This is an optimization exercise on Yosys and OpenROAD, whose aim is small area, a short achievable clock period and few clock cycles, not a production implementation. In this exercise RTL edits were held to simulation tests only and were not proved equivalent to the original. The series may have gaps, and a smaller design here may also do less where the tests do not look. Power and IR drop assume default switching activity.

Figure 1. Clock nets (run 1).
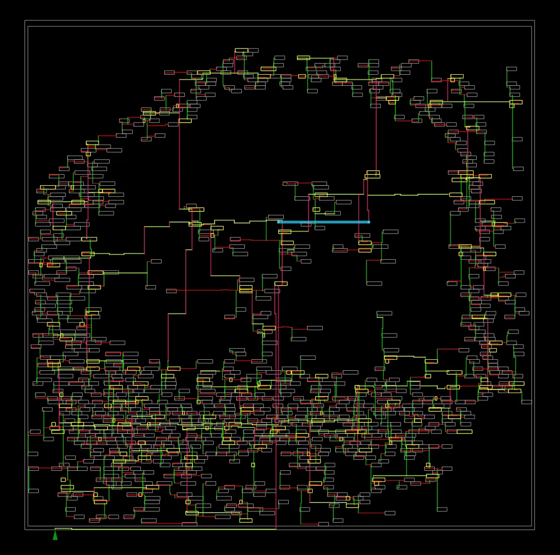
Figure 2. Wires at chosen ports, followed through buffers (run 1).
Bar = 100 um.
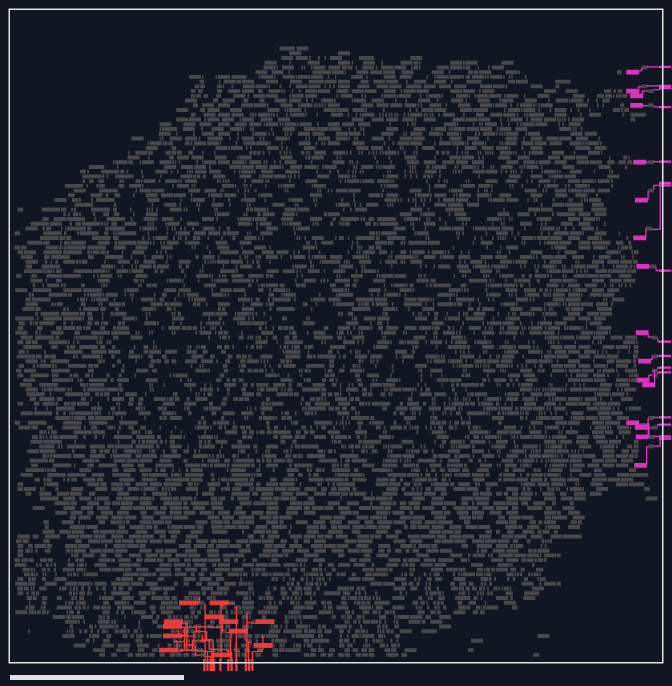
Figure 3. Cells by drive strength (run 1).
Bar = 100 um.
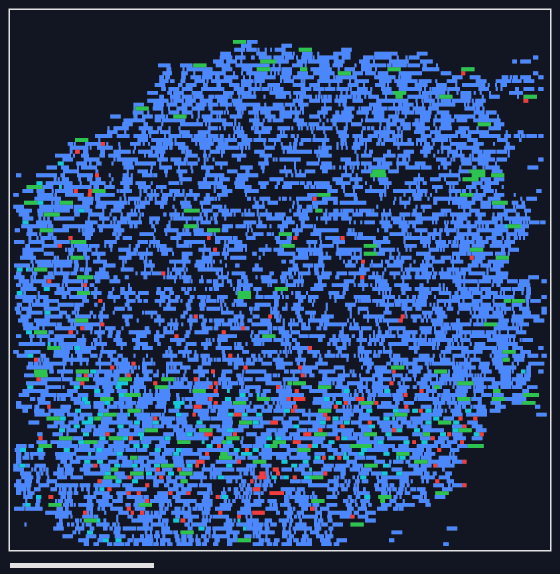
--- flow/design.v: outline only ---
// module element_process: 5990 lines
// module mnist_conv: 181 lines
module mnist_conv (
    input  wire        clk,
    input  wire        reset,
    input  wire        start,
    output wire        done,
    input  wire [11:0] img_base,
    input  wire [11:0] krn_base,
    input  wire [11:0] dst_base,
    output wire [11:0] img_addr,
    input  wire [15:0] img_rdata,
    output wire [11:0] krn_addr,
    input  wire [15:0] krn_rdata,
    output wire [11:0] dst_addr,
    output wire [15:0] dst_wdata,
    output wire        dst_we
);
  // ...
==> flow/run.sh <==
#!/bin/bash
# synth_recipe.tcl (not shown) runs the flow's synth.tcl, then flattens the netlist and writes it again
# the make line also repeats each setting of config.mk as NAME=value (left out here)
make -C /OpenROAD-flow-scripts/flow DESIGN_CONFIG=/design/flow/config.mk WORK_HOME=/design/flow/orfs CLKGATE_MAP_FILE= SYNTH_SCRIPT=/design/flow/synth_recipe.tcl finish
==> flow/config.mk <==
export PLATFORM = sky130hd
export DESIGN_NAME = mnist_conv
export DESIGN_NICKNAME = mnist_conv
export VERILOG_FILES = /design/flow/design.v
export SDC_FILE = /design/flow/constraint.sdc
export NUM_CORES = 4
export LEC_CHECK = 0
export CAP_MARGIN = 20
export CORE_MARGIN = 2
export CORE_UTILIZATION = 40
export SLEW_MARGIN = 20
==> flow/constraint.sdc <==
create_clock -name core_clock -period 8.0 [get_ports {clk}]
set_input_delay 1.6000 -clock core_clock [delete_from_list [all_inputs] [get_ports {clk}]]
set_output_delay 1.6000 -clock core_clock [all_outputs]
set_load 0.01 [all_outputs]
==> flow_summary.ini, run 1 <==
[setup_path]
cp_top_family = adder cells
critical_path_cell_list = nand2_1 > fa_1 > fa_1 > inv_1 > fa_1 > xnor2_1 > xnor2_1 > xnor2_1 > xnor2_1 > xnor2_1
critPathMostFrequentCell = sky130_fd_sc_hd__xnor2_1
cpPeakStageDelay_ns = 1.12
timing.setup.critical_path_class = reg2reg
cp.required_ns = 8.63
max_fanout_on_critical_path = 12
crit_path_end_kind = flip-flop
critical_path.startpoint_type = flip-flop
slowest_cp_cell = sky130_fd_sc_hd__edfxtp_1

[logic_synthesis]
asyncSetResetFlopFracSynth_pct = 0
ys_types = 60
synth_commonest_cells = sky130_fd_sc_hd__nand2_1, sky130_fd_sc_hd__fa_1, sky130_fd_sc_hd__inv_1
synth_sequential_area_ratio_pct = 36.1
syn_area_um2 = 54900
yosysTopAreaCellShare_pct = 30.3
synth-warning-count = 12
synth_cells = 5208
netlist_top_cells_area = sky130_fd_sc_hd__fa_1, sky130_fd_sc_hd__dfxtp_1, sky130_fd_sc_hd__edfxtp_1
top_cell_type_by_total_area_after_synthesis = sky130_fd_sc_hd__fa_1
synth_most_common_cell = sky130_fd_sc_hd__nand2_1
syn-mean-instance-area_um2 = 10.5
postSynthNetCount = 6174
synth-edff-count = 161

[sta]
slew_headroom_pct = 16.7
finalSetupTns_ns = 0
fin_crit_ns = 3.96
timing.final.max_slew_violations = 0
hold_violations = 0
ratio_of_final_minimum_period_to_clock_period_pct = 49.5
finalSetupViolCount = 0
max_freq_ghz = 0.253
tightestPinTransition_ns = 1.25
grt_setup_unrepaired = false

[global_routing]
total_routing_usage_reported_by_global_routing_pct = 29.6
grt_first_pass_wirelength_um = 289000
groute.layer.met1.usage_pct = 39.8
routing_usage_on_met2_pct = 42.5
groute.layer.met3.usage_pct = 9.81

[drt]
wirelength_um = 206000
met2RoutedLength_um = 84900
drt_pre_antenna_iters = 6
remaining_drc_errors = 0
m1WireLength_um = 82900
wl_met3_um = 25300
dr.first_iter.drc_count = 4411
highest_layer = met5

[final_layout]
num-nonclk-inverters = 783
fillers = 12900
finish.cell_count_without_fillers = 7158
multi_input_area_share_pct = 50.4
final.clkbuf_count = 128
area_share_clock_buf_inv_pct = 5.71
nets = 6258
largest_reg_flops = 180
area.share.sequential_pct = 32.1

[clock_network]
clk-insertion-delay-late_ns = 0.75
clock_tree.buffer_depth = 3
h_tree_levels = 3
cts_root_buffer = sky130_fd_sc_hd__clkbuf_16
post_cts_hold_fix_bufs = 0
cts_tree = built

[die]
initial_core_util_pct = 40.4
die_area_um2 = 140000
placement_rows = 135

[placement]
routabilityCongestion = 1.04
place.detailed.instances = 6974

[power]
pwr_density_cell_nw_per_um2 = 222
ir_drop_mv = 0.180
p_leak_nw = 24.3

[run]
reported_max_cap_violation_count = 0

[hold_path]
hold_path.class = reg2reg

[run_status]
run_status = no timing/DRC/antenna violations
Testbench counts for the RTL of run 1, summed over its fixed seeds: cycles 49,392.
About Figure 1:
sequential cells: 909
setup clock skew after layout: 0.0617 ns

About Figure 2:
magenta -> dst_wdata  # bits 16, direction output, end cells 16, buffers 16, wire 192 um
red -> dst_addr  # bits 12, direction output, end cells 12, buffers 12, wire 491 um
number of top-level design ports: 125
total of buffers placed on input and output ports: 124

About Figure 3:
blue -> x1 and smaller  # cells 4935, most used nand2_1
cyan -> x2  # cells 158, most used mux2_2
green -> x6 and larger  # cells 136, most used clkbuf_16
red -> x3 and x4  # cells 146, most used buf_4
buffers outside the clock class: 236
area growth from synthesis to layout: 12.5%
Worst Slack Setup Final: 4.04 ns
final cell area excluding filler cells: 61700 um2

## run 1: kinds of logic after synthesis
kind of cell,count (synthesis),share of synthesized area [%]
AOI/OAI and AO/OA,317,3.25
adders and majority gates,895,31.8
and+or+nand+nor,1470,11.4
xor gates and xnor gates,304,4.85
buffers and inverters,1034,7.17
muxes,279,5.46
DFF,909,36.1
## run 1: report_power, final
group / internal (mW) / switching [mW] / leakage, nW / total (mW)
Combinational: 1.34 / 1.97 / 15.0 / 3.31
Clock: 2.82 / 2.04 / 1.71 / 4.86
Sequential: 5.10 / 0.437 / 7.59 / 5.54
Total: 9.26 / 4.44 / 24.3 / 13.7
## run 1: per-stage QoR
| stage | setup WS [ns] | cell area [um2] | power (mW) | hold slack [ns] |
|---|---|---|---|---|
| floorplan | 1.79 | 54900 | 7.50 | 0.310 |
| global placement | 3.94 | 58200 | 8.87 | 0.310 |
| detailed placement | 4.20 | 58200 | 8.91 | 0.312 |
| CTS | 4.20 | 61700 | 13.8 | 0.322 |
| global route | 4.00 | 61700 | 14.4 | 0.327 |
| finish | 4.04 | 61700 | 13.7 | 0.320 |
## run 1: cell usage in the layout, fill, tap and decap left out, types with 12 or more instances in the layout
master	n
sky130_fd_sc_hd__nand2_1	1141
sky130_fd_sc_hd__fa_1	831
sky130_fd_sc_hd__inv_1	783
sky130_fd_sc_hd__dfxtp_1	743
sky130_fd_sc_hd__xnor2_1	230
sky130_fd_sc_hd__o21ai_0	189
sky130_fd_sc_hd__and2_1	169
sky130_fd_sc_hd__edfxtp_1	161
sky130_fd_sc_hd__mux2i_1	142
sky130_fd_sc_hd__mux2_2	129
sky130_fd_sc_hd__clkdlybuf4s50_1	124
sky130_fd_sc_hd__buf_4	112
sky130_fd_sc_hd__clkbuf_16	104
sky130_fd_sc_hd__xor2_1	74
sky130_fd_sc_hd__ha_1	64
sky130_fd_sc_hd__a21oi_1	56
sky130_fd_sc_hd__nor2_1	53
sky130_fd_sc_hd__nand3_1	17
sky130_fd_sc_hd__clkinv_2	15
sky130_fd_sc_hd__nor3_1	14
sky130_fd_sc_hd__clkbuf_8	13
sky130_fd_sc_hd__a21o_1	12
sky130_fd_sc_hd__nand4_1	12
Figure 4. The metal 1 layer (run 1).
Cells faint in the background.
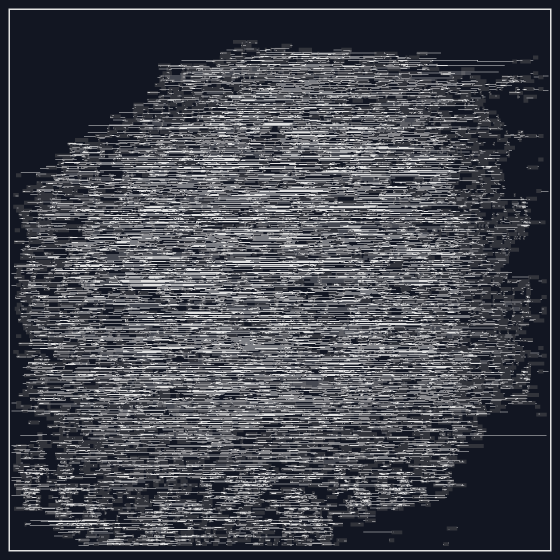

--- run 2 (diff from run 1) ---
--- a/flow/config.mk
+++ b/flow/config.mk
@@ -8,4 +8,5 @@
 export CAP_MARGIN = 20
 export CORE_MARGIN = 2
 export CORE_UTILIZATION = 40
+export SETUP_SLACK_MARGIN = 5.0
 export SLEW_MARGIN = 20
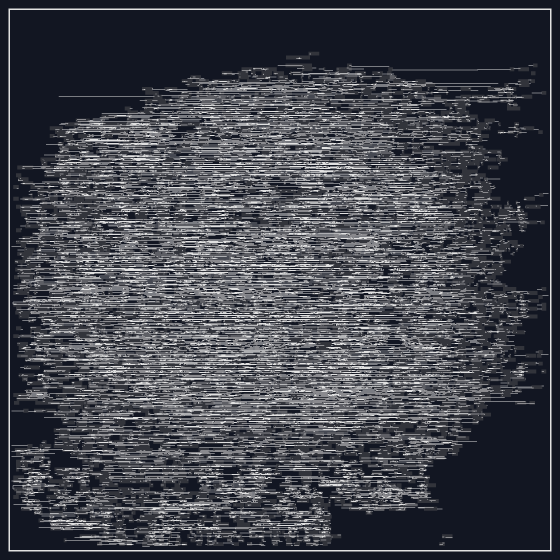
Figure 5: run 2, the metal 1 layer.
Cells faint in the background.
nets with wire on the layer = 6090
longest straight run = 96.1 um
wire length on this layer = 77.2 mm
share of all routed wire = 36%
DR vias: 40500
final wirelength: 213000 um
GR Layer Usage met1: 37.3%

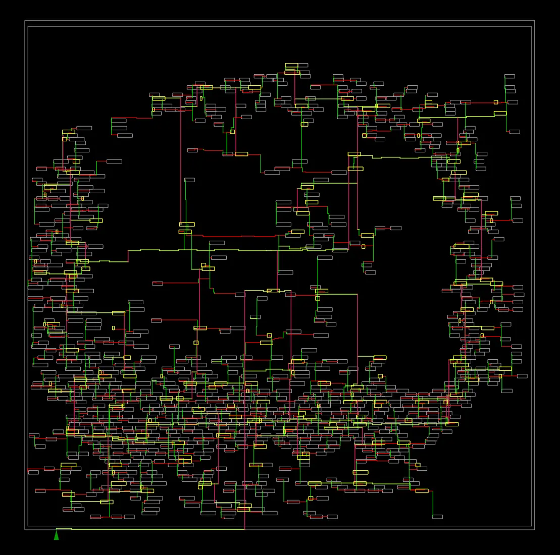
Figure 6: run 2, clock nets.
Clk. pwr: 4.65 mW
clock buffer count from CTS: 95
count of clock tree sinks: 909

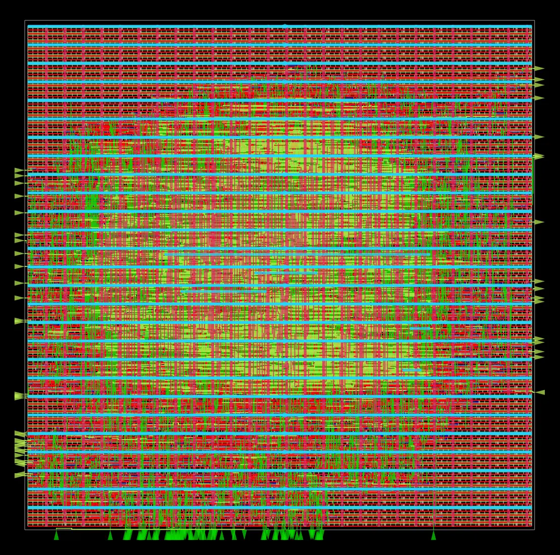
Figure 7: run 2, full-chip view from the flow's report step.
number of cell rows: 135
vertical die dimension: 374 um

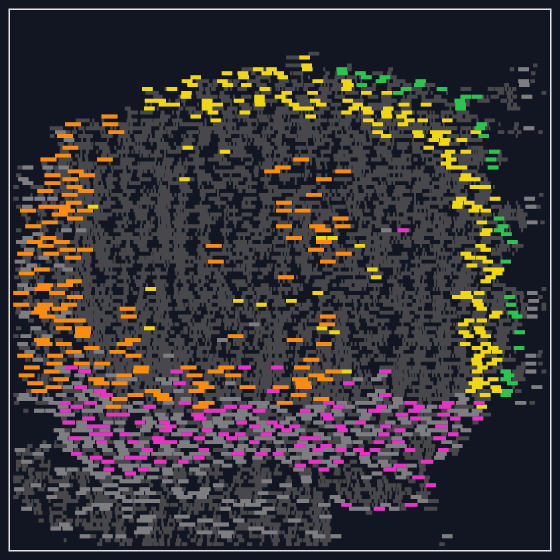
Figure 8: run 2, register map, names as in the netlist.
magenta -> ring0  # flops 128
orange -> win  # flops 144
yellow -> mac.st1_q  # flops 180
green -> mac.st2_q  # flops 41
Seq. cell area: 20100 um2
post-layout util: 49.9%
Power Sequential: 5.48 mW
fraction of area in registers: 29.6%

==> run 2 against run 1 <==
Power rose by 0.12%. Clock skew rose by 0.016 ns. Critical path type unchanged. Non-clock buffer count rose by 423. Count of clock-buffer cells in the layout rose by 9. Sequential power fell by 1%. Sequential share of layout area fell by 2.5 points. Critical path depth fell by 1. Hold slack got worse by 0.011 ns. Die area did not move. Via count rose by 6.5%. Final area rose by 9.8%. Cell count rose by 5.9%.
==> flow_summary.ini, run 2 <==
[run_status]
run_status = no timing/DRC/antenna violations

[final_layout]
final_cell_mix = sky130_fd_sc_hd__nand2_1, sky130_fd_sc_hd__inv_1, sky130_fd_sc_hd__dfxtp_1
finish.cell_count_without_fillers = 7581
stdcell_area_um2 = 67800
area.growth.synth_to_final_pct = 23.5
nets = 6679
largest_reg_flops = 180
mostFrequentLayoutCell = sky130_fd_sc_hd__nand2_1
fillers = 12200
layout-drive-gt1-share_pct = 24.9

[logic_synthesis]
top_cell_type_by_total_area_after_synthesis = sky130_fd_sc_hd__fa_1
synth_cells = 5208
synth-edff-count = 161
netlist_top_cells_area = sky130_fd_sc_hd__fa_1, sky130_fd_sc_hd__dfxtp_1, sky130_fd_sc_hd__edfxtp_1
asyncSetResetFlopFracSynth_pct = 0
synth_commonest_cells = sky130_fd_sc_hd__nand2_1, sky130_fd_sc_hd__fa_1, sky130_fd_sc_hd__inv_1
yosys_most_used_dff = sky130_fd_sc_hd__dfxtp_1
postSynthNetCount = 6174
ys_types = 60
yosys_register_bits = 909
synth_sequential_area_ratio_pct = 36.1
yosysTopAreaCellShare_pct = 30.3
synth_most_common_cell = sky130_fd_sc_hd__nand2_1
syn-mean-instance-area_um2 = 10.5
syn_area_um2 = 54900
synth-warning-count = 12

[global_routing]
grt_antenna_before_repair = 11
grt_pass1_vias = 41700
grt_max_degree = 187
global_route.overflow_total = 0
total_routing_usage_reported_by_global_routing_pct = 30.4
grt_first_pass_wirelength_um = 299000

[sta]
hold_violations = 0
final.hold.worst_slack_ns = 0.309
grt_setup_unrepaired = true
finalSetupViolCount = 0
finalSetupTns_ns = 0
ratio_of_final_minimum_period_to_clock_period_pct = 41.4
fin_crit_ns = 3.31
slew_headroom_pct = 28.5
tightestPinTransition_ns = 1.07
timing.final.max_slew_violations = 0
clock_skew_ns = 0.0777
finalWorstSetupSlack_ns = 4.69
max_freq_ghz = 0.302

[setup_path]
crit_path_end_kind = flip-flop
cp.required_ns = 8.67
slowest_cp_cell = sky130_fd_sc_hd__edfxtp_1
timing.reg2reg.worst_path_depth = 9
critPathMostFrequentCell = sky130_fd_sc_hd__xnor2_1
worst_ep_arrival_time_ns = 3.98
rrSetupSlack_ns = 4.69
cpPeakStageDelay_ns = 0.60
critical_path_cell_list = nand2_1 > fa_1 > fa_1 > fa_2 > xnor2_4 > xnor2_2 > xnor2_1 > xnor2_1 > xnor2_1
critical_path.startpoint_type = flip-flop
max_fanout_on_critical_path = 5
timing.setup.critical_path_class = reg2reg

[power]
fraction_of_power_spent_switching_nets_pct = 32.0
power.internal_mw = 9.32
clock_power_share_pct = 33.9
pwr_density_cell_nw_per_um2 = 202
p_leak_nw = 27.0
p_seq_share_pct = 40.0
switching_power_mw = 4.40
power.share.combinational_pct = 26.1
ir_drop_mv = 0.170
finalPower_mw = 13.7

[placement]
place.detailed.hpwl_um = 153000
dpl_worst_slack_ns = 3.84
buffer_ports.inserted = 124
placed_cell_area_um2 = 58000
place.detailed.instances = 6939
routabilityCongestion = 1.07

[clock_network]
h_tree_levels = 3
cts.clk_slew.worst_paths_ns = 0.07
cts_tree = built
cts_root_buffer = sky130_fd_sc_hd__clkbuf_16
clk-insertion-delay-late_ns = 0.77
clock_tree.buffer_depth = 3
post_cts_hold_fix_bufs = 0

[drt]
wl_per_cell_um = 28.1
vias_per_cell = 5.35
detail-route-antenna-nets = 0
remaining_drc_errors = 0
dr.first_iter.drc_count = 4708
drt_pre_antenna_iters = 7

[run]
reported_max_cap_violation_count = 0

[die]
standard_cell_core_area_um2 = 136000
die_area_um2 = 140000
initial_core_util_pct = 40.4
fp.dieW_um = 374
floorplan.io_pins = 125

[hold_path]
hold_path.class = reg2reg
min_path_cells = 0
run 2: cell counts after synthesis:
No cell type changed its count.
run 2: cell type report:
class / instances / area [um2] / area share (%)
multi-input cells: 3265 / 32300 / 47.6
flip-flops and latches: 909 / 20100 / 29.6
repair buffers: 659 / 6880 / 10.2
inverters: 783 / 2980 / 4.39
clock buffers: 137 / 2800 / 4.13
well taps: 1781 / 2230 / 3.29
clock inverters: 37 / 504 / 0.744
diodes: 10 / 25.0 / 0.0369
run 2: timing repair:
item,in CTS,in global routing
endpoints found under the setup margin,263,130
pin swaps,114,211
gates cloned,3,6
buffers inserted,362,87
gates resized for setup,643,377
endpoints found under the hold margin,0,0
run 2: routing by layer:
| layer | track usage, % | wire length, um |
|---|---|---|
| met1 | 37.3 | 77200 |
| met2 | 41.6 | 83300 |
| met3 | 15.7 | 34100 |
| met4 | 19.3 | 17900 |
| met5 | 1.23 | 323 |
run 2: cell families (layout without fill, tap and decap cells):
kind of cell | after synthesis | count (layout) | share of synthesized area [%]
AOI/OAI and AO/OA | 317 | 317 | 3.25
xor gates and xnor gates | 304 | 304 | 4.85
adders and majority gates | 895 | 895 | 31.8
buffers and inverters | 1034 | 1616 | 7.17
DFF | 909 | 909 | 36.1
muxes | 279 | 279 | 5.46
other | 0 | 10 | 0
and+or+nand+nor | 1470 | 1470 | 11.4
run 2: power by group through the flow:
stage / Combinational, mW / Sequential, mW / Clock (mW)
floorplan: 2.10 / 5.41 / 0
global route: 4.00 / 5.51 / 4.94
detailed placement: 3.13 / 5.64 / 0
global placement: 3.10 / 5.63 / 0
finish: 3.58 / 5.48 / 4.65
CTS: 3.40 / 5.47 / 4.74
run 2: worst max-delay path, delay by kind of cell (launching register included):
kind          cells  cell delay (ns)
flops             1             0.60
simple gates      1             0.17
fa+ha+maj         3             1.49
xor+xnor          5             0.97
Figure 9. Wires at chosen ports, followed through buffers (run 2).
Bar = 100 um.
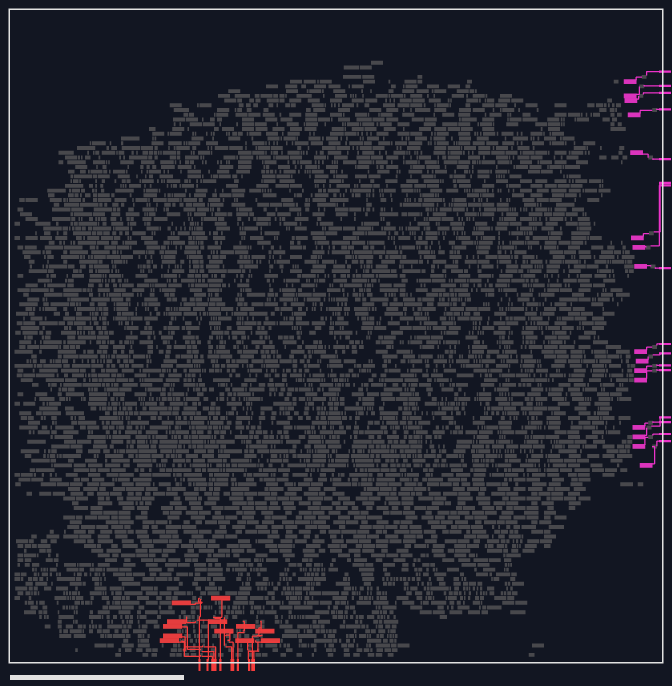

## Run 3: large edit since run 2, in outline
flow/design.v: 6171 -> 6288 lines; modules unchanged: 0
  element_process: edited, 5990 -> 6090 lines
  mnist_conv: edited, 181 -> 198 lines
==> module mnist_conv as of run 3 <==
module mnist_conv (
    input  wire        clk,
    input  wire        reset,
    input  wire        start,
    output wire        done,
    input  wire [11:0] img_base,
    input  wire [11:0] krn_base,
    input  wire [11:0] dst_base,
    output wire [11:0] img_addr,
    input  wire [15:0] img_rdata,
    output wire [11:0] krn_addr,
    input  wire [15:0] krn_rdata,
    output wire [11:0] dst_addr,
    output wire [15:0] dst_wdata,
    output wire        dst_we
);
    localparam PIPE = 3;             
    localparam [11:0] WE_ON  = 12'd26 + PIPE;
    localparam [11:0] WE_OFF = 12'd2054 + PIPE;
    localparam [1:0] MV_R = 2'd0, MV_L = 2'd1, MV_D = 2'd2;
    reg         run, done_r, we_r;
    reg  [11:0] cnt;                 
    reg  [2:0]  ph;                  
    reg  [11:0] ka, ia, da;          
    reg  [15:0] krd_q;               
    reg  [15:0] pix_q, pix_s0, pix_s1;   
    reg         rd_on;               
    assign done     = done_r;
    assign dst_we   = we_r;
    assign krn_addr = ka;
    assign img_addr = ia;
    assign dst_addr = da;
    wire go = start & ~run & ~done_r;    
    always @(posedge clk) begin
        if (reset) begin
            run    <= 1'b0;
            done_r <= 1'b0;
            we_r   <= 1'b0;
            cnt    <= 12'd0;
            ph     <= 3'b001;
            rd_on  <= 1'b0;
        end else begin
            if (go) run <= 1'b1;
            if (run) begin
                cnt <= cnt + 12'd1;
                ph  <= {ph[1:0], ph[2]};
            end else begin
                cnt <= {11'd0, go};
                ph  <= go ? 3'b010 : 3'b001;
            end
            if (run && cnt == 12'd15) rd_on <= 1'b1;
            if (run && cnt == WE_ON) we_r <= 1'b1;
            if (run && cnt == WE_OFF) begin
                we_r   <= 1'b0;
                done_r <= 1'b1;
                run    <= 1'b0;
                rd_on  <= 1'b0;
                cnt    <= 12'd0;
                ph     <= 3'b001;
            end
        end
    end
    reg kstream;
    always @(posedge clk) begin
        if (!run) begin
            ka      <= go ? ka + 12'd8 : krn_base;
            kstream <= 1'b0;
        end else if (!kstream) begin
            if (cnt == 12'd23) begin
                ka      <= ka + 12'd1;                     
                kstream <= 1'b1;
            end else begin
                ka      <= ka + (ph[2] ? 12'hfef : 12'd9);  
            end
        end else begin
            ka <= ka + (ph[0] ? 12'hfee : 12'd9);           
        end
    end
    always @(posedge clk) krd_q <= krn_rdata;
    reg [15:0] ring0 [0:6], ring1 [0:6], ring2 [0:6];
    wire ld0_direct = run && (cnt == 12'd2 || cnt == 12'd3 || cnt == 12'd4);
    wire ld0_add    = run && (cnt == 12'd5 || cnt == 12'd6 || cnt == 12'd7);
    wire [15:0] ring0_sum = ring2[0] + krd_q;
    genvar j;
    generate
        for (j = 0; j < 7; j = j + 1) begin : g_ring
            always @(posedge clk) begin
                ring1[j] <= ring0[j];
                ring2[j] <= ring1[j];
            end
            if (j == 0) begin : g_r0
                always @(posedge clk)
                    ring0[0] <= ld0_add ? ring0_sum : (ld0_direct ? krd_q : ring2[0]);
            end else begin : g_rj
                wire ld = run && (cnt == 3*j+5 || cnt == 3*j+6 || cnt == 3*j+7);
                always @(posedge clk)
                    ring0[j] <= ld ? krd_q : ring2[j];
            end
        end
    endgenerate
    reg  [4:0]  rrow, rpos;
    reg  [1:0]  mv_q;
    reg  [11:0] jmp_q;
    wire        row0     = (rrow == 5'd0);
    wire        row_end  = (rpos == (row0 ? 5'd27 : 5'd25));
    wire [4:0]  n1_row   = row_end ? rrow + 5'd1 : rrow;
    wire        n1_odd   = row_end ? ~rrow[0] : rrow[0];
    wire        n1_first = row_end;                        
    wire        n1_end   = ~row_end & (rpos == (row0 ? 5'd26 : 5'd24));
    wire [1:0]  n1_mv    = n1_first ? MV_D : (n1_odd ? MV_L : MV_R);
    reg  [11:0] n1_jmp;
    always @(*) begin
        if (n1_end)
            n1_jmp = n1_odd ? 12'd28 : 12'd26;                
        else if (n1_odd)                                      
            n1_jmp = n1_first ? 12'hfc5 : 12'hfc7;            
        else
            n1_jmp = 12'hfc9;                                 
    end
    wire [1:0]  mv_cur  = mv_q;
    wire [11:0] ia_step = ph[0] ? jmp_q : (mv_q == MV_D ? 12'd1 : 12'd28);
    always @(posedge clk) begin
        if (!rd_on) begin
            ia    <= img_base;
            rrow  <= 5'd0;
            rpos  <= 5'd0;
            mv_q  <= MV_R;
            jmp_q <= 12'hfc9;
        end else begin
            ia <= ia + ia_step;
            if (ph[0]) begin
                rrow  <= n1_row;
                rpos  <= row_end ? 5'd0 : rpos + 5'd1;
                mv_q  <= n1_mv;
                jmp_q <= n1_jmp;
            end
        end
    end
    always @(posedge clk) begin
        pix_q  <= img_rdata;
        pix_s0 <= pix_q;
        pix_s1 <= pix_s0;
    end
    reg [1:0] mv_d [0:PIPE];
    integer i;
    always @(posedge clk) begin
        mv_d[0] <= (ph[0] & rd_on) ? mv_cur : mv_d[0];
        for (i = 1; i <= PIPE; i = i + 1) mv_d[i] <= mv_d[i-1];
    end
    reg [15:0] win [0:8];
    wire [15:0] nw0 = pix_s1, nw1 = pix_s0, nw2 = pix_q;
    wire [1:0] mv_w = mv_d[0];
    always @(posedge clk) begin
        if (ph[2]) begin
            case (mv_w)
                MV_R: begin
                    win[0] <= win[1]; win[1] <= win[2]; win[2] <= nw0;
                    win[3] <= win[4]; win[4] <= win[5]; win[5] <= nw1;
                    win[6] <= win[7]; win[7] <= win[8]; win[8] <= nw2;
                end
                MV_L: begin
                    win[2] <= win[1]; win[1] <= win[0]; win[0] <= nw0;
                    win[5] <= win[4]; win[4] <= win[3]; win[3] <= nw1;
                    win[8] <= win[7]; win[7] <= win[6]; win[6] <= nw2;
                end
                default: begin
                    win[0] <= win[3]; win[1] <= win[4]; win[2] <= win[5];
                    win[3] <= win[6]; win[4] <= win[7]; win[5] <= win[8];
                    win[6] <= nw0;    win[7] <= nw1;    win[8] <= nw2;
                end
            endcase
        end
    end
    element_process mac (
        .clk(clk),
        .t0(ring0[0]), .t1(ring0[1]), .t2(ring0[2]), .t3(ring0[3]),
        .t4(ring0[4]), .t5(ring0[5]), .t6(ring0[6]), .t7(krd_q),
        .w0(win[0]), .w1(win[1]), .w2(win[2]), .w3(win[3]),
        .w4(win[4]), .w5(win[5]), .w6(win[6]), .w7(win[7]),
        .y(dst_wdata)
    );
    wire [1:0] mv_o = mv_d[PIPE];
    reg [11:0] da_step;
    always @(*) begin
        case (mv_o)
            MV_R:    da_step = 12'd2745;    
            MV_L:    da_step = 12'd2743;    
            default: da_step = 12'd2770;    
        endcase
    end
    wire last_ch = (PIPE % 3 == 0) ? ph[2] : ((PIPE % 3 == 1) ? ph[0] : ph[1]);
    always @(posedge clk) begin
        if (!run || cnt <= WE_ON)
            da <= run ? da : dst_base;
        else
            da <= da + (last_ch ? da_step : 12'd676);
    end
endmodule
==> flow/flow/run.sh (new file) <==
#!/bin/bash
# The standard layout (standard.sh), except that synthesis skips the early
# "abc -fast" pass inside Yosys's synth command (synth -noabc).  That pass
# restructures the full-adder trees before extract_fa runs and leaves many
# inverters between adder cells; without it extract_fa maps the trees
# cleanly.  Registers (names, count and cell types) are the same as the
# standard synthesis: the final abc mapping and dfflibmap are unchanged.
set -euo pipefail
here=$(pwd)
sed 's/yosys synth -nofsm -noshare {\*}\$args/yosys synth -nofsm -noshare -noabc {*}$args/' \
    synth_recipe.tcl > noabc_synth.tcl
grep -q -- '-noshare -noabc' noabc_synth.tcl
sed "s|SYNTH_SCRIPT=[^ ]*|SYNTH_SCRIPT=$here/noabc_synth.tcl|" standard.sh > standard_noabc.sh
grep -q "SYNTH_SCRIPT=$here/noabc_synth.tcl" standard_noabc.sh
bash standard_noabc.sh > flow_make.log 2>&1
==> flow/standard.sh (new file) <==
#!/bin/bash
# synth_recipe.tcl (not shown) runs the flow's synth.tcl, then flattens the netlist and writes it again
# the make line also repeats each setting of config.mk as NAME=value (left out here)
make -C /OpenROAD-flow-scripts/flow DESIGN_CONFIG=/design/flow/config.mk WORK_HOME=/design/flow/orfs CLKGATE_MAP_FILE= SYNTH_SCRIPT=/design/flow/synth_recipe.tcl "${@:-finish}"
--- a/flow/config.mk
+++ b/flow/config.mk
@@ -6,4 +6,5 @@
 export NUM_CORES = 4
 export LEC_CHECK = 0
+export ABC_CLOCK_PERIOD_IN_PS = 3000
 export CAP_MARGIN = 20
 export CORE_MARGIN = 2
removed: flow/run.sh
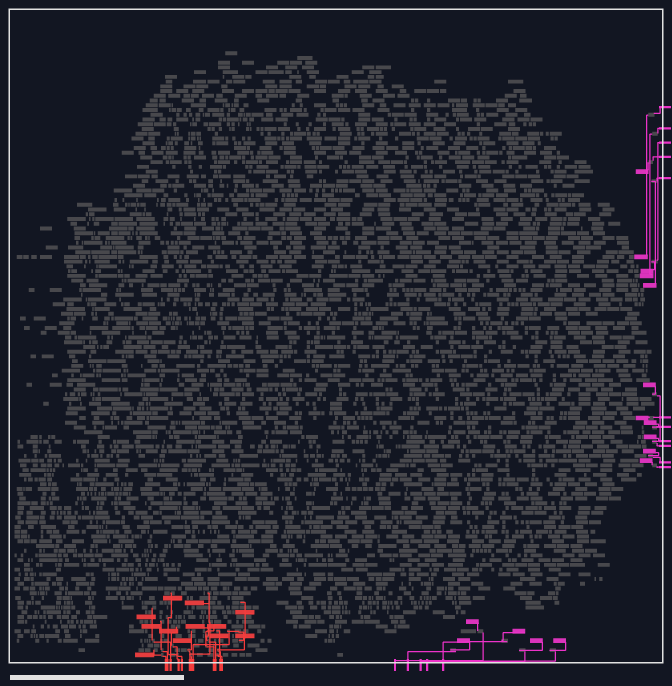
Figure 10: run 3, wires at chosen ports, followed through buffers.
Bar = 100 um.
red -> dst_addr  # bits 12, direction output, end cells 12, buffers 12, wire 442 um
magenta -> dst_wdata  # bits 16, direction output, end cells 16, buffers 16, wire 778 um

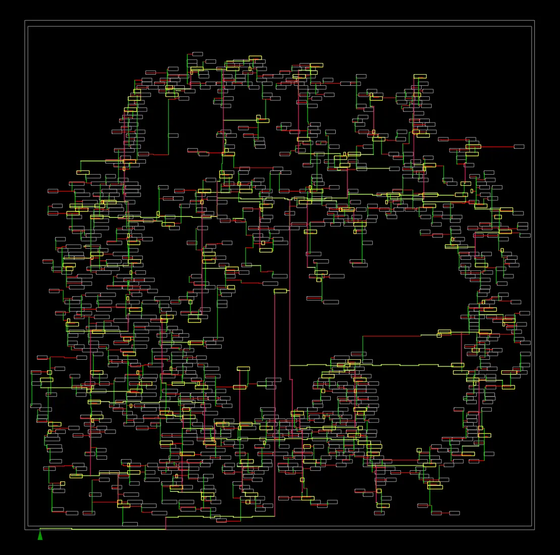
Figure 11: run 3, clock nets.
count of clock tree sinks: 962
Clk. pwr: 4.96 mW
latest clock arrival within the worst-skew pair: 0.77 ns
setup clock skew after layout: 0.0664 ns
sequential cells: 962

==> run 3 against run 2 <==
Still clean. Wire length fell by 11%. Synthesized cell count fell by 15%. Area after synthesis barely moved. Maximum frequency rose by 9.1%. Sequential share of layout area rose by 4.0 points. Sequential cell count rose by 53. First-iteration DRC count fell by 24%. Combinational power fell by 28%. Count of clock-buffer cells in the layout rose by 12. Cell count fell by 15%. Non-clock buffer count fell by 427. Critical path type unchanged. Largest power group unchanged.
==> flow_summary.ini, run 3 <==
[run_status]
run_status = no timing/DRC/antenna violations

[clock_network]
post_cts_hold_fix_bufs = 0
clock_buffer_count_from_cts = 104
cts_tree = built
cts.clk_slew.worst_paths_ns = 0.07
clock_tree.buffer_depth = 3
h_tree_levels = 3
cts_root_buffer = sky130_fd_sc_hd__clkbuf_16

[placement]
dpl_worst_slack_ns = 4.44
place.detailed.hpwl_um = 136000
placed_cell_area_um2 = 58100
routabilityCongestion = 1.00
buffer_ports.inserted = 124
place.detailed.instances = 6209

[sta]
tightestPinTransition_ns = 1.22
fin_crit_ns = 3.03
hold_violations = 0
finalSetupTns_ns = 0
finalSetupViolCount = 0
finalWorstSetupSlack_ns = 4.97
slew_headroom_pct = 18.8
ratio_of_final_minimum_period_to_clock_period_pct = 37.9
max_freq_ghz = 0.330
timing.final.max_slew_violations = 0
grt_setup_unrepaired = true
final.hold.worst_slack_ns = 0.304

[logic_synthesis]
postSynthNetCount = 5414
yosys_register_bits = 962
synth_cells = 4447
yosys_most_used_dff = sky130_fd_sc_hd__dfxtp_1
synth_most_common_cell = sky130_fd_sc_hd__and2_1
yosysTopAreaCellShare_pct = 30.3
synth_commonest_cells = sky130_fd_sc_hd__and2_1, sky130_fd_sc_hd__fa_1, sky130_fd_sc_hd__dfxtp_1
synth-edff-count = 161
netlist_top_cells_area = sky130_fd_sc_hd__fa_1, sky130_fd_sc_hd__dfxtp_1, sky130_fd_sc_hd__and2_1
asyncSetResetFlopFracSynth_pct = 0
top_cell_type_by_total_area_after_synthesis = sky130_fd_sc_hd__fa_1
synth-warning-count = 12
synth_sequential_area_ratio_pct = 38.0
syn_area_um2 = 54900
ys_types = 68
syn-mean-instance-area_um2 = 12.3

[setup_path]
crit_path_end_kind = flip-flop
cp.required_ns = 8.64
critical_path.startpoint_type = flip-flop
timing.setup.critical_path_class = reg2reg
max_fanout_on_critical_path = 15
worst_ep_arrival_time_ns = 3.68
rrSetupSlack_ns = 4.97
timing.reg2reg.worst_path_depth = 4

[power]
finalPower_mw = 13.1
power.share.combinational_pct = 19.6
switching_power_mw = 3.77
pwr_density_cell_nw_per_um2 = 210
power.internal_mw = 9.33
ir_drop_mv = 0.174
p_seq_share_pct = 42.5
clock_power_share_pct = 37.9
p_leak_nw = 27.6
fraction_of_power_spent_switching_nets_pct = 28.8

[drt]
wl_per_cell_um = 29.3
remaining_drc_errors = 0
drt_pre_antenna_iters = 6
dr.first_iter.drc_count = 3578
detail-route-antenna-nets = 0
vias_per_cell = 5.42

[global_routing]
grt_max_degree = 259
grt_first_pass_wirelength_um = 269000
grt_antenna_before_repair = 24
grt_pass1_vias = 36900
global_route.overflow_total = 0
total_routing_usage_reported_by_global_routing_pct = 27.3

[hold_path]
min_path_cells = 0
hold_path.class = reg2reg

[run]
reported_max_cap_violation_count = 0

[final_layout]
nets = 5547
layout-drive-gt1-share_pct = 11.2
finish.cell_count_without_fillers = 6468
area.growth.synth_to_final_pct = 13.5
mostFrequentLayoutCell = sky130_fd_sc_hd__and2_1
largest_reg_flops = 280
final_cell_mix = sky130_fd_sc_hd__and2_1, sky130_fd_sc_hd__fa_1, sky130_fd_sc_hd__dfxtp_1

[die]
initial_core_util_pct = 40.4
floorplan.io_pins = 125
standard_cell_core_area_um2 = 136000
placement_rows = 135
Testbench counts for the RTL of run 3, summed over its fixed seeds: cycles 49,392.
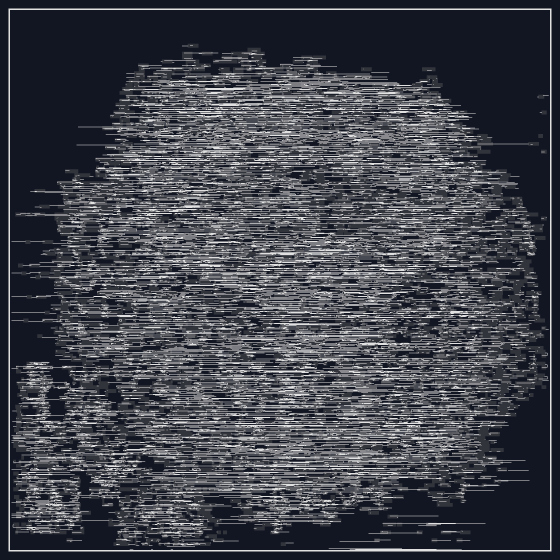
Figure 12: run 3, the metal 1 layer.
Cells faint in the background.
nets with wire on the layer = 4998
share of all routed wire = 40%
final wirelength: 190000 um
DR vias: 35000
GR Layer Usage met1: 35.2%

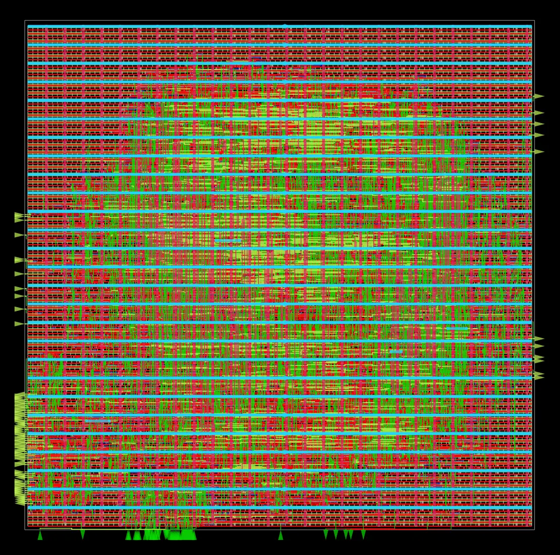
Figure 13: run 3, full-chip view from the flow's report step.
Chip Width: 374 um
vertical die dimension: 374 um
final cell area excluding filler cells: 62300 um2
post-layout util: 45.9%
Die ar.: 140000 um2

[run 3: cell type report]
cell class | instances | area, um2
sequential | 962 | 20900
timing repair buffer | 232 | 2130
tap | 1781 | 2230
antenna | 17 | 42.5
fill | 12400 | 73500
clock inverter | 47 | 479
multi-input combinational | 3257 | 33300
clock buffer | 149 | 3060
inverter | 23 | 87.6
[run 3: repair_timing]
action | 4_1_cts | 5_1_grt
resized for setup | 215 | 38
pin swaps | 7 | 17
buffers inserted | 40 | 6
endpoints found under the setup margin | 95 | 46
[run 3: cells by family (layout without fill, tap and decap cells)]
group	Yosys count	count (layout)	synth area share (%)
AOI/OAI and AO/OA	309	309	3.23
adders and majority gates	896	896	31.8
and+or+nand+nor	1466	1466	15.1
buffers and inverters	228	451	1.59
muxes	274	274	5.28
other	0	17	0
xor gates and xnor gates	312	312	4.98
DFF	962	962	38.0
[run 3: power by group through the flow]
stage | Clock, mW | Sequential (mW) | Combinational [mW]
3_5_place_dp | 0 | 5.68 | 2.51
3_3_place_gp | 0 | 5.67 | 2.46
6_report | 4.96 | 5.57 | 2.57
4_1_cts | 5.04 | 5.57 | 2.55
5_1_grt | 5.24 | 5.60 | 2.84
2_1_floorplan | 0 | 5.57 | 1.59
[run 3: worst max-delay path, stage by stage, from the launching register on]
cell and delay, ns:
sky130_fd_sc_hd__dfxtp_1 1.12, sky130_fd_sc_hd__and2_1 0.27, sky130_fd_sc_hd__fa_1 0.45, sky130_fd_sc_hd__fa_1 0.62
sky130_fd_sc_hd__fa_1 0.43
[run 3: per-layer routing]
| metal | global-route usage (%) | wire length (um) | vias up |
|---|---|---|---|
| li1 | - | - | 14600 |
| met1 | 35.2 | 75000 | 18100 |
| met2 | 41.5 | 84000 | 1859 |
| met3 | 7.75 | 19300 | 481 |
| met4 | 14.4 | 11300 | 8 |
| met5 | 0 | 55 | - |
Figure 14. Cells by drive strength (run 3).
Bar = 100 um.
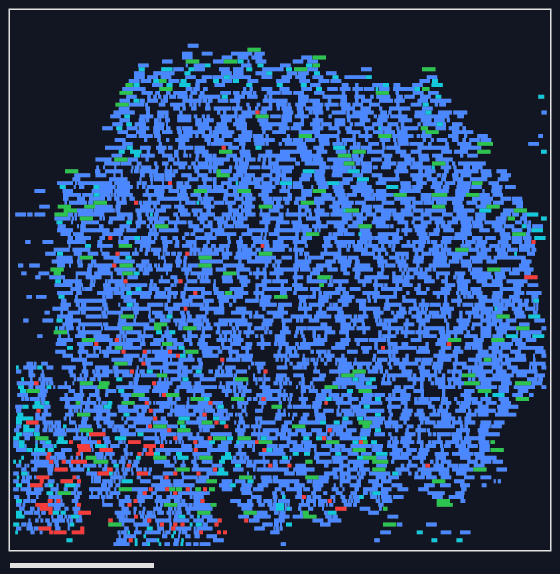

--- run 4 (diff from run 3) ---
--- a/flow/config.mk
+++ b/flow/config.mk
@@ -8,6 +8,6 @@
 export ABC_CLOCK_PERIOD_IN_PS = 3000
 export CAP_MARGIN = 20
 export CORE_MARGIN = 2
-export CORE_UTILIZATION = 40
+export CORE_UTILIZATION = 55
 export SETUP_SLACK_MARGIN = 5.0
 export SLEW_MARGIN = 20
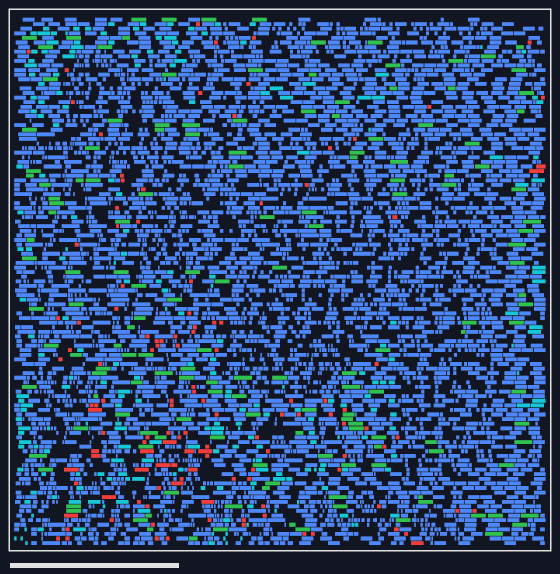
Figure 15: run 4, cells by drive strength.
Bar = 100 um.
cyan -> x2  # cells 231, most used mux2_2
blue -> x1 and smaller  # cells 4150, most used and2_1
red -> x3 and x4  # cells 124, most used buf_4
green -> x6 and larger  # cells 158, most used clkbuf_16
Worst Slack Setup Final: 4.93 ns
final cell area excluding filler cells: 61800 um2
buffers outside the clock class: 230
area growth from synthesis to layout: 12.7%

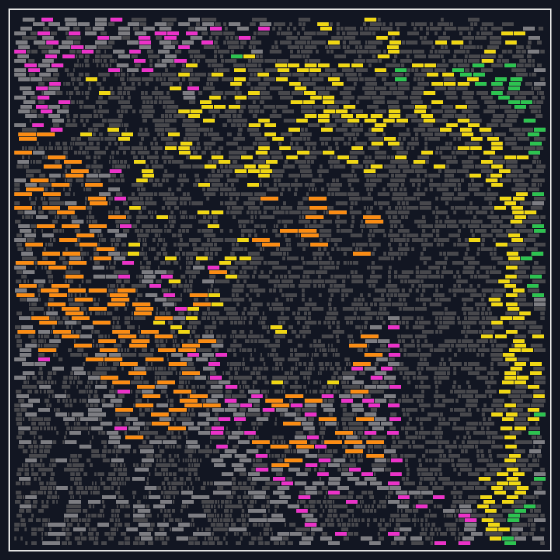
Figure 16: run 4, register map, names as in the netlist.
orange -> win  # flops 144
magenta -> ring0  # flops 112, where widely spread
yellow -> mac.st1_q  # flops 280, where widely spread
green -> mac.st2_q  # flops 41, where a column on the right
not coloured = 385
fraction of area in registers: 33.9%
Power Sequential: 5.58 mW
post-layout util: 62.7%

==> run 4 against run 3 <==
Power increased by 1.1%. Register-to-register slack got worse by 0.04 ns. Cell count is 7.5% lower. Sequential cell count is the same. Largest power group unchanged. First-iteration DRC count up 5.4%. Largest cell class unchanged. Non-clock buffer count decreased by 2. Area after synthesis unchanged. Die area fell by 27%. Critical path depth stayed put. Sequential share of layout area is 0.23 points higher.
==> flow_summary.ini, run 4 <==
[power]
clock_power_share_pct = 38.7
power.internal_mw = 9.52
ir_drop_mv = 0.246
finalPower_mw = 13.2
p_leak_nw = 27.7
pwr_density_cell_nw_per_um2 = 214
fraction_of_power_spent_switching_nets_pct = 28.2
p_seq_share_pct = 42.1
switching_power_mw = 3.73
power.share.combinational_pct = 19.2

[sta]
grt_setup_unrepaired = true
finalSetupTns_ns = 0
hold_violations = 0
ratio_of_final_minimum_period_to_clock_period_pct = 38.4
fin_crit_ns = 3.07
timing.final.max_slew_violations = 0
max_freq_ghz = 0.325
slew_headroom_pct = 19.6
finalSetupViolCount = 0
tightestPinTransition_ns = 1.20

[logic_synthesis]
ys_types = 68
top_cell_type_by_total_area_after_synthesis = sky130_fd_sc_hd__fa_1
asyncSetResetFlopFracSynth_pct = 0
synth_most_common_cell = sky130_fd_sc_hd__and2_1
synth_commonest_cells = sky130_fd_sc_hd__and2_1, sky130_fd_sc_hd__fa_1, sky130_fd_sc_hd__dfxtp_1
yosysTopAreaCellShare_pct = 30.3
synth_sequential_area_ratio_pct = 38.0
synth-warning-count = 12
netlist_top_cells_area = sky130_fd_sc_hd__fa_1, sky130_fd_sc_hd__dfxtp_1, sky130_fd_sc_hd__and2_1
postSynthNetCount = 5414
syn-mean-instance-area_um2 = 12.3
syn_area_um2 = 54900
synth_cells = 4447
synth-edff-count = 161
yosys_register_bits = 962

[drt]
vias = 35700
detail-route-antenna-nets = 0
drt_pre_antenna_iters = 5
wl_per_cell_um = 31.8
vias_per_cell = 5.96
dr.first_iter.drc_count = 3770
remaining_drc_errors = 0

[setup_path]
critical_path.startpoint_type = flip-flop
critPathMostFrequentCell = sky130_fd_sc_hd__fa_1
critical_path_depth = 4
worst_ep_arrival_time_ns = 3.66
worstPathBufferInverterCount = 0
timing.reg2reg.worst_path_depth = 4
rrSetupSlack_ns = 4.93
crit_path_end_kind = flip-flop
cp.required_ns = 8.58
cpPeakStageDelay_ns = 0.99
max_fanout_on_critical_path = 16
slowest_cp_cell = sky130_fd_sc_hd__edfxtp_1
cp_top_family = adder cells
critical_path_cell_list = and2_1 > fa_1 > fa_1 > fa_1
timing.setup.critical_path_class = reg2reg

[clock_network]
clock_tree.buffer_depth = 3
post_cts_hold_fix_bufs = 0
h_tree_levels = 3
cts.clk_slew.worst_paths_ns = 0.07
cts_tree = built
cts_root_buffer = sky130_fd_sc_hd__clkbuf_16
cts_sinks = 962

[die]
die_h_um = 320
initial_core_util_pct = 55.7
fp.dieW_um = 320
standard_cell_core_area_um2 = 98600
die_area_um2 = 102000

[hold_path]
min_path_cells = 0
hold_path.class = reg2reg

[global_routing]
grt_max_degree = 208
global_route.overflow_total = 0
grt_pass1_vias = 36700
grt_antenna_before_repair = 30
total_routing_usage_reported_by_global_routing_pct = 37.9

[placement]
buffer_ports.inserted = 124
routabilityCongestion = 0.989
place.detailed.hpwl_um = 137000
placed_cell_area_um2 = 57500

[run_status]
run_status = no timing/DRC/antenna violations

[run]
reported_max_cap_violation_count = 0

[final_layout]
layout-drive-gt1-share_pct = 11.0
final_cell_mix = sky130_fd_sc_hd__and2_1, sky130_fd_sc_hd__fa_1, sky130_fd_sc_hd__dfxtp_1
mostFrequentLayoutCell = sky130_fd_sc_hd__and2_1
largest_reg_flops = 280
nets = 5543
fillers = 7839
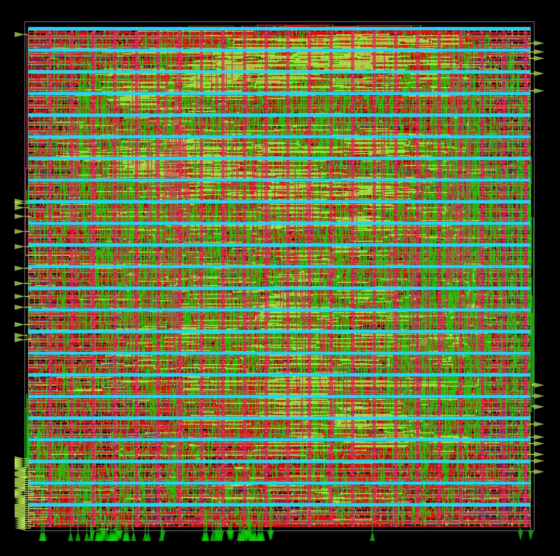
Figure 17: run 4, full-chip view from the flow's report step.
Post-Layout Cell Count: 5984
final wirelength: 191000 um
number of cell rows: 115

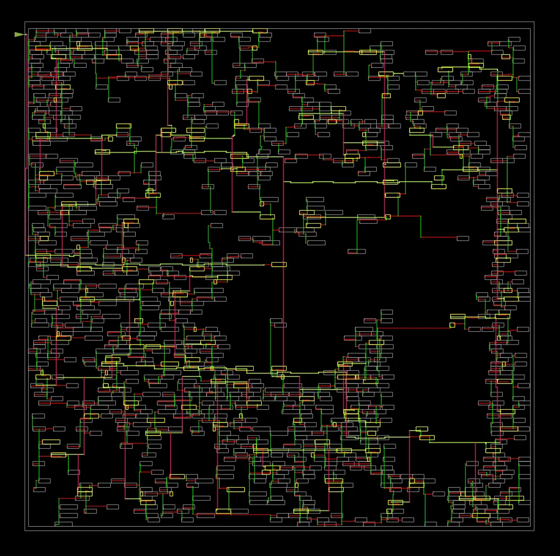
Figure 18: run 4, clock nets.
setup clock skew after layout: 0.0330 ns
clock buffer count from CTS: 102
latest clock arrival within the worst-skew pair: 0.71 ns
Clk. pwr: 5.13 mW

run 4: worst reg2reg max path: stages, from the launching register on:
cell and delay [ns]:
sky130_fd_sc_hd__edfxtp_1 0.99, sky130_fd_sc_hd__and2_1 0.27, sky130_fd_sc_hd__fa_1 0.54, sky130_fd_sc_hd__fa_1 0.74, sky130_fd_sc_hd__fa_1 0.43
run 4: logic make-up (layout without fill, tap and decap cells):
group,after synthesis,in the layout,synth area share [%]
other cells,0,34,0
buf+inv,228,444,1.59
xor+xnor,312,312,4.98
fa+ha+maj,896,896,31.8
flops,962,962,38.0
compound gates,309,309,3.23
simple gates,1466,1466,15.1
mux,274,274,5.28
run 4: cell type report:
class,instances,area (um2),area share (%)
Antenna cell,34,85.1,0.138
Clock buffer,135,2940,4.76
Clock inverter,56,728,1.18
Inverter,23,87.6,0.142
Multi-Input combinational cell,3257,33300,54.0
Sequential cell,962,20900,33.9
Tap cell,1287,1610,2.61
Timing Repair Buffer,230,2070,3.36
run 4: repair_timing:
item,CTS,global route
setup buffers,20,17
pin swaps,2,25
gates resized for setup,141,49
endpoints found under the setup margin,105,49
run 4: power by group through the flow:
| stage | Combinational [mW] | Sequential, mW | Clock (mW) |
|---|---|---|---|
| floorplan | 1.59 | 5.57 | 0 |
| global placement | 2.42 | 5.68 | 0 |
| detailed placement | 2.45 | 5.68 | 0 |
| CTS | 2.49 | 5.58 | 5.18 |
| global route | 2.78 | 5.60 | 5.38 |
| finish | 2.54 | 5.58 | 5.13 |
run 4: per-stage QoR:
stage / util (%) / hold slack, ns / setup WS, ns / std cells
CTS: 62.4 / 0.322 / 5.00 / 5933
finish: 62.7 / 0.310 / 4.93 / 5984
global route: 62.6 / 0.326 / 4.97 / 5950
floorplan: - / 0.310 / 4.74 / 4447
global placement: 58.4 / 0.310 / 4.47 / 5722
detailed placement: 58.4 / 0.312 / 4.43 / 5722
run 4: layer usage:
layer	track usage [%]	wire length [um]
met5	0	0
met2	58.6	86500
met3	10.0	20100
met4	20.7	11100
met1	48.9	72800
Figure 19. Wires at chosen ports, followed through buffers (run 4).
Bar = 100 um.
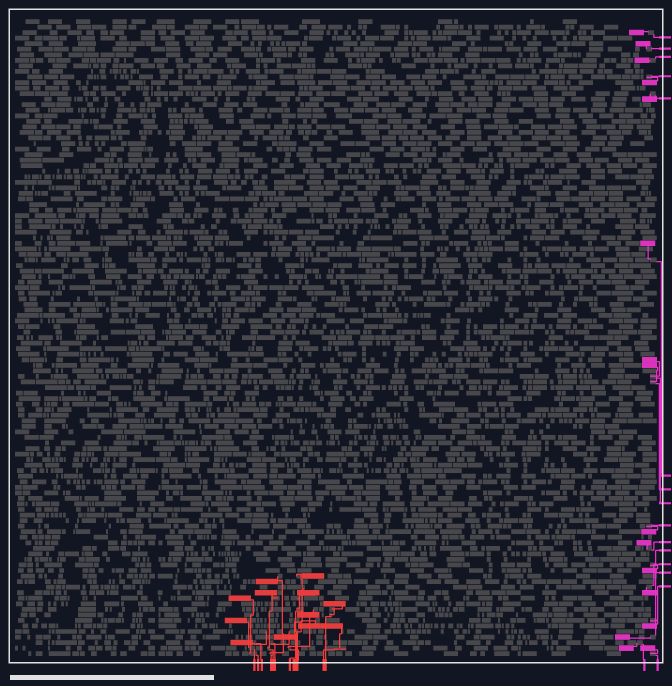

--- run 5: outline of the changes from run 4 ---
flow/design.v: 6288 -> 6288 lines; modules unchanged: 1
  element_process: edited, 6090 -> 6090 lines
--- a/flow/config.mk
+++ b/flow/config.mk
@@ -9,5 +9,5 @@
 export CAP_MARGIN = 20
 export CORE_MARGIN = 2
-export CORE_UTILIZATION = 55
+export CORE_UTILIZATION = 40
 export SETUP_SLACK_MARGIN = 5.0
 export SLEW_MARGIN = 20
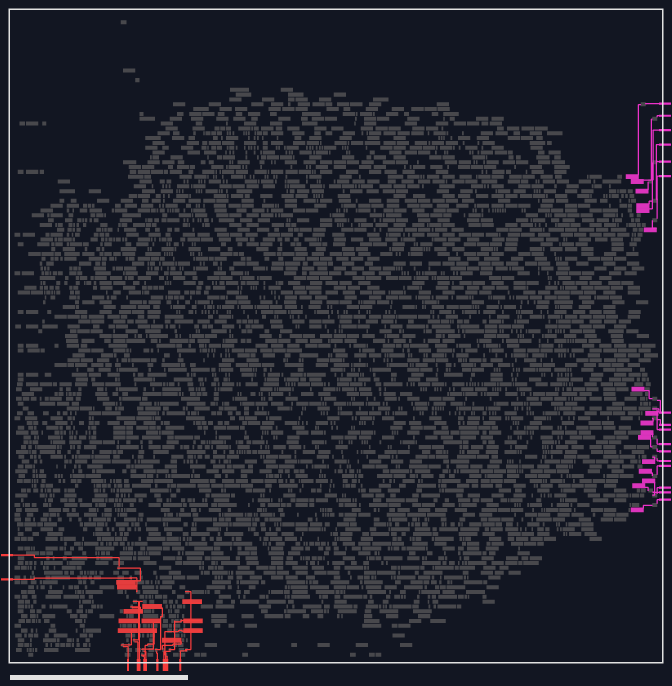
Figure 20: run 5, wires at chosen ports, followed through buffers.
Bar = 100 um.

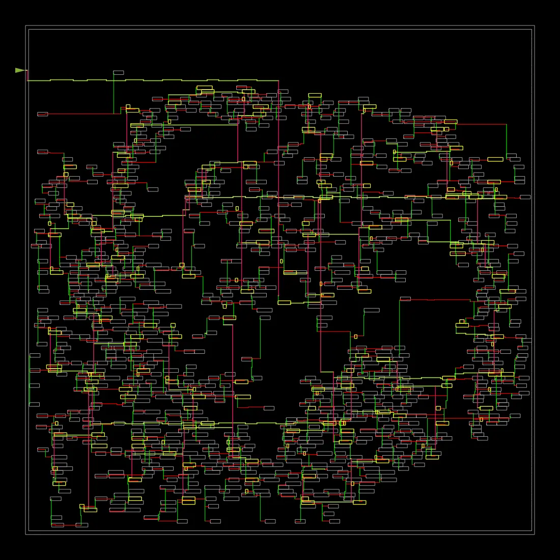
Figure 21: run 5, clock nets.
Clk. pwr: 5.10 mW
clock buffer count from CTS: 103
setup clock skew after layout: 0.0361 ns
CLK BUF: 142
latest clock arrival within the worst-skew pair: 0.75 ns

==> run 5 against run 4 <==
Still clean. Wire length decreased by 5.3%. Utilization decreased by 17 points. Clock skew increased by 0.0031 ns. Sequential cell count unchanged.
==> flow_summary.ini, run 5 <==
[die]
placement_rows = 133
die_area_um2 = 135000

[final_layout]
area.growth.synth_to_final_pct = 14.1
seq_cell_area_um2 = 20900
largest_reg_flops = 280
finish.cell_count_without_fillers = 6475
fillers = 11900
multiInputGateArea_um2 = 30800
mostFrequentLayoutCell = sky130_fd_sc_hd__nand2_1
nets = 5594

[global_routing]
grt_max_degree = 122
grt_antenna_before_repair = 6
global_route.overflow_total = 0
grt_pass1_vias = 37200

[clock_network]
cts.clk_slew.worst_paths_ns = 0.07
clock_tree.buffer_depth = 3
post_cts_hold_fix_bufs = 0
cts_tree = built

[logic_synthesis]
netlist_top_cells_area = sky130_fd_sc_hd__fa_1, sky130_fd_sc_hd__dfxtp_1, sky130_fd_sc_hd__edfxtp_1
ys_types = 70
postSynthNetCount = 5501
yosys_register_bits = 962
post_synth_mux_area_share_pct = 5.35
top_cell_type_by_total_area_after_synthesis = sky130_fd_sc_hd__fa_1
synth_compound_gate_area_share_pct = 3.49
synth_sequential_area_ratio_pct = 39.5
synth-edff-count = 161
asyncSetResetFlopFracSynth_pct = 0
yosysTopAreaCellShare_pct = 31.5
synth_cells = 4534
synth-warning-count = 12
synth_most_common_cell = sky130_fd_sc_hd__nand2_1
synth_adder_area_share_pct = 33.1

[power]
p_seq_share_pct = 41.6
power.internal_mw = 9.55
power.share.combinational_pct = 20.4
ir_drop_mv = 0.212
clock_power_share_pct = 38.1

[setup_path]
cp_top_family = compound AO/OA/AOI/OAI gates
critPathMostFrequentCell = sky130_fd_sc_hd__nor4_4
timing.setup.critical_path_class = reg2reg
cpPeakStageDelay_ns = 0.39
max_fanout_on_critical_path = 3
worst_ep_arrival_time_ns = 3.68
worstPathBufferInverterCount = 0
rrSetupSlack_ns = 4.93
critical_path_cell_list = nor4_4 > nand2_2 > nor4_4 > o31ai_4 > fa_2 > a21o_1 > a21oi_2 > o21bai_1 > a2111o_1 > a31oi_2 > xor2_1 > mux2i_1
cp.required_ns = 8.61

[sta]
tightestPinTransition_ns = 1.10
finalSetupViolCount = 0
slew_headroom_pct = 26.8
finalWorstSetupSlack_ns = 4.93
grt_setup_unrepaired = true
fin_crit_ns = 3.07
ratio_of_final_minimum_period_to_clock_period_pct = 38.4

[drt]
vias = 35500
drt_pre_antenna_iters = 6
remaining_drc_errors = 0
vias_per_cell = 5.48
wl_per_cell_um = 27.9

[hold_path]
hold_path.class = reg2reg
min_path_cells = 0

[run_status]
run_status = no timing/DRC/antenna violations

[run]
reported_max_cap_violation_count = 0

[placement]
buffer_ports.inserted = 124
place.detailed.hpwl_um = 129000
routabilityCongestion = 0.980
Testbench counts for the RTL of run 5, summed over its fixed seeds: cycles 49,392.
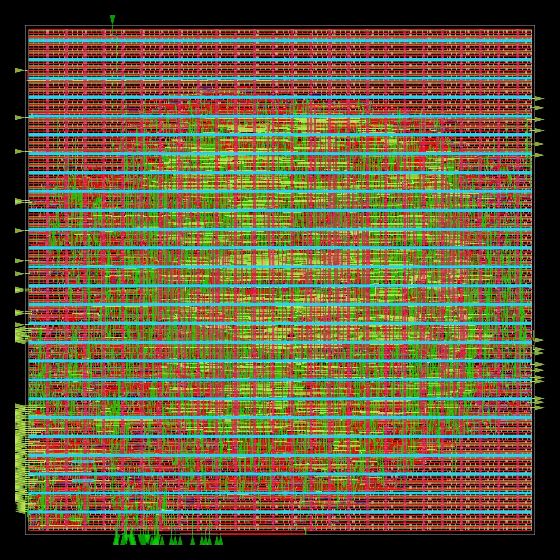
Figure 22: run 5, full-chip view from the flow's report step.
Chip Width: 367 um
post-layout util: 45.9%

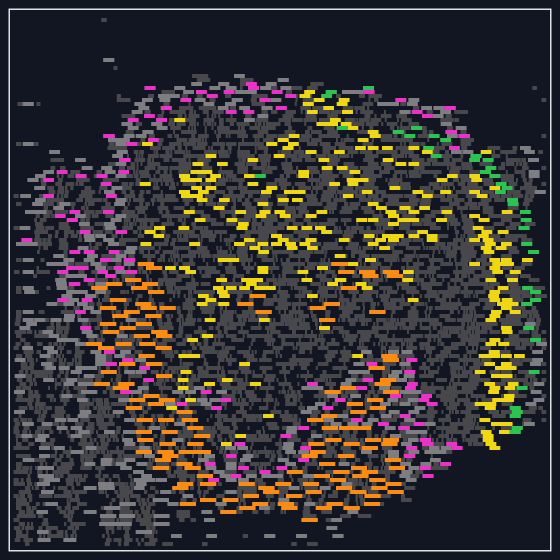
Figure 23: run 5, register map, names as in the netlist.
magenta -> ring0  # flops 112, where widely spread
green -> mac.st2_q  # flops 41
yellow -> mac.st1_q  # flops 280
orange -> win  # flops 144
Power Sequential: 5.57 mW
fraction of area in registers: 34.8%

run 5: cell type report:
type | instances | share of cell area (%)
clock inverters | 52 | 1.08
flip-flops and latches | 962 | 34.8
repair buffers | 264 | 4.08
inverters | 51 | 0.328
clock buffers | 142 | 4.88
multi-input cells | 3245 | 51.2
diodes | 4 | 0.0166
well taps | 1755 | 3.65
run 5: power groups by stage:
stage               registers, mW  logic [mW]  clock network, mW
floorplan                    5.56        1.81                  0
global placement             5.67        2.62                  0
detailed placement           5.68        2.64                  0
CTS                          5.57        2.70               5.17
global route                 5.60        3.04               5.36
finish                       5.57        2.72               5.10
run 5: cell families (layout without fill, tap and decap cells):
logic type                 Yosys count  in the layout
muxes                              263            263
AOI/OAI and AO/OA                  317            317
DFF                                962            962
buffers and inverters              327            509
adders and majority gates          896            896
and+or+nand+nor                   1454           1454
xor gates and xnor gates           315            315
other                                0              4
run 5: per-stage QoR:
| step | hold slack (ns) | total power [mW] | instance area (um2) |
|---|---|---|---|
| global route | 0.319 | 14.0 | 60200 |
| floorplan | 0.310 | 7.37 | 52900 |
| finish | 0.311 | 13.4 | 60200 |
| detailed placement | 0.312 | 8.32 | 55800 |
| CTS | 0.313 | 13.4 | 59700 |
| global placement | 0.310 | 8.29 | 55800 |
run 5: what timing repair did:
| action | CTS | global route |
|---|---|---|
| setup buffers | 35 | 32 |
| resized for setup | 172 | 33 |
| endpoints found under the setup margin | 90 | 75 |
| pin swaps | 11 | 19 |
run 5: metal layers:
metal  track usage [%]  up-vias  part of all wire, %  wire length (um)
li1                  -    14600                    -                 -
met1              34.9    18000                   38             68700
met2              40.8     2252                   43             78400
met3              6.80      622                   11             20200
met4              16.3        4                  7.3             13100
met5                 0        -                0.015                27
Figure 24. The metal 1 layer (run 5).
Cells faint in the background.
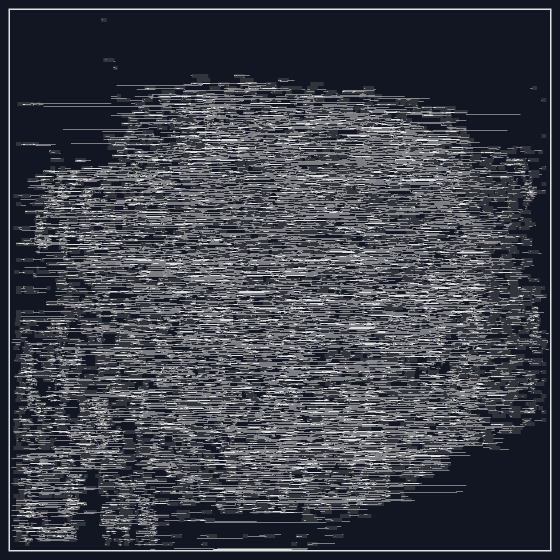

--- run 6 (diff from run 5) ---
--- a/flow/design.v
+++ b/flow/design.v
@@ -6150,20 +6150,32 @@
             end
         end
     end
-    reg kstream;
+    localparam [1:0] KD_P9 = 2'd0, KD_M17 = 2'd1, KD_P1 = 2'd2, KD_M18 = 2'd3;
+    reg       kstream;
+    reg [1:0] kd;
+    reg [11:0] kstep;
+    always @(*) begin
+        case (kd)
+            KD_P9:   kstep = 12'd9;
+            KD_M17:  kstep = 12'hfef;
+            KD_P1:   kstep = 12'd1;
+            default: kstep = 12'hfee;
+        endcase
+    end
     always @(posedge clk) begin
         if (!run) begin
             ka      <= go ? ka + 12'd8 : krn_base;
             kstream <= 1'b0;
-        end else if (!kstream) begin
-            if (cnt == 12'd23) begin
-                ka      <= ka + 12'd1;                     
-                kstream <= 1'b1;
-            end else begin
-                ka      <= ka + (ph[2] ? 12'hfef : 12'd9);  
-            end
+            kd      <= KD_P9;                               
         end else begin
-            ka <= ka + (ph[0] ? 12'hfee : 12'd9);           
+            ka <= ka + kstep;
+            if (cnt == 12'd23) kstream <= 1'b1;
+            if (cnt == 12'd22)
+                kd <= KD_P1;                                
+            else if (kstream || cnt == 12'd23)
+                kd <= ph[2] ? KD_M18 : KD_P9;               
+            else
+                kd <= ph[1] ? KD_M17 : KD_P9;               
         end
     end
     always @(posedge clk) krd_q <= krn_rdata;
@@ -6280,9 +6292,9 @@
     end
     wire last_ch = (PIPE % 3 == 0) ? ph[2] : ((PIPE % 3 == 1) ? ph[0] : ph[1]);
     always @(posedge clk) begin
-        if (!run || cnt <= WE_ON)
-            da <= run ? da : dst_base;
-        else
+        if (we_r)
             da <= da + (last_ch ? da_step : 12'd676);
+        else
+            da <= dst_base;
     end
 endmodule
==> flow/flow/run.sh (replaced) <==
#!/bin/bash
set -euo pipefail
SETUP_MARGIN=5.15
here=$(pwd)
sed 's/yosys synth -nofsm -noshare {\*}\$args/yosys synth -nofsm -noshare -noabc {*}$args/' \
    synth_recipe.tcl > noabc_synth.tcl
grep -q -- '-noshare -noabc' noabc_synth.tcl
sed -e "s|SYNTH_SCRIPT=[^ ]*|SYNTH_SCRIPT=$here/noabc_synth.tcl SETUP_SLACK_MARGIN=$SETUP_MARGIN|" \
    standard.sh > standard_noabc.sh
grep -q "SYNTH_SCRIPT=$here/noabc_synth.tcl SETUP_SLACK_MARGIN=$SETUP_MARGIN" standard_noabc.sh
bash standard_noabc.sh > flow_make.log 2>&1
--- a/flow/config.mk
+++ b/flow/config.mk
@@ -8,6 +8,5 @@
 export ABC_CLOCK_PERIOD_IN_PS = 3000
 export CAP_MARGIN = 20
 export CORE_MARGIN = 2
-export CORE_UTILIZATION = 40
-export SETUP_SLACK_MARGIN = 5.0
+export CORE_UTILIZATION = 55
 export SLEW_MARGIN = 20
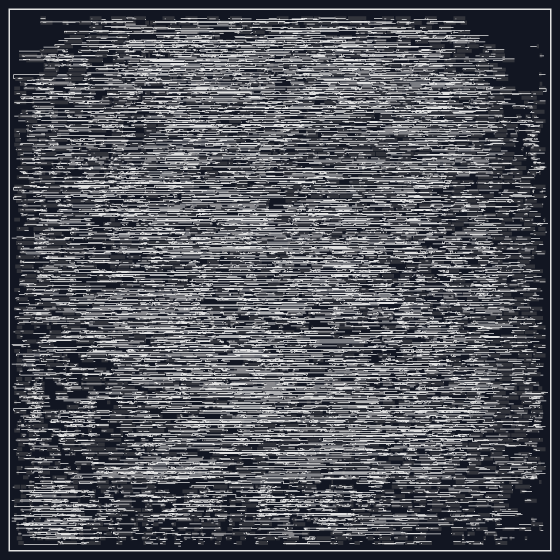
Figure 25: run 6, the metal 1 layer.
Cells faint in the background.
DR vias: 35500
final wirelength: 182000 um
GR Layer Usage met1: 48.3%

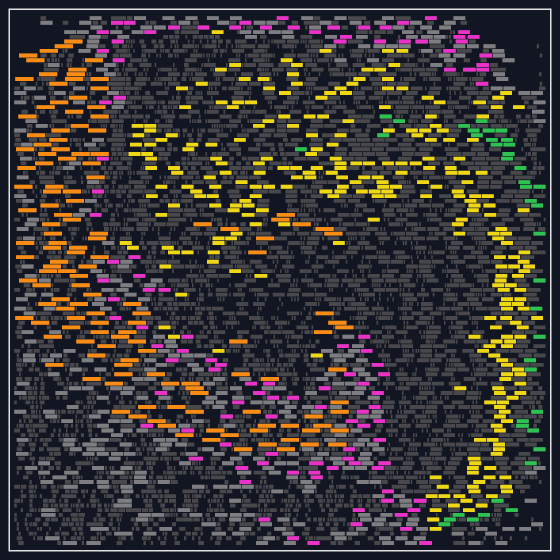
Figure 26: run 6, register map, names as in the netlist.
Seq. cell area: 20900 um2
fraction of area in registers: 34.7%

==> run 6 against run 5 <==
Still clean on timing, DRC and antenna. Non-clock buffer count is 41 higher. Final area hardly changed. Wire length is 0.67% higher. Power is 3.5% higher. Largest power group unchanged.
==> flow_summary.ini, run 6 <==
[run_status]
run_status = no timing/DRC/antenna violations

[hold_path]
min_path_cells = 0
hold_path.class = reg2reg

[sta]
grt_setup_unrepaired = true
final.hold.worst_slack_ns = 0.317
ratio_of_final_minimum_period_to_clock_period_pct = 37.0
fin_crit_ns = 2.96
finalSetupViolCount = 0
slew_headroom_pct = 36.1
tightestPinTransition_ns = 0.957
max_freq_ghz = 0.338

[clock_network]
clock_buffer_count_from_cts = 103
clk-insertion-delay-late_ns = 0.71
cts_root_buffer = sky130_fd_sc_hd__clkbuf_16
clock_tree.buffer_depth = 3
cts_tree = built
cts.clk_slew.worst_paths_ns = 0.06
post_cts_hold_fix_bufs = 0

[global_routing]
global_route.overflow_total = 0
grt_antenna_before_repair = 8
grt_pass1_vias = 37000
grt_max_degree = 170

[logic_synthesis]
postSynthNetCount = 5505
synth_commonest_cells = sky130_fd_sc_hd__nand2_1, sky130_fd_sc_hd__fa_1, sky130_fd_sc_hd__dfxtp_1
synth-edff-count = 149
netlist_top_cells_area = sky130_fd_sc_hd__fa_1, sky130_fd_sc_hd__dfxtp_1, sky130_fd_sc_hd__nand2_1
synth_most_common_cell = sky130_fd_sc_hd__nand2_1
synth-warning-count = 12
synth_sequential_area_ratio_pct = 39.5
yosysTopAreaCellShare_pct = 31.6
top_cell_type_by_total_area_after_synthesis = sky130_fd_sc_hd__fa_1
synth_cells = 4536
asyncSetResetFlopFracSynth_pct = 0
yosys_register_bits = 964
ys_types = 58

[die]
die_area_um2 = 98200
placement_rows = 113
fp.dieW_um = 313

[placement]
buffer_ports.inserted = 124
placed_cell_area_um2 = 55000
routabilityCongestion = 1.02
place.detailed.hpwl_um = 129000

[setup_path]
max_fanout_on_critical_path = 3
rrSetupSlack_ns = 5.04
cp.required_ns = 8.62
timing.setup.critical_path_class = reg2reg
worst_ep_arrival_time_ns = 3.57

[final_layout]
mostFrequentLayoutCell = sky130_fd_sc_hd__nand2_1
final_core_utilization_pct = 63.5
largest_reg_flops = 280
finish.cell_count_without_fillers = 6026
nets = 5639

[drt]
vias_per_cell = 5.89
wl_per_cell_um = 30.1
drt_pre_antenna_iters = 5
remaining_drc_errors = 0

[power]
finalPower_mw = 13.9
ir_drop_mv = 0.270
Testbench counts for the RTL of run 6, summed over its fixed seeds: cycles 49,392.
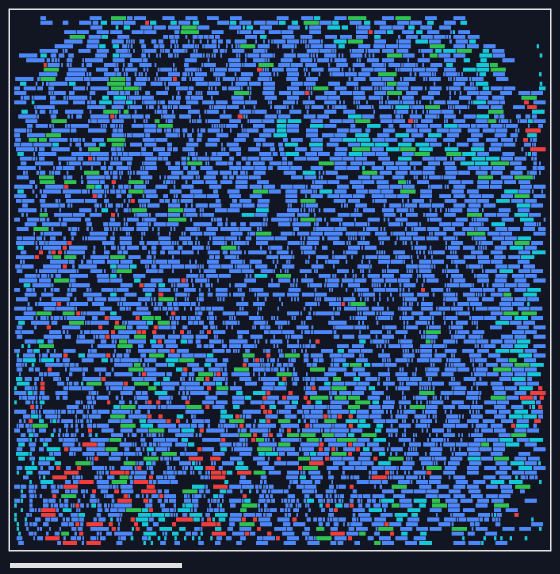
Figure 27: run 6, cells by drive strength.
Bar = 100 um.
cyan -> x2  # cells 345, most used mux2_2
blue -> x1 and smaller  # cells 4036, most used nand2_1
green -> x6 and larger  # cells 184, most used clkbuf_16
red -> x3 and x4  # cells 194, most used buf_4
Worst Slack Setup Final: 5.04 ns
area growth from synthesis to layout: 14.4%
buffers outside the clock class: 305
final cell area excluding filler cells: 60200 um2

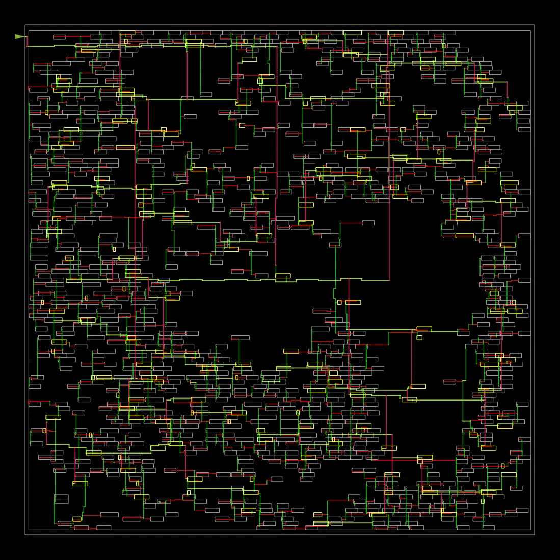
Figure 28: run 6, clock nets.
Clk. pwr: 5.19 mW
CLK BUF: 150
count of clock tree sinks: 964
setup clock skew after layout: 0.0283 ns

## run 6: layer usage
layer / part of all wire (%) / vias up / GRT usage [%]
met5: 0.0072 / - / 0
met2: 44 / 2264 / 56.7
met3: 12 / 637 / 11.8
met4: 7.1 / 2 / 21.9
met1: 37 / 17900 / 48.3
li1: - / 14700 / -
## run 6: final cells by class
| class | instances | area, um2 |
|---|---|---|
| clock buffer | 150 | 3150 |
| fill | 7584 | 34600 |
| sequential | 964 | 20900 |
| antenna | 2 | 5.00 |
| timing repair buffer | 305 | 2750 |
| tap | 1265 | 1580 |
| inverter | 49 | 184 |
| clock inverter | 44 | 576 |
| multi-input combinational | 3247 | 31100 |
## run 6: repair_timing
item	CTS	global route
cloned	1	0
gates resized for setup	330	84
endpoints found under the setup margin	264	179
setup buffers	65	47
pin swaps	37	54
## run 6: power by group
| part | internal, mW | switching (mW) | leakage [nW] |
|---|---|---|---|
| logic | 1.44 | 1.66 | 9.55 |
| registers | 5.29 | 0.282 | 8.03 |
| clock network | 3.12 | 2.07 | 1.83 |
| total | 9.85 | 4.01 | 19.4 |
## run 6: logic make-up (layout without fill, tap and decap cells)
| kind of cell | Yosys count | in the layout | synth area share (%) |
|---|---|---|---|
| compound gates | 312 | 312 | 3.40 |
| buf+inv | 325 | 548 | 2.34 |
| mux | 273 | 273 | 5.49 |
| fa+ha+maj | 898 | 898 | 33.2 |
| other cells | 0 | 2 | 0 |
| flops | 964 | 964 | 39.5 |
| xor+xnor | 319 | 319 | 5.31 |
| simple gates | 1445 | 1445 | 10.8 |
## run 6: worst max-delay path, cell delays in order (launching register included)
cell,delay (ns)
sky130_fd_sc_hd__dfxtp_2,0.33
sky130_fd_sc_hd__fa_2,0.39
sky130_fd_sc_hd__fa_2,0.38
sky130_fd_sc_hd__fa_2,0.49
sky130_fd_sc_hd__o31a_1,0.40
sky130_fd_sc_hd__o21a_1,0.22
sky130_fd_sc_hd__or4_1,0.42
sky130_fd_sc_hd__o311ai_2,0.09
sky130_fd_sc_hd__xor2_1,0.16
Figure 29. Wires at chosen ports, followed through buffers (run 6).
Bar = 100 um.
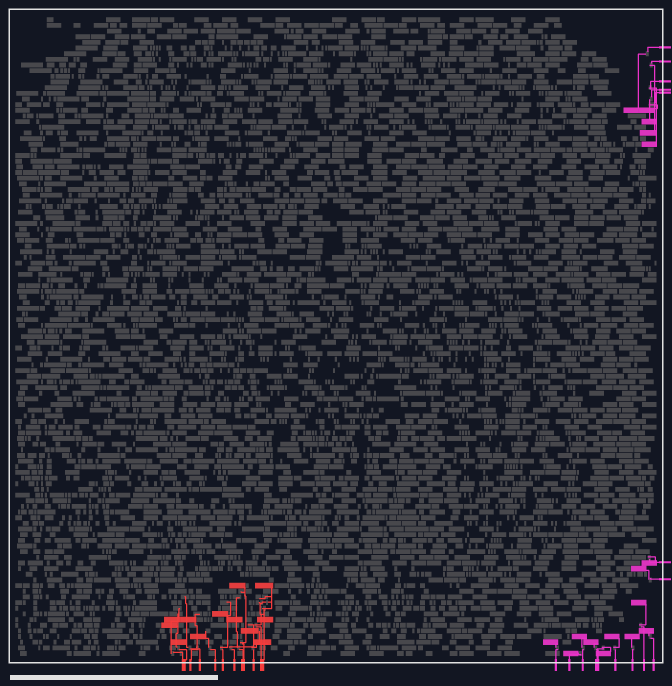

--- run 7 (diff from run 6) ---
--- a/flow/design.v
+++ b/flow/design.v
@@ -19,7 +19,8 @@
     output reg  [15:0] y
 );
     reg [279:0] st1_q;
-    reg [40:0] st2_q;
+    reg [55:0] st2_q;
+    reg [31:0] st3_q;
     wire [15:0] fa_x, fa_y;
     wire p0_0_0;
     wire p0_0_1;
@@ -5982,30 +5983,6 @@
     assign s1720 = c1672 ^ c1674 ^ c1676;
     assign s1721 = s1679 ^ c1678 ^ s1680;
     assign s1722 = s1681 ^ s1682 ^ s1683;
-    assign s1723 = s1627 ^ c1685 ^ s1686;
-    assign c1724 = (s1627 & c1685) | (s1686 & (s1627 ^ c1685));
-    assign s1725 = c1628 ^ s1631 ^ c1687;
-    assign c1726 = (c1628 & s1631) | (c1687 & (c1628 ^ s1631));
-    assign s1727 = c1689 ^ s1690 ^ s1692;
-    assign c1728 = (c1689 & s1690) | (s1692 & (c1689 ^ s1690));
-    assign s1729 = s1639 ^ s1641 ^ c1691;
-    assign c1730 = (s1639 & s1641) | (c1691 & (s1639 ^ s1641));
-    assign s1731 = s1647 ^ c1695 ^ s1696;
-    assign c1732 = (s1647 & c1695) | (s1696 & (s1647 ^ c1695));
-    assign s1733 = s1651 ^ s1653 ^ c1697;
-    assign c1734 = (s1651 & s1653) | (c1697 & (s1651 ^ s1653));
-    assign s1735 = s1700 ^ c1699 ^ s1702;
-    assign c1736 = (s1700 & c1699) | (s1702 & (s1700 ^ c1699));
-    assign s1737 = s1661 ^ c1701 ^ c1703;
-    assign c1738 = (s1661 & c1701) | (c1703 & (s1661 ^ c1701));
-    assign s1739 = c1705 ^ c1707 ^ s1708;
-    assign c1740 = (c1705 & c1707) | (s1708 & (c1705 ^ c1707));
-    assign s1741 = s1677 ^ c1709 ^ s1714;
-    assign c1742 = (s1677 & c1709) | (s1714 & (s1677 ^ c1709));
-    assign s1743 = c1711 ^ s1716 ^ c1713;
-    assign c1744 = (c1711 & s1716) | (c1713 & (c1711 ^ s1716));
-    assign s1745 = c1715 ^ c1717 ^ c1719;
-    assign s1746 = s1720 ^ s1721 ^ s1722;
     always @(posedge clk) st2_q[0] <= st1_q[0];
     always @(posedge clk) st2_q[1] <= st1_q[1];
     always @(posedge clk) st2_q[2] <= s1356;
@@ -6014,78 +5991,149 @@
     always @(posedge clk) st2_q[5] <= s1522;
     always @(posedge clk) st2_q[6] <= s1619;
     always @(posedge clk) st2_q[7] <= s1684;
-    always @(posedge clk) st2_q[8] <= s1723;
-    always @(posedge clk) st2_q[9] <= c1724;
-    always @(posedge clk) st2_q[10] <= s1725;
-    always @(posedge clk) st2_q[11] <= s1688;
-    always @(posedge clk) st2_q[12] <= c1726;
-    always @(posedge clk) st2_q[13] <= s1727;
-    always @(posedge clk) st2_q[14] <= c1728;
-    always @(posedge clk) st2_q[15] <= s1729;
-    always @(posedge clk) st2_q[16] <= c1693;
-    always @(posedge clk) st2_q[17] <= s1694;
-    always @(posedge clk) st2_q[18] <= c1730;
-    always @(posedge clk) st2_q[19] <= s1731;
-    always @(posedge clk) st2_q[20] <= s1698;
-    always @(posedge clk) st2_q[21] <= c1732;
-    always @(posedge clk) st2_q[22] <= s1733;
-    always @(posedge clk) st2_q[23] <= s1735;
-    always @(posedge clk) st2_q[24] <= c1734;
-    always @(posedge clk) st2_q[25] <= c1736;
-    always @(posedge clk) st2_q[26] <= s1737;
-    always @(posedge clk) st2_q[27] <= s1704;
-    always @(posedge clk) st2_q[28] <= s1706;
-    always @(posedge clk) st2_q[29] <= c1738;
-    always @(posedge clk) st2_q[30] <= s1739;
-    always @(posedge clk) st2_q[31] <= s1710;
-    always @(posedge clk) st2_q[32] <= s1712;
-    always @(posedge clk) st2_q[33] <= c1740;
-    always @(posedge clk) st2_q[34] <= s1741;
-    always @(posedge clk) st2_q[35] <= s1743;
-    always @(posedge clk) st2_q[36] <= s1718;
-    always @(posedge clk) st2_q[37] <= c1742;
-    always @(posedge clk) st2_q[38] <= c1744;
-    always @(posedge clk) st2_q[39] <= s1745;
-    always @(posedge clk) st2_q[40] <= s1746;
-    assign s1747 = st2_q[10] ^ st2_q[11] ^ st2_q[9];
-    assign c1748 = (st2_q[10] & st2_q[11]) | (st2_q[9] & (st2_q[10] ^ st2_q[11]));
-    assign s1749 = st2_q[14] ^ st2_q[15] ^ st2_q[16];
-    assign c1750 = (st2_q[14] & st2_q[15]) | (st2_q[16] & (st2_q[14] ^ st2_q[15]));
-    assign s1751 = st2_q[18] ^ st2_q[19] ^ st2_q[20];
-    assign c1752 = (st2_q[18] & st2_q[19]) | (st2_q[20] & (st2_q[18] ^ st2_q[19]));
-    assign s1753 = st2_q[21] ^ st2_q[22] ^ st2_q[23];
-    assign c1754 = (st2_q[21] & st2_q[22]) | (st2_q[23] & (st2_q[21] ^ st2_q[22]));
-    assign s1755 = st2_q[24] ^ st2_q[25] ^ st2_q[26];
-    assign c1756 = (st2_q[24] & st2_q[25]) | (st2_q[26] & (st2_q[24] ^ st2_q[25]));
-    assign s1757 = st2_q[29] ^ st2_q[30] ^ st2_q[31];
-    assign c1758 = (st2_q[29] & st2_q[30]) | (st2_q[31] & (st2_q[29] ^ st2_q[30]));
-    assign s1759 = st2_q[33] ^ st2_q[34] ^ st2_q[35];
-    assign c1760 = (st2_q[33] & st2_q[34]) | (st2_q[35] & (st2_q[33] ^ st2_q[34]));
-    assign s1761 = st2_q[37] ^ st2_q[38] ^ st2_q[39];
-    assign s1762 = st2_q[12] ^ st2_q[13] ^ c1748;
-    assign c1763 = (st2_q[12] & st2_q[13]) | (c1748 & (st2_q[12] ^ st2_q[13]));
-    assign s1764 = st2_q[27] ^ st2_q[28] ^ c1754;
-    assign c1765 = (st2_q[27] & st2_q[28]) | (c1754 & (st2_q[27] ^ st2_q[28]));
-    assign s1766 = st2_q[32] ^ c1756 ^ s1757;
-    assign c1767 = (st2_q[32] & c1756) | (s1757 & (st2_q[32] ^ c1756));
-    assign s1768 = st2_q[36] ^ c1758 ^ s1759;
-    assign c1769 = (st2_q[36] & c1758) | (s1759 & (st2_q[36] ^ c1758));
-    assign s1770 = st2_q[40] ^ c1760 ^ s1761;
-    assign s1771 = st2_q[17] ^ s1749 ^ c1763;
-    assign c1772 = (st2_q[17] & s1749) | (c1763 & (st2_q[17] ^ s1749));
-    assign s1773 = ~(c1750 ^ s1751);
-    assign c1774 = c1750 | s1751;
-    assign s1775 = ~(c1752 ^ s1753);
-    assign c1776 = c1752 | s1753;
-    assign s1777 = ~(s1755 ^ s1764);
-    assign c1778 = s1755 | s1764;
+    always @(posedge clk) st2_q[8] <= c1685;
+    always @(posedge clk) st2_q[9] <= s1686;
+    always @(posedge clk) st2_q[10] <= s1627;
+    always @(posedge clk) st2_q[11] <= c1687;
+    always @(posedge clk) st2_q[12] <= s1688;
+    always @(posedge clk) st2_q[13] <= c1628;
+    always @(posedge clk) st2_q[14] <= s1631;
+    always @(posedge clk) st2_q[15] <= c1689;
+    always @(posedge clk) st2_q[16] <= s1690;
+    always @(posedge clk) st2_q[17] <= s1692;
+    always @(posedge clk) st2_q[18] <= c1691;
+    always @(posedge clk) st2_q[19] <= c1693;
+    always @(posedge clk) st2_q[20] <= s1694;
+    always @(posedge clk) st2_q[21] <= s1639;
+    always @(posedge clk) st2_q[22] <= s1641;
+    always @(posedge clk) st2_q[23] <= c1695;
+    always @(posedge clk) st2_q[24] <= s1696;
+    always @(posedge clk) st2_q[25] <= s1698;
+    always @(posedge clk) st2_q[26] <= s1647;
+    always @(posedge clk) st2_q[27] <= c1697;
+    always @(posedge clk) st2_q[28] <= c1699;
+    always @(posedge clk) st2_q[29] <= s1700;
+    always @(posedge clk) st2_q[30] <= s1702;
+    always @(posedge clk) st2_q[31] <= s1651;
+    always @(posedge clk) st2_q[32] <= s1653;
+    always @(posedge clk) st2_q[33] <= c1701;
+    always @(posedge clk) st2_q[34] <= c1703;
+    always @(posedge clk) st2_q[35] <= s1704;
+    always @(posedge clk) st2_q[36] <= s1706;
+    always @(posedge clk) st2_q[37] <= s1661;
+    always @(posedge clk) st2_q[38] <= c1705;
+    always @(posedge clk) st2_q[39] <= c1707;
+    always @(posedge clk) st2_q[40] <= s1708;
+    always @(posedge clk) st2_q[41] <= s1710;
+    always @(posedge clk) st2_q[42] <= s1712;
+    always @(posedge clk) st2_q[43] <= c1709;
+    always @(posedge clk) st2_q[44] <= c1711;
+    always @(posedge clk) st2_q[45] <= c1713;
+    always @(posedge clk) st2_q[46] <= s1714;
+    always @(posedge clk) st2_q[47] <= s1716;
+    always @(posedge clk) st2_q[48] <= s1718;
+    always @(posedge clk) st2_q[49] <= s1677;
+    always @(posedge clk) st2_q[50] <= c1715;
+    always @(posedge clk) st2_q[51] <= c1717;
+    always @(posedge clk) st2_q[52] <= c1719;
+    always @(posedge clk) st2_q[53] <= s1720;
+    always @(posedge clk) st2_q[54] <= s1721;
+    always @(posedge clk) st2_q[55] <= s1722;
+    assign s1723 = st2_q[10] ^ st2_q[8] ^ st2_q[9];
+    assign c1724 = (st2_q[10] & st2_q[8]) | (st2_q[9] & (st2_q[10] ^ st2_q[8]));
+    assign s1725 = st2_q[11] ^ st2_q[12] ^ st2_q[13];
+    assign c1726 = (st2_q[11] & st2_q[12]) | (st2_q[13] & (st2_q[11] ^ st2_q[12]));
+    assign s1727 = st2_q[15] ^ st2_q[16] ^ st2_q[17];
+    assign c1728 = (st2_q[15] & st2_q[16]) | (st2_q[17] & (st2_q[15] ^ st2_q[16]));
+    assign s1729 = st2_q[18] ^ st2_q[19] ^ st2_q[20];
+    assign c1730 = (st2_q[18] & st2_q[19]) | (st2_q[20] & (st2_q[18] ^ st2_q[19]));
+    assign s1731 = st2_q[23] ^ st2_q[24] ^ st2_q[25];
+    assign c1732 = (st2_q[23] & st2_q[24]) | (st2_q[25] & (st2_q[23] ^ st2_q[24]));
+    assign s1733 = st2_q[27] ^ st2_q[28] ^ st2_q[29];
+    assign c1734 = (st2_q[27] & st2_q[28]) | (st2_q[29] & (st2_q[27] ^ st2_q[28]));
+    assign s1735 = st2_q[30] ^ st2_q[31] ^ st2_q[32];
+    assign c1736 = (st2_q[30] & st2_q[31]) | (st2_q[32] & (st2_q[30] ^ st2_q[31]));
+    assign s1737 = st2_q[33] ^ st2_q[34] ^ st2_q[35];
+    assign c1738 = (st2_q[33] & st2_q[34]) | (st2_q[35] & (st2_q[33] ^ st2_q[34]));
+    assign s1739 = st2_q[38] ^ st2_q[39] ^ st2_q[40];
+    assign c1740 = (st2_q[38] & st2_q[39]) | (st2_q[40] & (st2_q[38] ^ st2_q[39]));
+    assign s1741 = st2_q[43] ^ st2_q[44] ^ st2_q[45];
+    assign c1742 = (st2_q[43] & st2_q[44]) | (st2_q[45] & (st2_q[43] ^ st2_q[44]));
+    assign s1743 = st2_q[46] ^ st2_q[47] ^ st2_q[48];
+    assign c1744 = (st2_q[46] & st2_q[47]) | (st2_q[48] & (st2_q[46] ^ st2_q[47]));
+    assign s1745 = st2_q[50] ^ st2_q[51] ^ st2_q[52];
+    assign s1746 = st2_q[53] ^ st2_q[54] ^ st2_q[55];
+    assign s1747 = st2_q[14] ^ c1724 ^ s1725;
+    assign c1748 = (st2_q[14] & c1724) | (s1725 & (st2_q[14] ^ c1724));
+    assign s1749 = st2_q[21] ^ st2_q[22] ^ c1728;
+    assign c1750 = (st2_q[21] & st2_q[22]) | (c1728 & (st2_q[21] ^ st2_q[22]));
+    assign s1751 = st2_q[26] ^ c1730 ^ s1731;
+    assign c1752 = (st2_q[26] & c1730) | (s1731 & (st2_q[26] ^ c1730));
+    assign s1753 = c1732 ^ s1733 ^ s1735;
+    assign c1754 = (c1732 & s1733) | (s1735 & (c1732 ^ s1733));
+    assign s1755 = st2_q[36] ^ st2_q[37] ^ c1734;
+    assign c1756 = (st2_q[36] & st2_q[37]) | (c1734 & (st2_q[36] ^ st2_q[37]));
+    assign s1757 = st2_q[41] ^ st2_q[42] ^ c1738;
+    assign c1758 = (st2_q[41] & st2_q[42]) | (c1738 & (st2_q[41] ^ st2_q[42]));
+    assign s1759 = st2_q[49] ^ c1740 ^ s1741;
+    assign c1760 = (st2_q[49] & c1740) | (s1741 & (st2_q[49] ^ c1740));
+    assign s1761 = c1742 ^ c1744 ^ s1745;
+    always @(posedge clk) st3_q[0] <= st2_q[0];
+    always @(posedge clk) st3_q[1] <= st2_q[1];
+    always @(posedge clk) st3_q[2] <= st2_q[2];
+    always @(posedge clk) st3_q[3] <= st2_q[3];
+    always @(posedge clk) st3_q[4] <= st2_q[4];
+    always @(posedge clk) st3_q[5] <= st2_q[5];
+    always @(posedge clk) st3_q[6] <= st2_q[6];
+    always @(posedge clk) st3_q[7] <= st2_q[7];
+    always @(posedge clk) st3_q[8] <= s1723;
+    always @(posedge clk) st3_q[9] <= s1747;
+    always @(posedge clk) st3_q[10] <= c1748;
+    always @(posedge clk) st3_q[11] <= c1726;
+    always @(posedge clk) st3_q[12] <= s1727;
+    always @(posedge clk) st3_q[13] <= s1749;
+    always @(posedge clk) st3_q[14] <= s1729;
+    always @(posedge clk) st3_q[15] <= c1750;
+    always @(posedge clk) st3_q[16] <= s1751;
+    always @(posedge clk) st3_q[17] <= c1752;
+    always @(posedge clk) st3_q[18] <= s1753;
+    always @(posedge clk) st3_q[19] <= c1754;
+    always @(posedge clk) st3_q[20] <= s1755;
+    always @(posedge clk) st3_q[21] <= c1736;
+    always @(posedge clk) st3_q[22] <= s1737;
+    always @(posedge clk) st3_q[23] <= c1756;
+    always @(posedge clk) st3_q[24] <= s1757;
+    always @(posedge clk) st3_q[25] <= s1739;
+    always @(posedge clk) st3_q[26] <= c1758;
+    always @(posedge clk) st3_q[27] <= s1759;
+    always @(posedge clk) st3_q[28] <= s1743;
+    always @(posedge clk) st3_q[29] <= c1760;
+    always @(posedge clk) st3_q[30] <= s1761;
+    always @(posedge clk) st3_q[31] <= s1746;
+    assign s1762 = st3_q[10] ^ st3_q[11] ^ st3_q[12];
+    assign c1763 = (st3_q[10] & st3_q[11]) | (st3_q[12] & (st3_q[10] ^ st3_q[11]));
+    assign s1764 = st3_q[19] ^ st3_q[20] ^ st3_q[21];
+    assign c1765 = (st3_q[19] & st3_q[20]) | (st3_q[21] & (st3_q[19] ^ st3_q[20]));
+    assign s1766 = st3_q[23] ^ st3_q[24] ^ st3_q[25];
+    assign c1767 = (st3_q[23] & st3_q[24]) | (st3_q[25] & (st3_q[23] ^ st3_q[24]));
+    assign s1768 = st3_q[26] ^ st3_q[27] ^ st3_q[28];
+    assign c1769 = (st3_q[26] & st3_q[27]) | (st3_q[28] & (st3_q[26] ^ st3_q[27]));
+    assign s1770 = st3_q[29] ^ st3_q[30] ^ st3_q[31];
+    assign s1771 = st3_q[13] ^ st3_q[14] ^ c1763;
+    assign c1772 = (st3_q[13] & st3_q[14]) | (c1763 & (st3_q[13] ^ st3_q[14]));
+    assign s1773 = ~(st3_q[15] ^ st3_q[16]);
+    assign c1774 = st3_q[15] | st3_q[16];
+    assign s1775 = ~(st3_q[17] ^ st3_q[18]);
+    assign c1776 = st3_q[17] | st3_q[18];
+    assign s1777 = ~(st3_q[22] ^ s1764);
+    assign c1778 = st3_q[22] | s1764;
     assign s1779 = ~(c1765 ^ s1766);
     assign c1780 = c1765 | s1766;
     assign s1781 = ~(c1767 ^ s1768);
     assign c1782 = c1767 | s1768;
     assign s1783 = ~(c1769 ^ s1770);
-    assign fa_x = {c1782, c1780, c1778, c1776, c1774, c1772, s1771, s1762, s1747, st2_q[8], st2_q[7], st2_q[6], st2_q[4], st2_q[3], st2_q[2], st2_q[0]};
-    assign fa_y = {s1783, s1781, s1779, s1777, s1775, s1773, 1'b1, 1'b1, 1'b1, 1'b1, 1'b1, 1'b1, st2_q[5], 1'b1, 1'b1, st2_q[1]};
+    assign fa_x = {c1782, c1780, c1778, c1776, c1774, c1772, s1771, s1762, st3_q[9], st3_q[8], st3_q[7], st3_q[6], st3_q[4], st3_q[3], st3_q[2], st3_q[0]};
+    assign fa_y = {s1783, s1781, s1779, s1777, s1775, s1773, 1'b1, 1'b1, 1'b1, 1'b1, 1'b1, 1'b1, st3_q[5], 1'b1, 1'b1, st3_q[1]};
     always @(posedge clk) y <= ~(fa_x + fa_y + 16'd1);
 endmodule
 module mnist_conv (
@@ -6104,7 +6152,7 @@
     output wire [15:0] dst_wdata,
     output wire        dst_we
 );
-    localparam PIPE = 3;             
+    localparam PIPE = 4;             
     localparam [11:0] WE_ON  = 12'd26 + PIPE;
     localparam [11:0] WE_OFF = 12'd2054 + PIPE;
     localparam [1:0] MV_R = 2'd0, MV_L = 2'd1, MV_D = 2'd2;
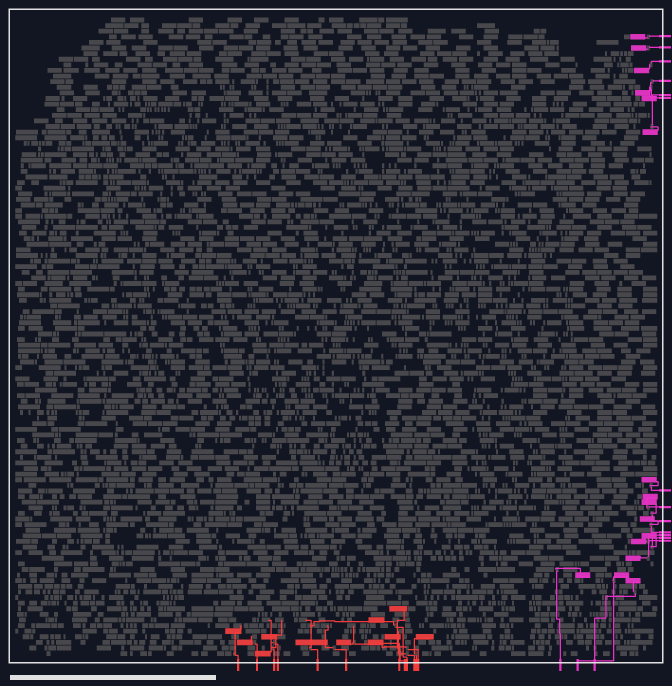
Figure 30: run 7, wires at chosen ports, followed through buffers.
Bar = 100 um.
magenta -> dst_wdata  # bits 16, direction output, end cells 16, buffers 16, wire 369 um
red -> dst_addr  # bits 12, direction output, end cells 12, buffers 12, wire 341 um

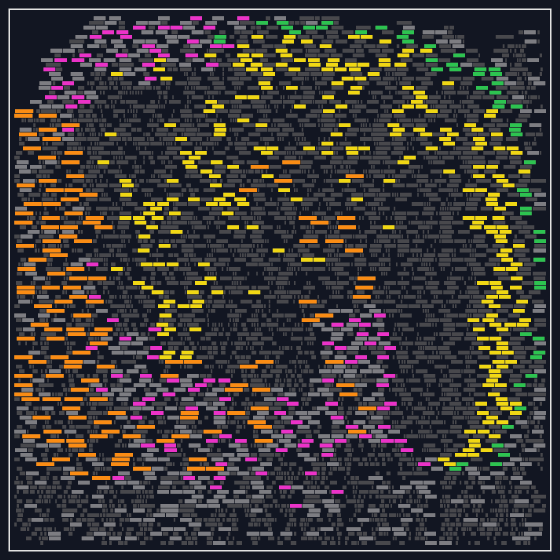
Figure 31: run 7, register map, names as in the netlist.
post-layout util: 62.9%
Power Sequential: 5.93 mW
fraction of area in registers: 36.0%
Seq. cell area: 21900 um2

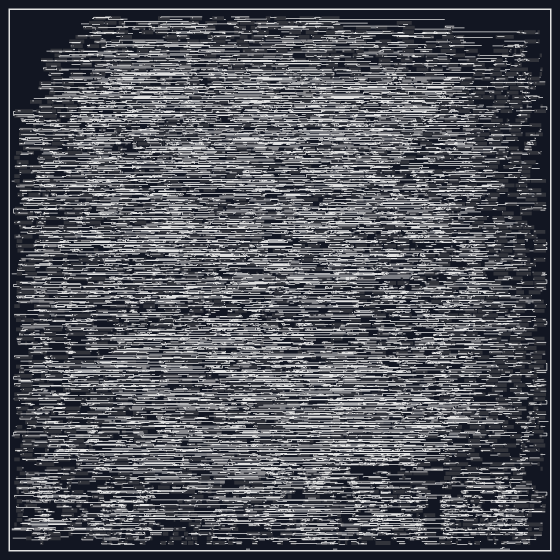
Figure 32: run 7, the metal 1 layer.
Cells faint in the background.
longest straight run = 90.6 um
main direction = horizontal
share of all routed wire = 37%
wire length on this layer = 67.6 mm
DR vias: 35800
GR Layer Usage met1: 48.1%
final wirelength: 181000 um

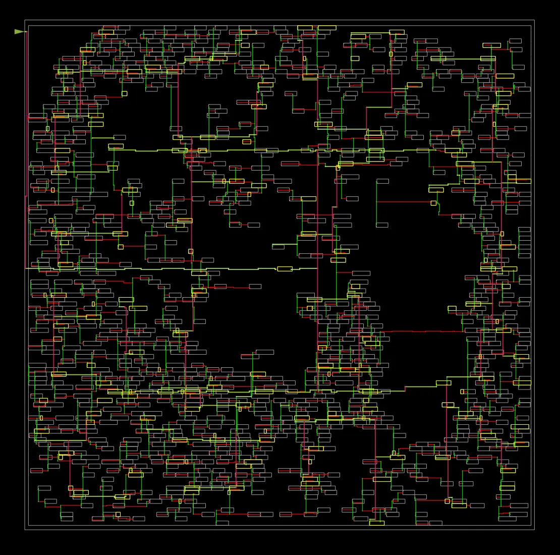
Figure 33: run 7, clock nets.
sequential cells: 1013
CLK BUF: 149
latest clock arrival within the worst-skew pair: 0.72 ns
setup clock skew after layout: 0.0357 ns
count of clock tree sinks: 1013

==> run 7 against run 6 <==
Non-clock buffer count decreased by 20. First-iteration DRC count increased by 3.7%. Hold slack improved by 0.0018 ns. Clock skew grew 0.0074 ns. Critical endpoint is now krn_addr[1]. Maximum frequency rose by 3.4%. Combinational power fell by 26%. Largest cell class unchanged. Synthesized cell count up 1.0%. Clock power up 2%. Via count up 0.80%. Wire length fell by 0.31%. Cell count up 0.73%.
==> flow_summary.ini, run 7 <==
[placement]
placed_cell_area_um2 = 56000

[final_layout]
nets = 5669
stdcell_area_um2 = 60800
area.growth.synth_to_final_pct = 13.4
largest_reg_flops = 280
mostFrequentLayoutCell = sky130_fd_sc_hd__nand2_1

[global_routing]
grt_antenna_before_repair = 8
grt_pass1_vias = 37100
grt_busiest_layer = met2
groute.layer.met3.usage_pct = 11.6
grt_max_degree = 119

[logic_synthesis]
combinational_family_with_the_most_area_after_synthesis = adder cells
synth_xor_xnor_area_share_pct = 5.11
netlist_top_cells_area = sky130_fd_sc_hd__dfxtp_1, sky130_fd_sc_hd__fa_1, sky130_fd_sc_hd__nand2_1
yosysTopAreaCellShare_pct = 32.2
synth_simple_gate_area_share_pct = 10.5
ys_types = 67
synth_sequential_area_ratio_pct = 40.6
top_cell_type_by_total_area_after_synthesis = sky130_fd_sc_hd__dfxtp_1
asyncSetResetFlopFracSynth_pct = 0
synth_compound_gate_area_share_pct = 3.29
yosys_register_bits = 1013

[setup_path]
cp.required_ns = 6.40
worst_ep_arrival_time_ns = 1.26
critical_path_cell_list = buf_2
max_fanout_on_critical_path = 2
critical_path_depth = 1

[power]
power.internal_mw = 9.82
clock_power_share_pct = 39.2
fraction_of_power_spent_switching_nets_pct = 27.4
power.share.combinational_pct = 17.0

[sta]
slew_headroom_pct = 29.3
grt_setup_unrepaired = true
finalSetupViolCount = 0

[hold_path]
min_path_cells = 0

[clock_network]
cts_tree = built
clock_buffer_count_from_cts = 106
post_cts_hold_fix_bufs = 0

[drt]
vias_per_cell = 5.89

[run_status]
run_status = no timing/DRC/antenna violations
Testbench counts for the RTL of run 7, summed over its fixed seeds: cycles 49,416.
-- run 7: cell type report --
cell class                      instances  area share, %
Timing Repair Buffer                  285           4.18
Sequential cell                      1013           36.0
Clock buffer                          149           5.10
Tap cell                             1276           2.62
Clock inverter                         50           1.14
Inverter                               63          0.401
Antenna cell                            3         0.0123
Multi-Input combinational cell       3231           50.6
-- run 7: per-layer routing --
layer,vias up,part of all wire [%]
met2,2363,42
met4,6,8.0
li1,14800,-
met5,-,0.022
met3,749,12
met1,17900,37
-- run 7: power by group through the flow --
stage / logic (mW) / registers (mW) / clock network [mW]
3_5_place_dp: 2.22 / 6.06 / 0
2_1_floorplan: 1.45 / 5.93 / 0
4_1_cts: 2.30 / 5.93 / 5.37
6_report: 2.30 / 5.93 / 5.30
3_3_place_gp: 2.19 / 6.05 / 0
5_1_grt: 2.60 / 5.97 / 5.57
-- run 7: logic make-up after synthesis --
group / Yosys count
compound gates: 303
xor+xnor: 313
fa+ha+maj: 898
buf+inv: 339
flops: 1013
mux: 279
simple gates: 1438
-- run 7: timing repair --
item	4_1_cts	5_1_grt
setup buffers	64	27
endpoints found under the hold margin	0	0
setup endpoints to repair	276	104
gates resized for setup	282	64
pin swaps	4	15
cloned	0	1
-- run 7: through the flow --
stage / power, mW / instances / hold slack (ns)
finish: 13.5 / 6070 / 0.318
global route: 14.1 / 6067 / 0.326
CTS: 13.6 / 6039 / 0.322
detailed placement: 8.27 / 5776 / 0.312
global placement: 8.24 / 5776 / 0.309
floorplan: 7.38 / 4583 / 0.310
-- run 7: worst reg2reg max path, cell delays in order, from the launching register on --
cell and delay [ns]:
sky130_fd_sc_hd__edfxtp_1 0.93, sky130_fd_sc_hd__nand2_1 0.20, sky130_fd_sc_hd__fa_1 0.54, sky130_fd_sc_hd__fa_1 0.62, sky130_fd_sc_hd__fa_1 0.44
Figure 34. Full-chip view from the flow's report step (run 7).
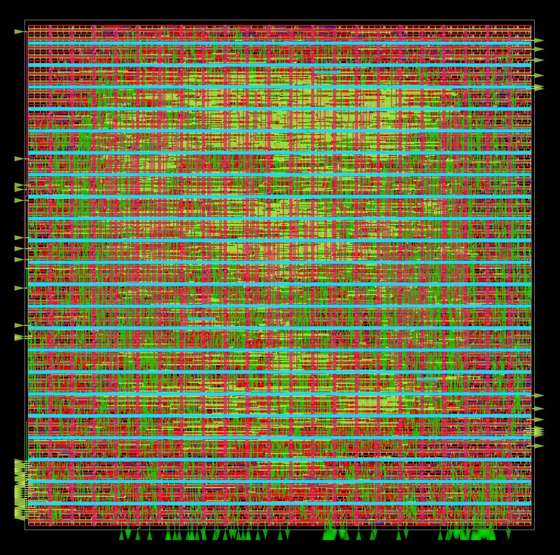

--- run 8 (diff from run 7) ---
--- a/flow/flow/run.sh
+++ b/flow/flow/run.sh
@@ -1,6 +1,6 @@
 #!/bin/bash
 set -euo pipefail
-SETUP_MARGIN=5.15
+SETUP_MARGIN=5.3
 here=$(pwd)
 sed 's/yosys synth -nofsm -noshare {\*}\$args/yosys synth -nofsm -noshare -noabc {*}$args/' \
     synth_recipe.tcl > noabc_synth.tcl
--- a/flow/config.mk
+++ b/flow/config.mk
@@ -9,4 +9,6 @@
 export CAP_MARGIN = 20
 export CORE_MARGIN = 2
 export CORE_UTILIZATION = 55
+export CTS_CLUSTER_DIAMETER = 100
+export CTS_CLUSTER_SIZE = 20
 export SLEW_MARGIN = 20
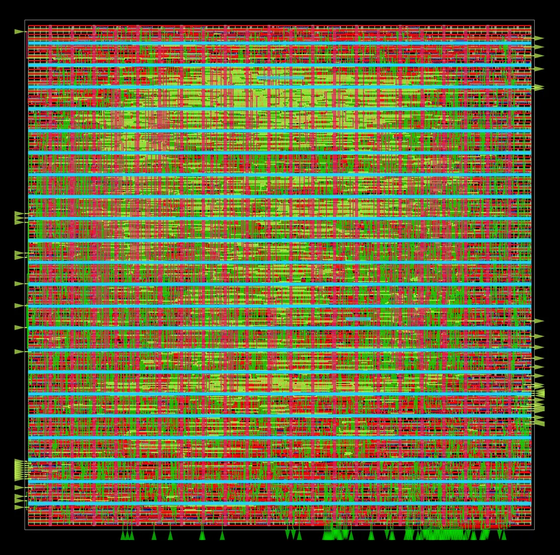
Figure 35: run 8, full-chip view from the flow's report step.
Die ar.: 100000 um2
number of cell rows: 114
Post-Layout Cell Count: 6046
final cell area excluding filler cells: 60100 um2

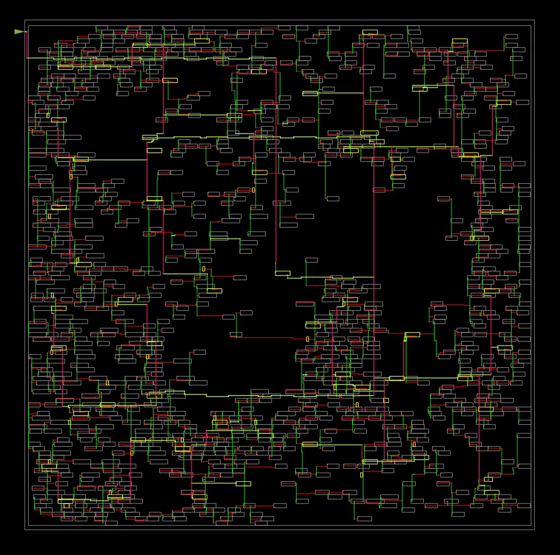
Figure 36: run 8, clock nets.
clock buffer count from CTS: 57
Clk. pwr: 3.11 mW
latest clock arrival within the worst-skew pair: 0.74 ns

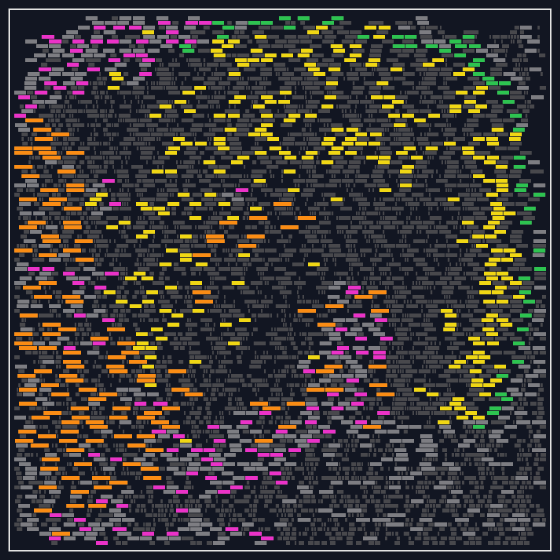
Figure 37: run 8, register map, names as in the netlist.
green -> mac.st2_q  # flops 56
yellow -> mac.st1_q  # flops 280
orange -> win  # flops 144
magenta -> ring0  # flops 112
not coloured = 421
fraction of area in registers: 36.5%
Seq. cell area: 21900 um2

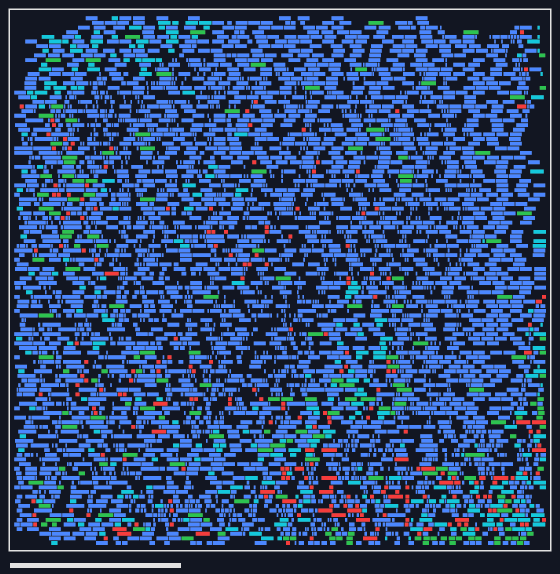
Figure 38: run 8, cells by drive strength.
Bar = 100 um.
red -> x3 and x4  # cells 215, most used buf_4
green -> x6 and larger  # cells 173
blue -> x1 and smaller  # cells 4104, most used nand2_1
cyan -> x2  # cells 274, most used mux2_2
buffers outside the clock class: 370
area growth from synthesis to layout: 12.0%
Worst Slack Setup Final: 5.13 ns

==> run 8 against run 7 <==
Global-route usage grew 1.3 points. Non-clock buffer count rose by 85. Setup slack lost 0.0073 ns. Power is 15% lower. Largest cell class unchanged. Largest power group unchanged.
==> flow_summary.ini, run 8 <==
[run_status]
run_status = no timing/DRC/antenna violations

[drt]
wl_per_cell_um = 31.2
dr.first_iter.drc_count = 4145
remaining_drc_errors = 0
wirelength_um = 189000
vias = 36100
vias_per_cell = 5.97
drt_pre_antenna_iters = 6

[setup_path]
cp_top_family = flip-flops
max_fanout_on_critical_path = 2
rrSetupSlack_ns = 5.25
critical_path.startpoint_type = flip-flop
worstPathBufferInverterCount = 1
critical_path_depth = 1
critical_path_cell_list = buf_2
cp.required_ns = 6.40
worst_ep_arrival_time_ns = 1.27
timing.setup.critical_path_class = reg2out

[logic_synthesis]
yosysTopAreaCellShare_pct = 32.2
synth-warning-count = 12
yosys_register_bits = 1013
ys_types = 67
postSynthNetCount = 5552
netlist_top_cells_area = sky130_fd_sc_hd__dfxtp_1, sky130_fd_sc_hd__fa_1, sky130_fd_sc_hd__nand2_1
synth_sequential_area_ratio_pct = 40.6
top_cell_type_by_total_area_after_synthesis = sky130_fd_sc_hd__dfxtp_1
asyncSetResetFlopFracSynth_pct = 0

[run]
reported_max_cap_violation_count = 0

[power]
finalPower_mw = 11.5
pwr_density_cell_nw_per_um2 = 191
p_leak_nw = 18.3
ir_drop_mv = 0.201

[sta]
finalSetupTns_ns = 0
slew_headroom_pct = 28.3
grt_setup_unrepaired = true
clock_skew_ns = 0.0677
hold_violations = 0
ratio_of_final_minimum_period_to_clock_period_pct = 35.8
tightestPinTransition_ns = 1.08
finalSetupViolCount = 0

[global_routing]
groute.layer.met1.usage_pct = 49.4
global_route.overflow_total = 0
grt_antenna_before_repair = 9
grt_max_degree = 126
routing_usage_on_met2_pct = 57.6
groute.layer.met3.usage_pct = 11.8
grt_pass1_vias = 37000
grt_busiest_layer = met2

[final_layout]
mostFrequentLayoutCell = sky130_fd_sc_hd__nand2_1
final_cell_mix = sky130_fd_sc_hd__nand2_1, sky130_fd_sc_hd__fa_1, sky130_fd_sc_hd__dfxtp_1
nets = 5705
largest_reg_flops = 280

[die]
initial_core_util_pct = 55.5
floorplan.io_pins = 125
die_h_um = 316

[hold_path]
hold_path.class = reg2reg
min_path_cells = 0

[placement]
routabilityCongestion = 0.990
place.detailed.hpwl_um = 132000

[clock_network]
cts_sinks = 1013
cts_tree = built
h_tree_levels = 2
clock_tree.buffer_depth = 3
cts_root_buffer = sky130_fd_sc_hd__clkbuf_16
post_cts_hold_fix_bufs = 0
-- run 8: changes by cell type in the layout (fill, tap and decap cells not counted), moves of 13 or more --
cell,before,now
sky130_fd_sc_hd__clkbuf_8,19,2
sky130_fd_sc_hd__clkbuf_16,112,59
sky130_fd_sc_hd__dfxtp_2,53,83
sky130_fd_sc_hd__dfxtp_1,797,761
sky130_fd_sc_hd__bufinv_16,13,0
sky130_fd_sc_hd__buf_6,3,59
sky130_fd_sc_hd__buf_2,49,11
sky130_fd_sc_hd__clkinv_2,16,1
sky130_fd_sc_hd__buf_12,26,46
sky130_fd_sc_hd__buf_4,131,180
-- run 8: area by class of cell --
type | count | area, um2
diodes | 4 | 10.0
multi-input cells | 3231 | 30900
repair buffers | 370 | 3780
clock buffers | 84 | 1560
flip-flops and latches | 1013 | 21900
inverters | 63 | 249
clock inverters | 5 | 68.8
fillers | 7822 | 36600
well taps | 1276 | 1600
-- run 8: kinds of logic after synthesis --
logic type,share of synthesized area [%]
fa+ha+maj,32.6
buf+inv,2.39
simple gates,10.5
compound gates,3.29
flops,40.6
xor+xnor,5.11
mux,5.51
-- run 8: routing by layer --
| metal | up-vias | wire length [um] |
|---|---|---|
| li1 | 14800 | - |
| met1 | 18200 | 69600 |
| met2 | 2351 | 81800 |
| met3 | 729 | 22300 |
| met4 | 4 | 14700 |
| met5 | - | 41 |
-- run 8: where the power goes --
group | internal, mW | switching, mW | total (mW) | leakage, nW
Sequential | 5.61 | 0.328 | 5.93 | 8.47
Combinational | 1.15 | 1.27 | 2.42 | 9.08
Clock | 1.36 | 1.75 | 3.11 | 0.783
-- run 8: repair_timing --
action,CTS,global route
pin swaps,19,51
setup endpoints to repair,332,188
endpoints found under the hold margin,0,0
buffers inserted,136,35
resized for setup,388,85
gates cloned,1,1
-- run 8: stage by stage --
stage / utilization, % / instance area [um2] / std cells / hold slack, ns / setup slack [ns]
2_1_floorplan: - / 53700 / 4583 / 0.310 / 5.31
3_3_place_gp: 58.0 / 56000 / 5780 / 0.310 / 4.79
3_5_place_dp: 58.0 / 56000 / 5780 / 0.312 / 4.81
4_1_cts: 61.4 / 59400 / 6006 / 0.328 / 5.09
5_1_grt: 62.1 / 60100 / 6042 / 0.329 / 5.08
6_report: 62.1 / 60100 / 6046 / 0.327 / 5.13
Figure 39. Wires at chosen ports, followed through buffers (run 8).
Bar = 100 um.
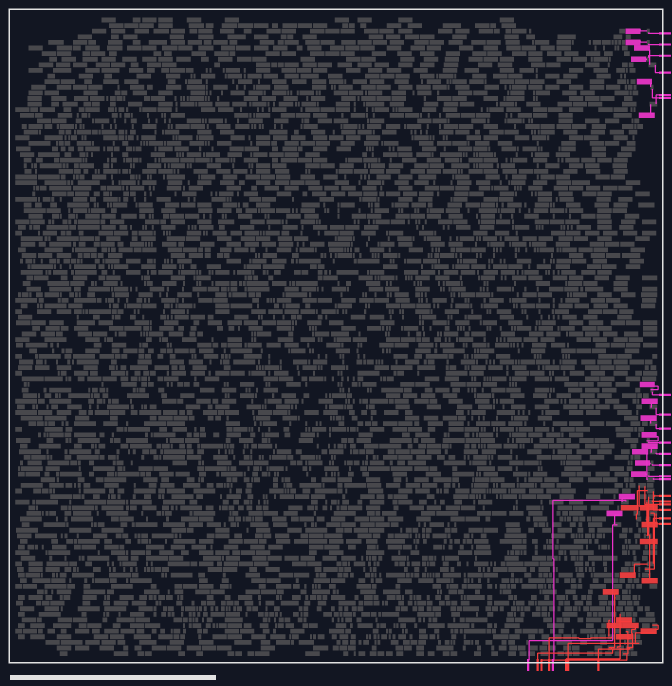

--- run 9 (diff from run 8) ---
--- a/flow/flow/run.sh
+++ b/flow/flow/run.sh
@@ -1,6 +1,6 @@
 #!/bin/bash
 set -euo pipefail
-SETUP_MARGIN=5.3
+SETUP_MARGIN=5.15
 here=$(pwd)
 sed 's/yosys synth -nofsm -noshare {\*}\$args/yosys synth -nofsm -noshare -noabc {*}$args/' \
     synth_recipe.tcl > noabc_synth.tcl
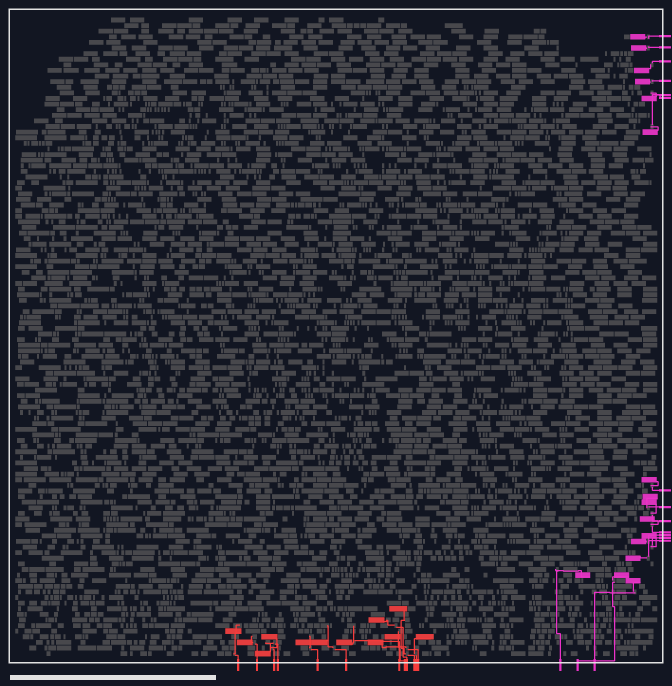
Figure 40: run 9, wires at chosen ports, followed through buffers.
Bar = 100 um.

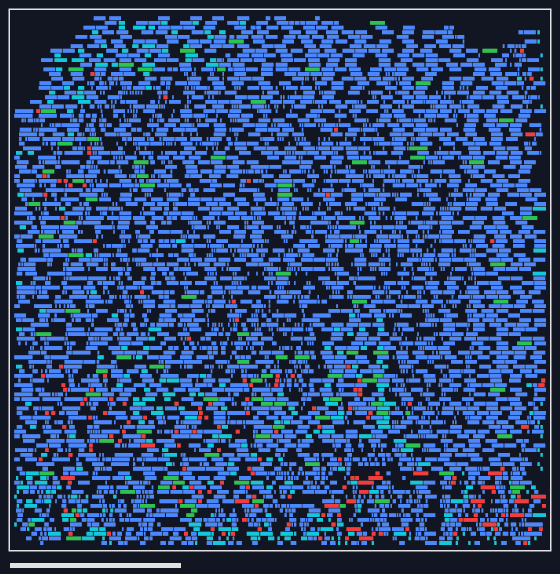
Figure 41: run 9, cells by drive strength.
Bar = 100 um.
blue -> x1 and smaller  # cells 4155, most used nand2_1
red -> x3 and x4  # cells 159, most used buf_4
green -> x6 and larger  # cells 96, most used clkbuf_16
cyan -> x2  # cells 275, most used mux2_2
buffers outside the clock class: 286
final cell area excluding filler cells: 58700 um2
Worst Slack Setup Final: 5.12 ns

==> run 9 against run 8 <==
Count of clock-buffer cells in the layout increased by 1. Clock skew decreased by 0.031 ns. Combinational power decreased by 5%. Hold slack about the same. Clock power increased by 1%. Final area decreased by 2.3%. Via count decreased by 1.2%. First-iteration DRC count decreased by 11%. Die area unchanged. Global-route usage decreased by 1.7 points.
==> flow_summary.ini, run 9 <==
[run_status]
run_status = no timing/DRC/antenna violations

[drt]
dr.first_iter.drc_count = 3696
drt_pre_antenna_iters = 6
remaining_drc_errors = 0
vias_per_cell = 5.97
detail-route-antenna-nets = 0
wl_per_cell_um = 30.1

[setup_path]
timing.setup.critical_path_class = reg2out
slowest_cp_cell = sky130_fd_sc_hd__edfxtp_1
cp_top_family = flip-flops
cpPeakStageDelay_ns = 0.41
cp.required_ns = 6.40
rrSetupSlack_ns = 5.14
critical_path_cell_list = buf_2
critical_path.startpoint_type = flip-flop
max_fanout_on_critical_path = 2
crit_path_end_kind = primary output
timing.reg2reg.worst_path_depth = 4
worstPathBufferInverterCount = 1
critical_path_depth = 1
worst_ep_arrival_time_ns = 1.28

[global_routing]
grt_antenna_before_repair = 6
routing_usage_on_met2_pct = 53.9
grt_busiest_layer = met2
total_routing_usage_reported_by_global_routing_pct = 36.8
grt_max_degree = 119
grt_first_pass_wirelength_um = 256000
grt_pass1_vias = 36500
global_route.overflow_total = 0
groute.layer.met3.usage_pct = 11.9

[power]
p_leak_nw = 17.7
ir_drop_mv = 0.175
pwr_density_cell_nw_per_um2 = 194
finalPower_mw = 11.4

[clock_network]
cts_sinks = 1013
cts_tree = built
cts_root_buffer = sky130_fd_sc_hd__clkbuf_16
clock_tree.buffer_depth = 3
h_tree_levels = 2
post_cts_hold_fix_bufs = 0
cts.clk_slew.worst_paths_ns = 0.09

[die]
floorplan.io_pins = 125
initial_core_util_pct = 55.5
placement_rows = 114
fp.dieW_um = 316
die_h_um = 316
standard_cell_core_area_um2 = 96700
die_area_um2 = 100000

[logic_synthesis]
asyncSetResetFlopFracSynth_pct = 0
synth_most_common_cell = sky130_fd_sc_hd__nand2_1
synth-warning-count = 12
syn-mean-instance-area_um2 = 11.7
synth_commonest_cells = sky130_fd_sc_hd__nand2_1, sky130_fd_sc_hd__dfxtp_1, sky130_fd_sc_hd__fa_1
synth_cells = 4583
top_cell_type_by_total_area_after_synthesis = sky130_fd_sc_hd__dfxtp_1
postSynthNetCount = 5552
yosys_most_used_dff = sky130_fd_sc_hd__dfxtp_1
synth-edff-count = 149
synth_sequential_area_ratio_pct = 40.6
ys_types = 67
yosysTopAreaCellShare_pct = 32.2
yosys_register_bits = 1013
netlist_top_cells_area = sky130_fd_sc_hd__dfxtp_1, sky130_fd_sc_hd__fa_1, sky130_fd_sc_hd__nand2_1
syn_area_um2 = 53600

[placement]
buffer_ports.inserted = 124
placed_cell_area_um2 = 56000
routabilityCongestion = 1.04
place.detailed.hpwl_um = 127000

[sta]
fin_crit_ns = 2.88
slew_headroom_pct = 28.8
timing.final.max_slew_violations = 0
ratio_of_final_minimum_period_to_clock_period_pct = 36.0
hold_violations = 0
tightestPinTransition_ns = 1.07
finalSetupViolCount = 0
max_freq_ghz = 0.347
finalSetupTns_ns = 0
grt_setup_unrepaired = true
final.hold.worst_slack_ns = 0.327

[run]
reported_max_cap_violation_count = 0

[final_layout]
nets = 5622
final_cell_mix = sky130_fd_sc_hd__nand2_1, sky130_fd_sc_hd__fa_1, sky130_fd_sc_hd__dfxtp_1
layout-drive-gt1-share_pct = 11.3
area.growth.synth_to_final_pct = 9.48
mostFrequentLayoutCell = sky130_fd_sc_hd__nand2_1
largest_reg_flops = 280

[hold_path]
hold_path.class = reg2reg
min_path_cells = 0
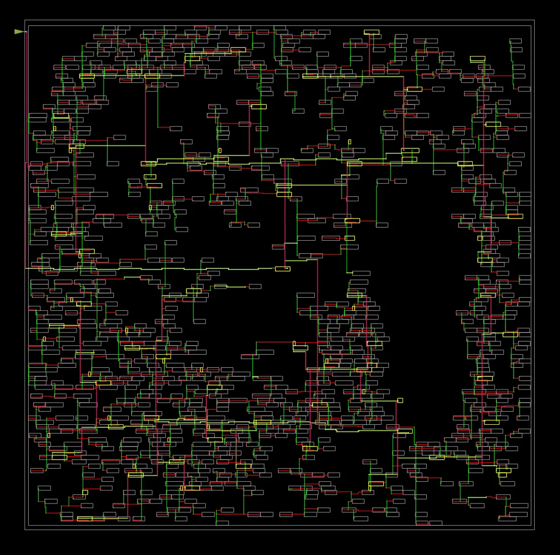
Figure 42: run 9, clock nets.
setup clock skew after layout: 0.0365 ns
clock buffer count from CTS: 58
latest clock arrival within the worst-skew pair: 0.73 ns
Clk. pwr: 3.15 mW

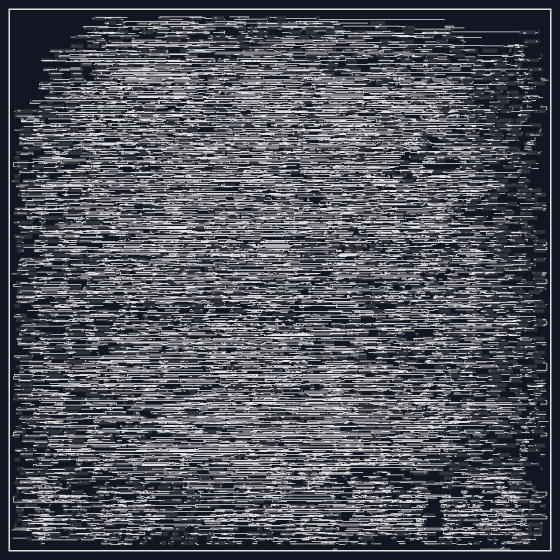
Figure 43: run 9, the metal 1 layer.
Cells faint in the background.
share of all routed wire = 37%
main direction = horizontal
wire length on this layer = 67.1 mm
DR vias: 35600
final wirelength: 180000 um
GR Layer Usage met1: 47.5%

==> run 9: power by group <==
part,leakage [nW],internal (mW),switching [mW]
logic,8.42,1.07,1.24
registers,8.46,5.60,0.316
clock network,0.809,1.39,1.76
total,17.7,8.06,3.32
==> run 9: final cells by class <==
cell class / instances / area [um2]
inverters: 63 / 241
repair buffers: 286 / 2530
multi-input cells: 3231 / 30800
diodes: 4 / 10.0
fillers: 7978 / 38000
flip-flops and latches: 1013 / 21900
clock buffers: 85 / 1580
clock inverters: 7 / 108
well taps: 1276 / 1600
==> run 9: metrics by stage <==
step | util (%) | cells | setup WS [ns]
5_1_grt | 60.7 | 5961 | 5.06
3_3_place_gp | 57.9 | 5776 | 4.69
2_1_floorplan | - | 4583 | 5.17
6_report | 60.7 | 5965 | 5.12
3_5_place_dp | 57.9 | 5776 | 4.70
4_1_cts | 60.3 | 5937 | 5.07
==> run 9: layer usage <==
metal | vias to the layer above | part of all wire, %
li1 | 14600 | -
met1 | 17900 | 37
met2 | 2408 | 42
met3 | 713 | 12
met4 | 2 | 8.0
met5 | - | 0.0072
==> run 9: cells by family (layout without fill, tap and decap cells) <==
family,count (synthesis),after routing,synth area share (%)
AOI/OAI and AO/OA,303,303,3.29
xor gates and xnor gates,313,313,5.11
muxes,279,279,5.51
DFF,1013,1013,40.6
and+or+nand+nor,1438,1438,10.5
buffers and inverters,339,441,2.39
adders and majority gates,898,898,32.6
other,0,4,0
==> run 9: what timing repair did <==
action,in CTS,in global routing
pin swaps,4,17
setup endpoints to repair,285,100
cloned,0,1
buffers inserted,69,22
endpoints found under the hold margin,0,0
resized for setup,303,47

==> separate check: timing with driven ports <==
The flow's constraints put no driver on any port. The routed layouts listed below were extracted and timed again, unchanged, in two steps. Step 1 sets driving cells, clkbuf_16 on the clock port and buf_2 on the other inputs (assumed; they add their load-dependent delay and slew). Step 2 moves the port delays by t, midway between the first and last clock arrival at a register: inputs arrive t later, outputs are due t later. That takes back most of the time a late clock gives input paths. a / b / c = ideal ports / drivers / drivers and shift; a / b = the first two.
run | t (ns) | setup slack, ns | worst setup path after step 2 | worst register clock-pin slew, ns | worst data-port slew with drivers (ns)
run 1 | 0.795 | 4.041 / 4.041 / 4.041 | register to register | 0.07 / 0.07 | 0.06
run 2 | 0.800 | 4.690 / 4.690 / 4.529 | input to register | 0.08 / 0.08 | 0.07
run 3 | 0.809 | 4.965 / 4.965 / 4.676 | input to register | 0.07 / 0.07 | 0.09
run 4 | 0.766 | 4.927 / 4.927 / 4.651 | input to register | 0.07 / 0.07 | 0.07
run 5 | 0.811 | 4.928 / 4.928 / 4.899 | input to register | 0.08 / 0.08 | 0.09
run 6 | 0.774 | 5.043 / 5.043 / 4.934 | input to register | 0.07 / 0.07 | 0.06
run 7 | 0.772 | 5.140 / 5.070 / 4.711 | input to register | 0.07 / 0.07 | 0.08
run 8 | 0.788 | 5.132 / 5.054 / 4.767 | input to register | 0.10 / 0.10 | 0.07
run 9 | 0.785 | 5.117 / 5.047 / 4.707 | input to register | 0.10 / 0.10 | 0.08
After both steps setup and hold are still met in every run listed. For run 7, which loses most, drivers alone change the setup slack by -0.070 ns; drivers and shift together by -0.429 ns.
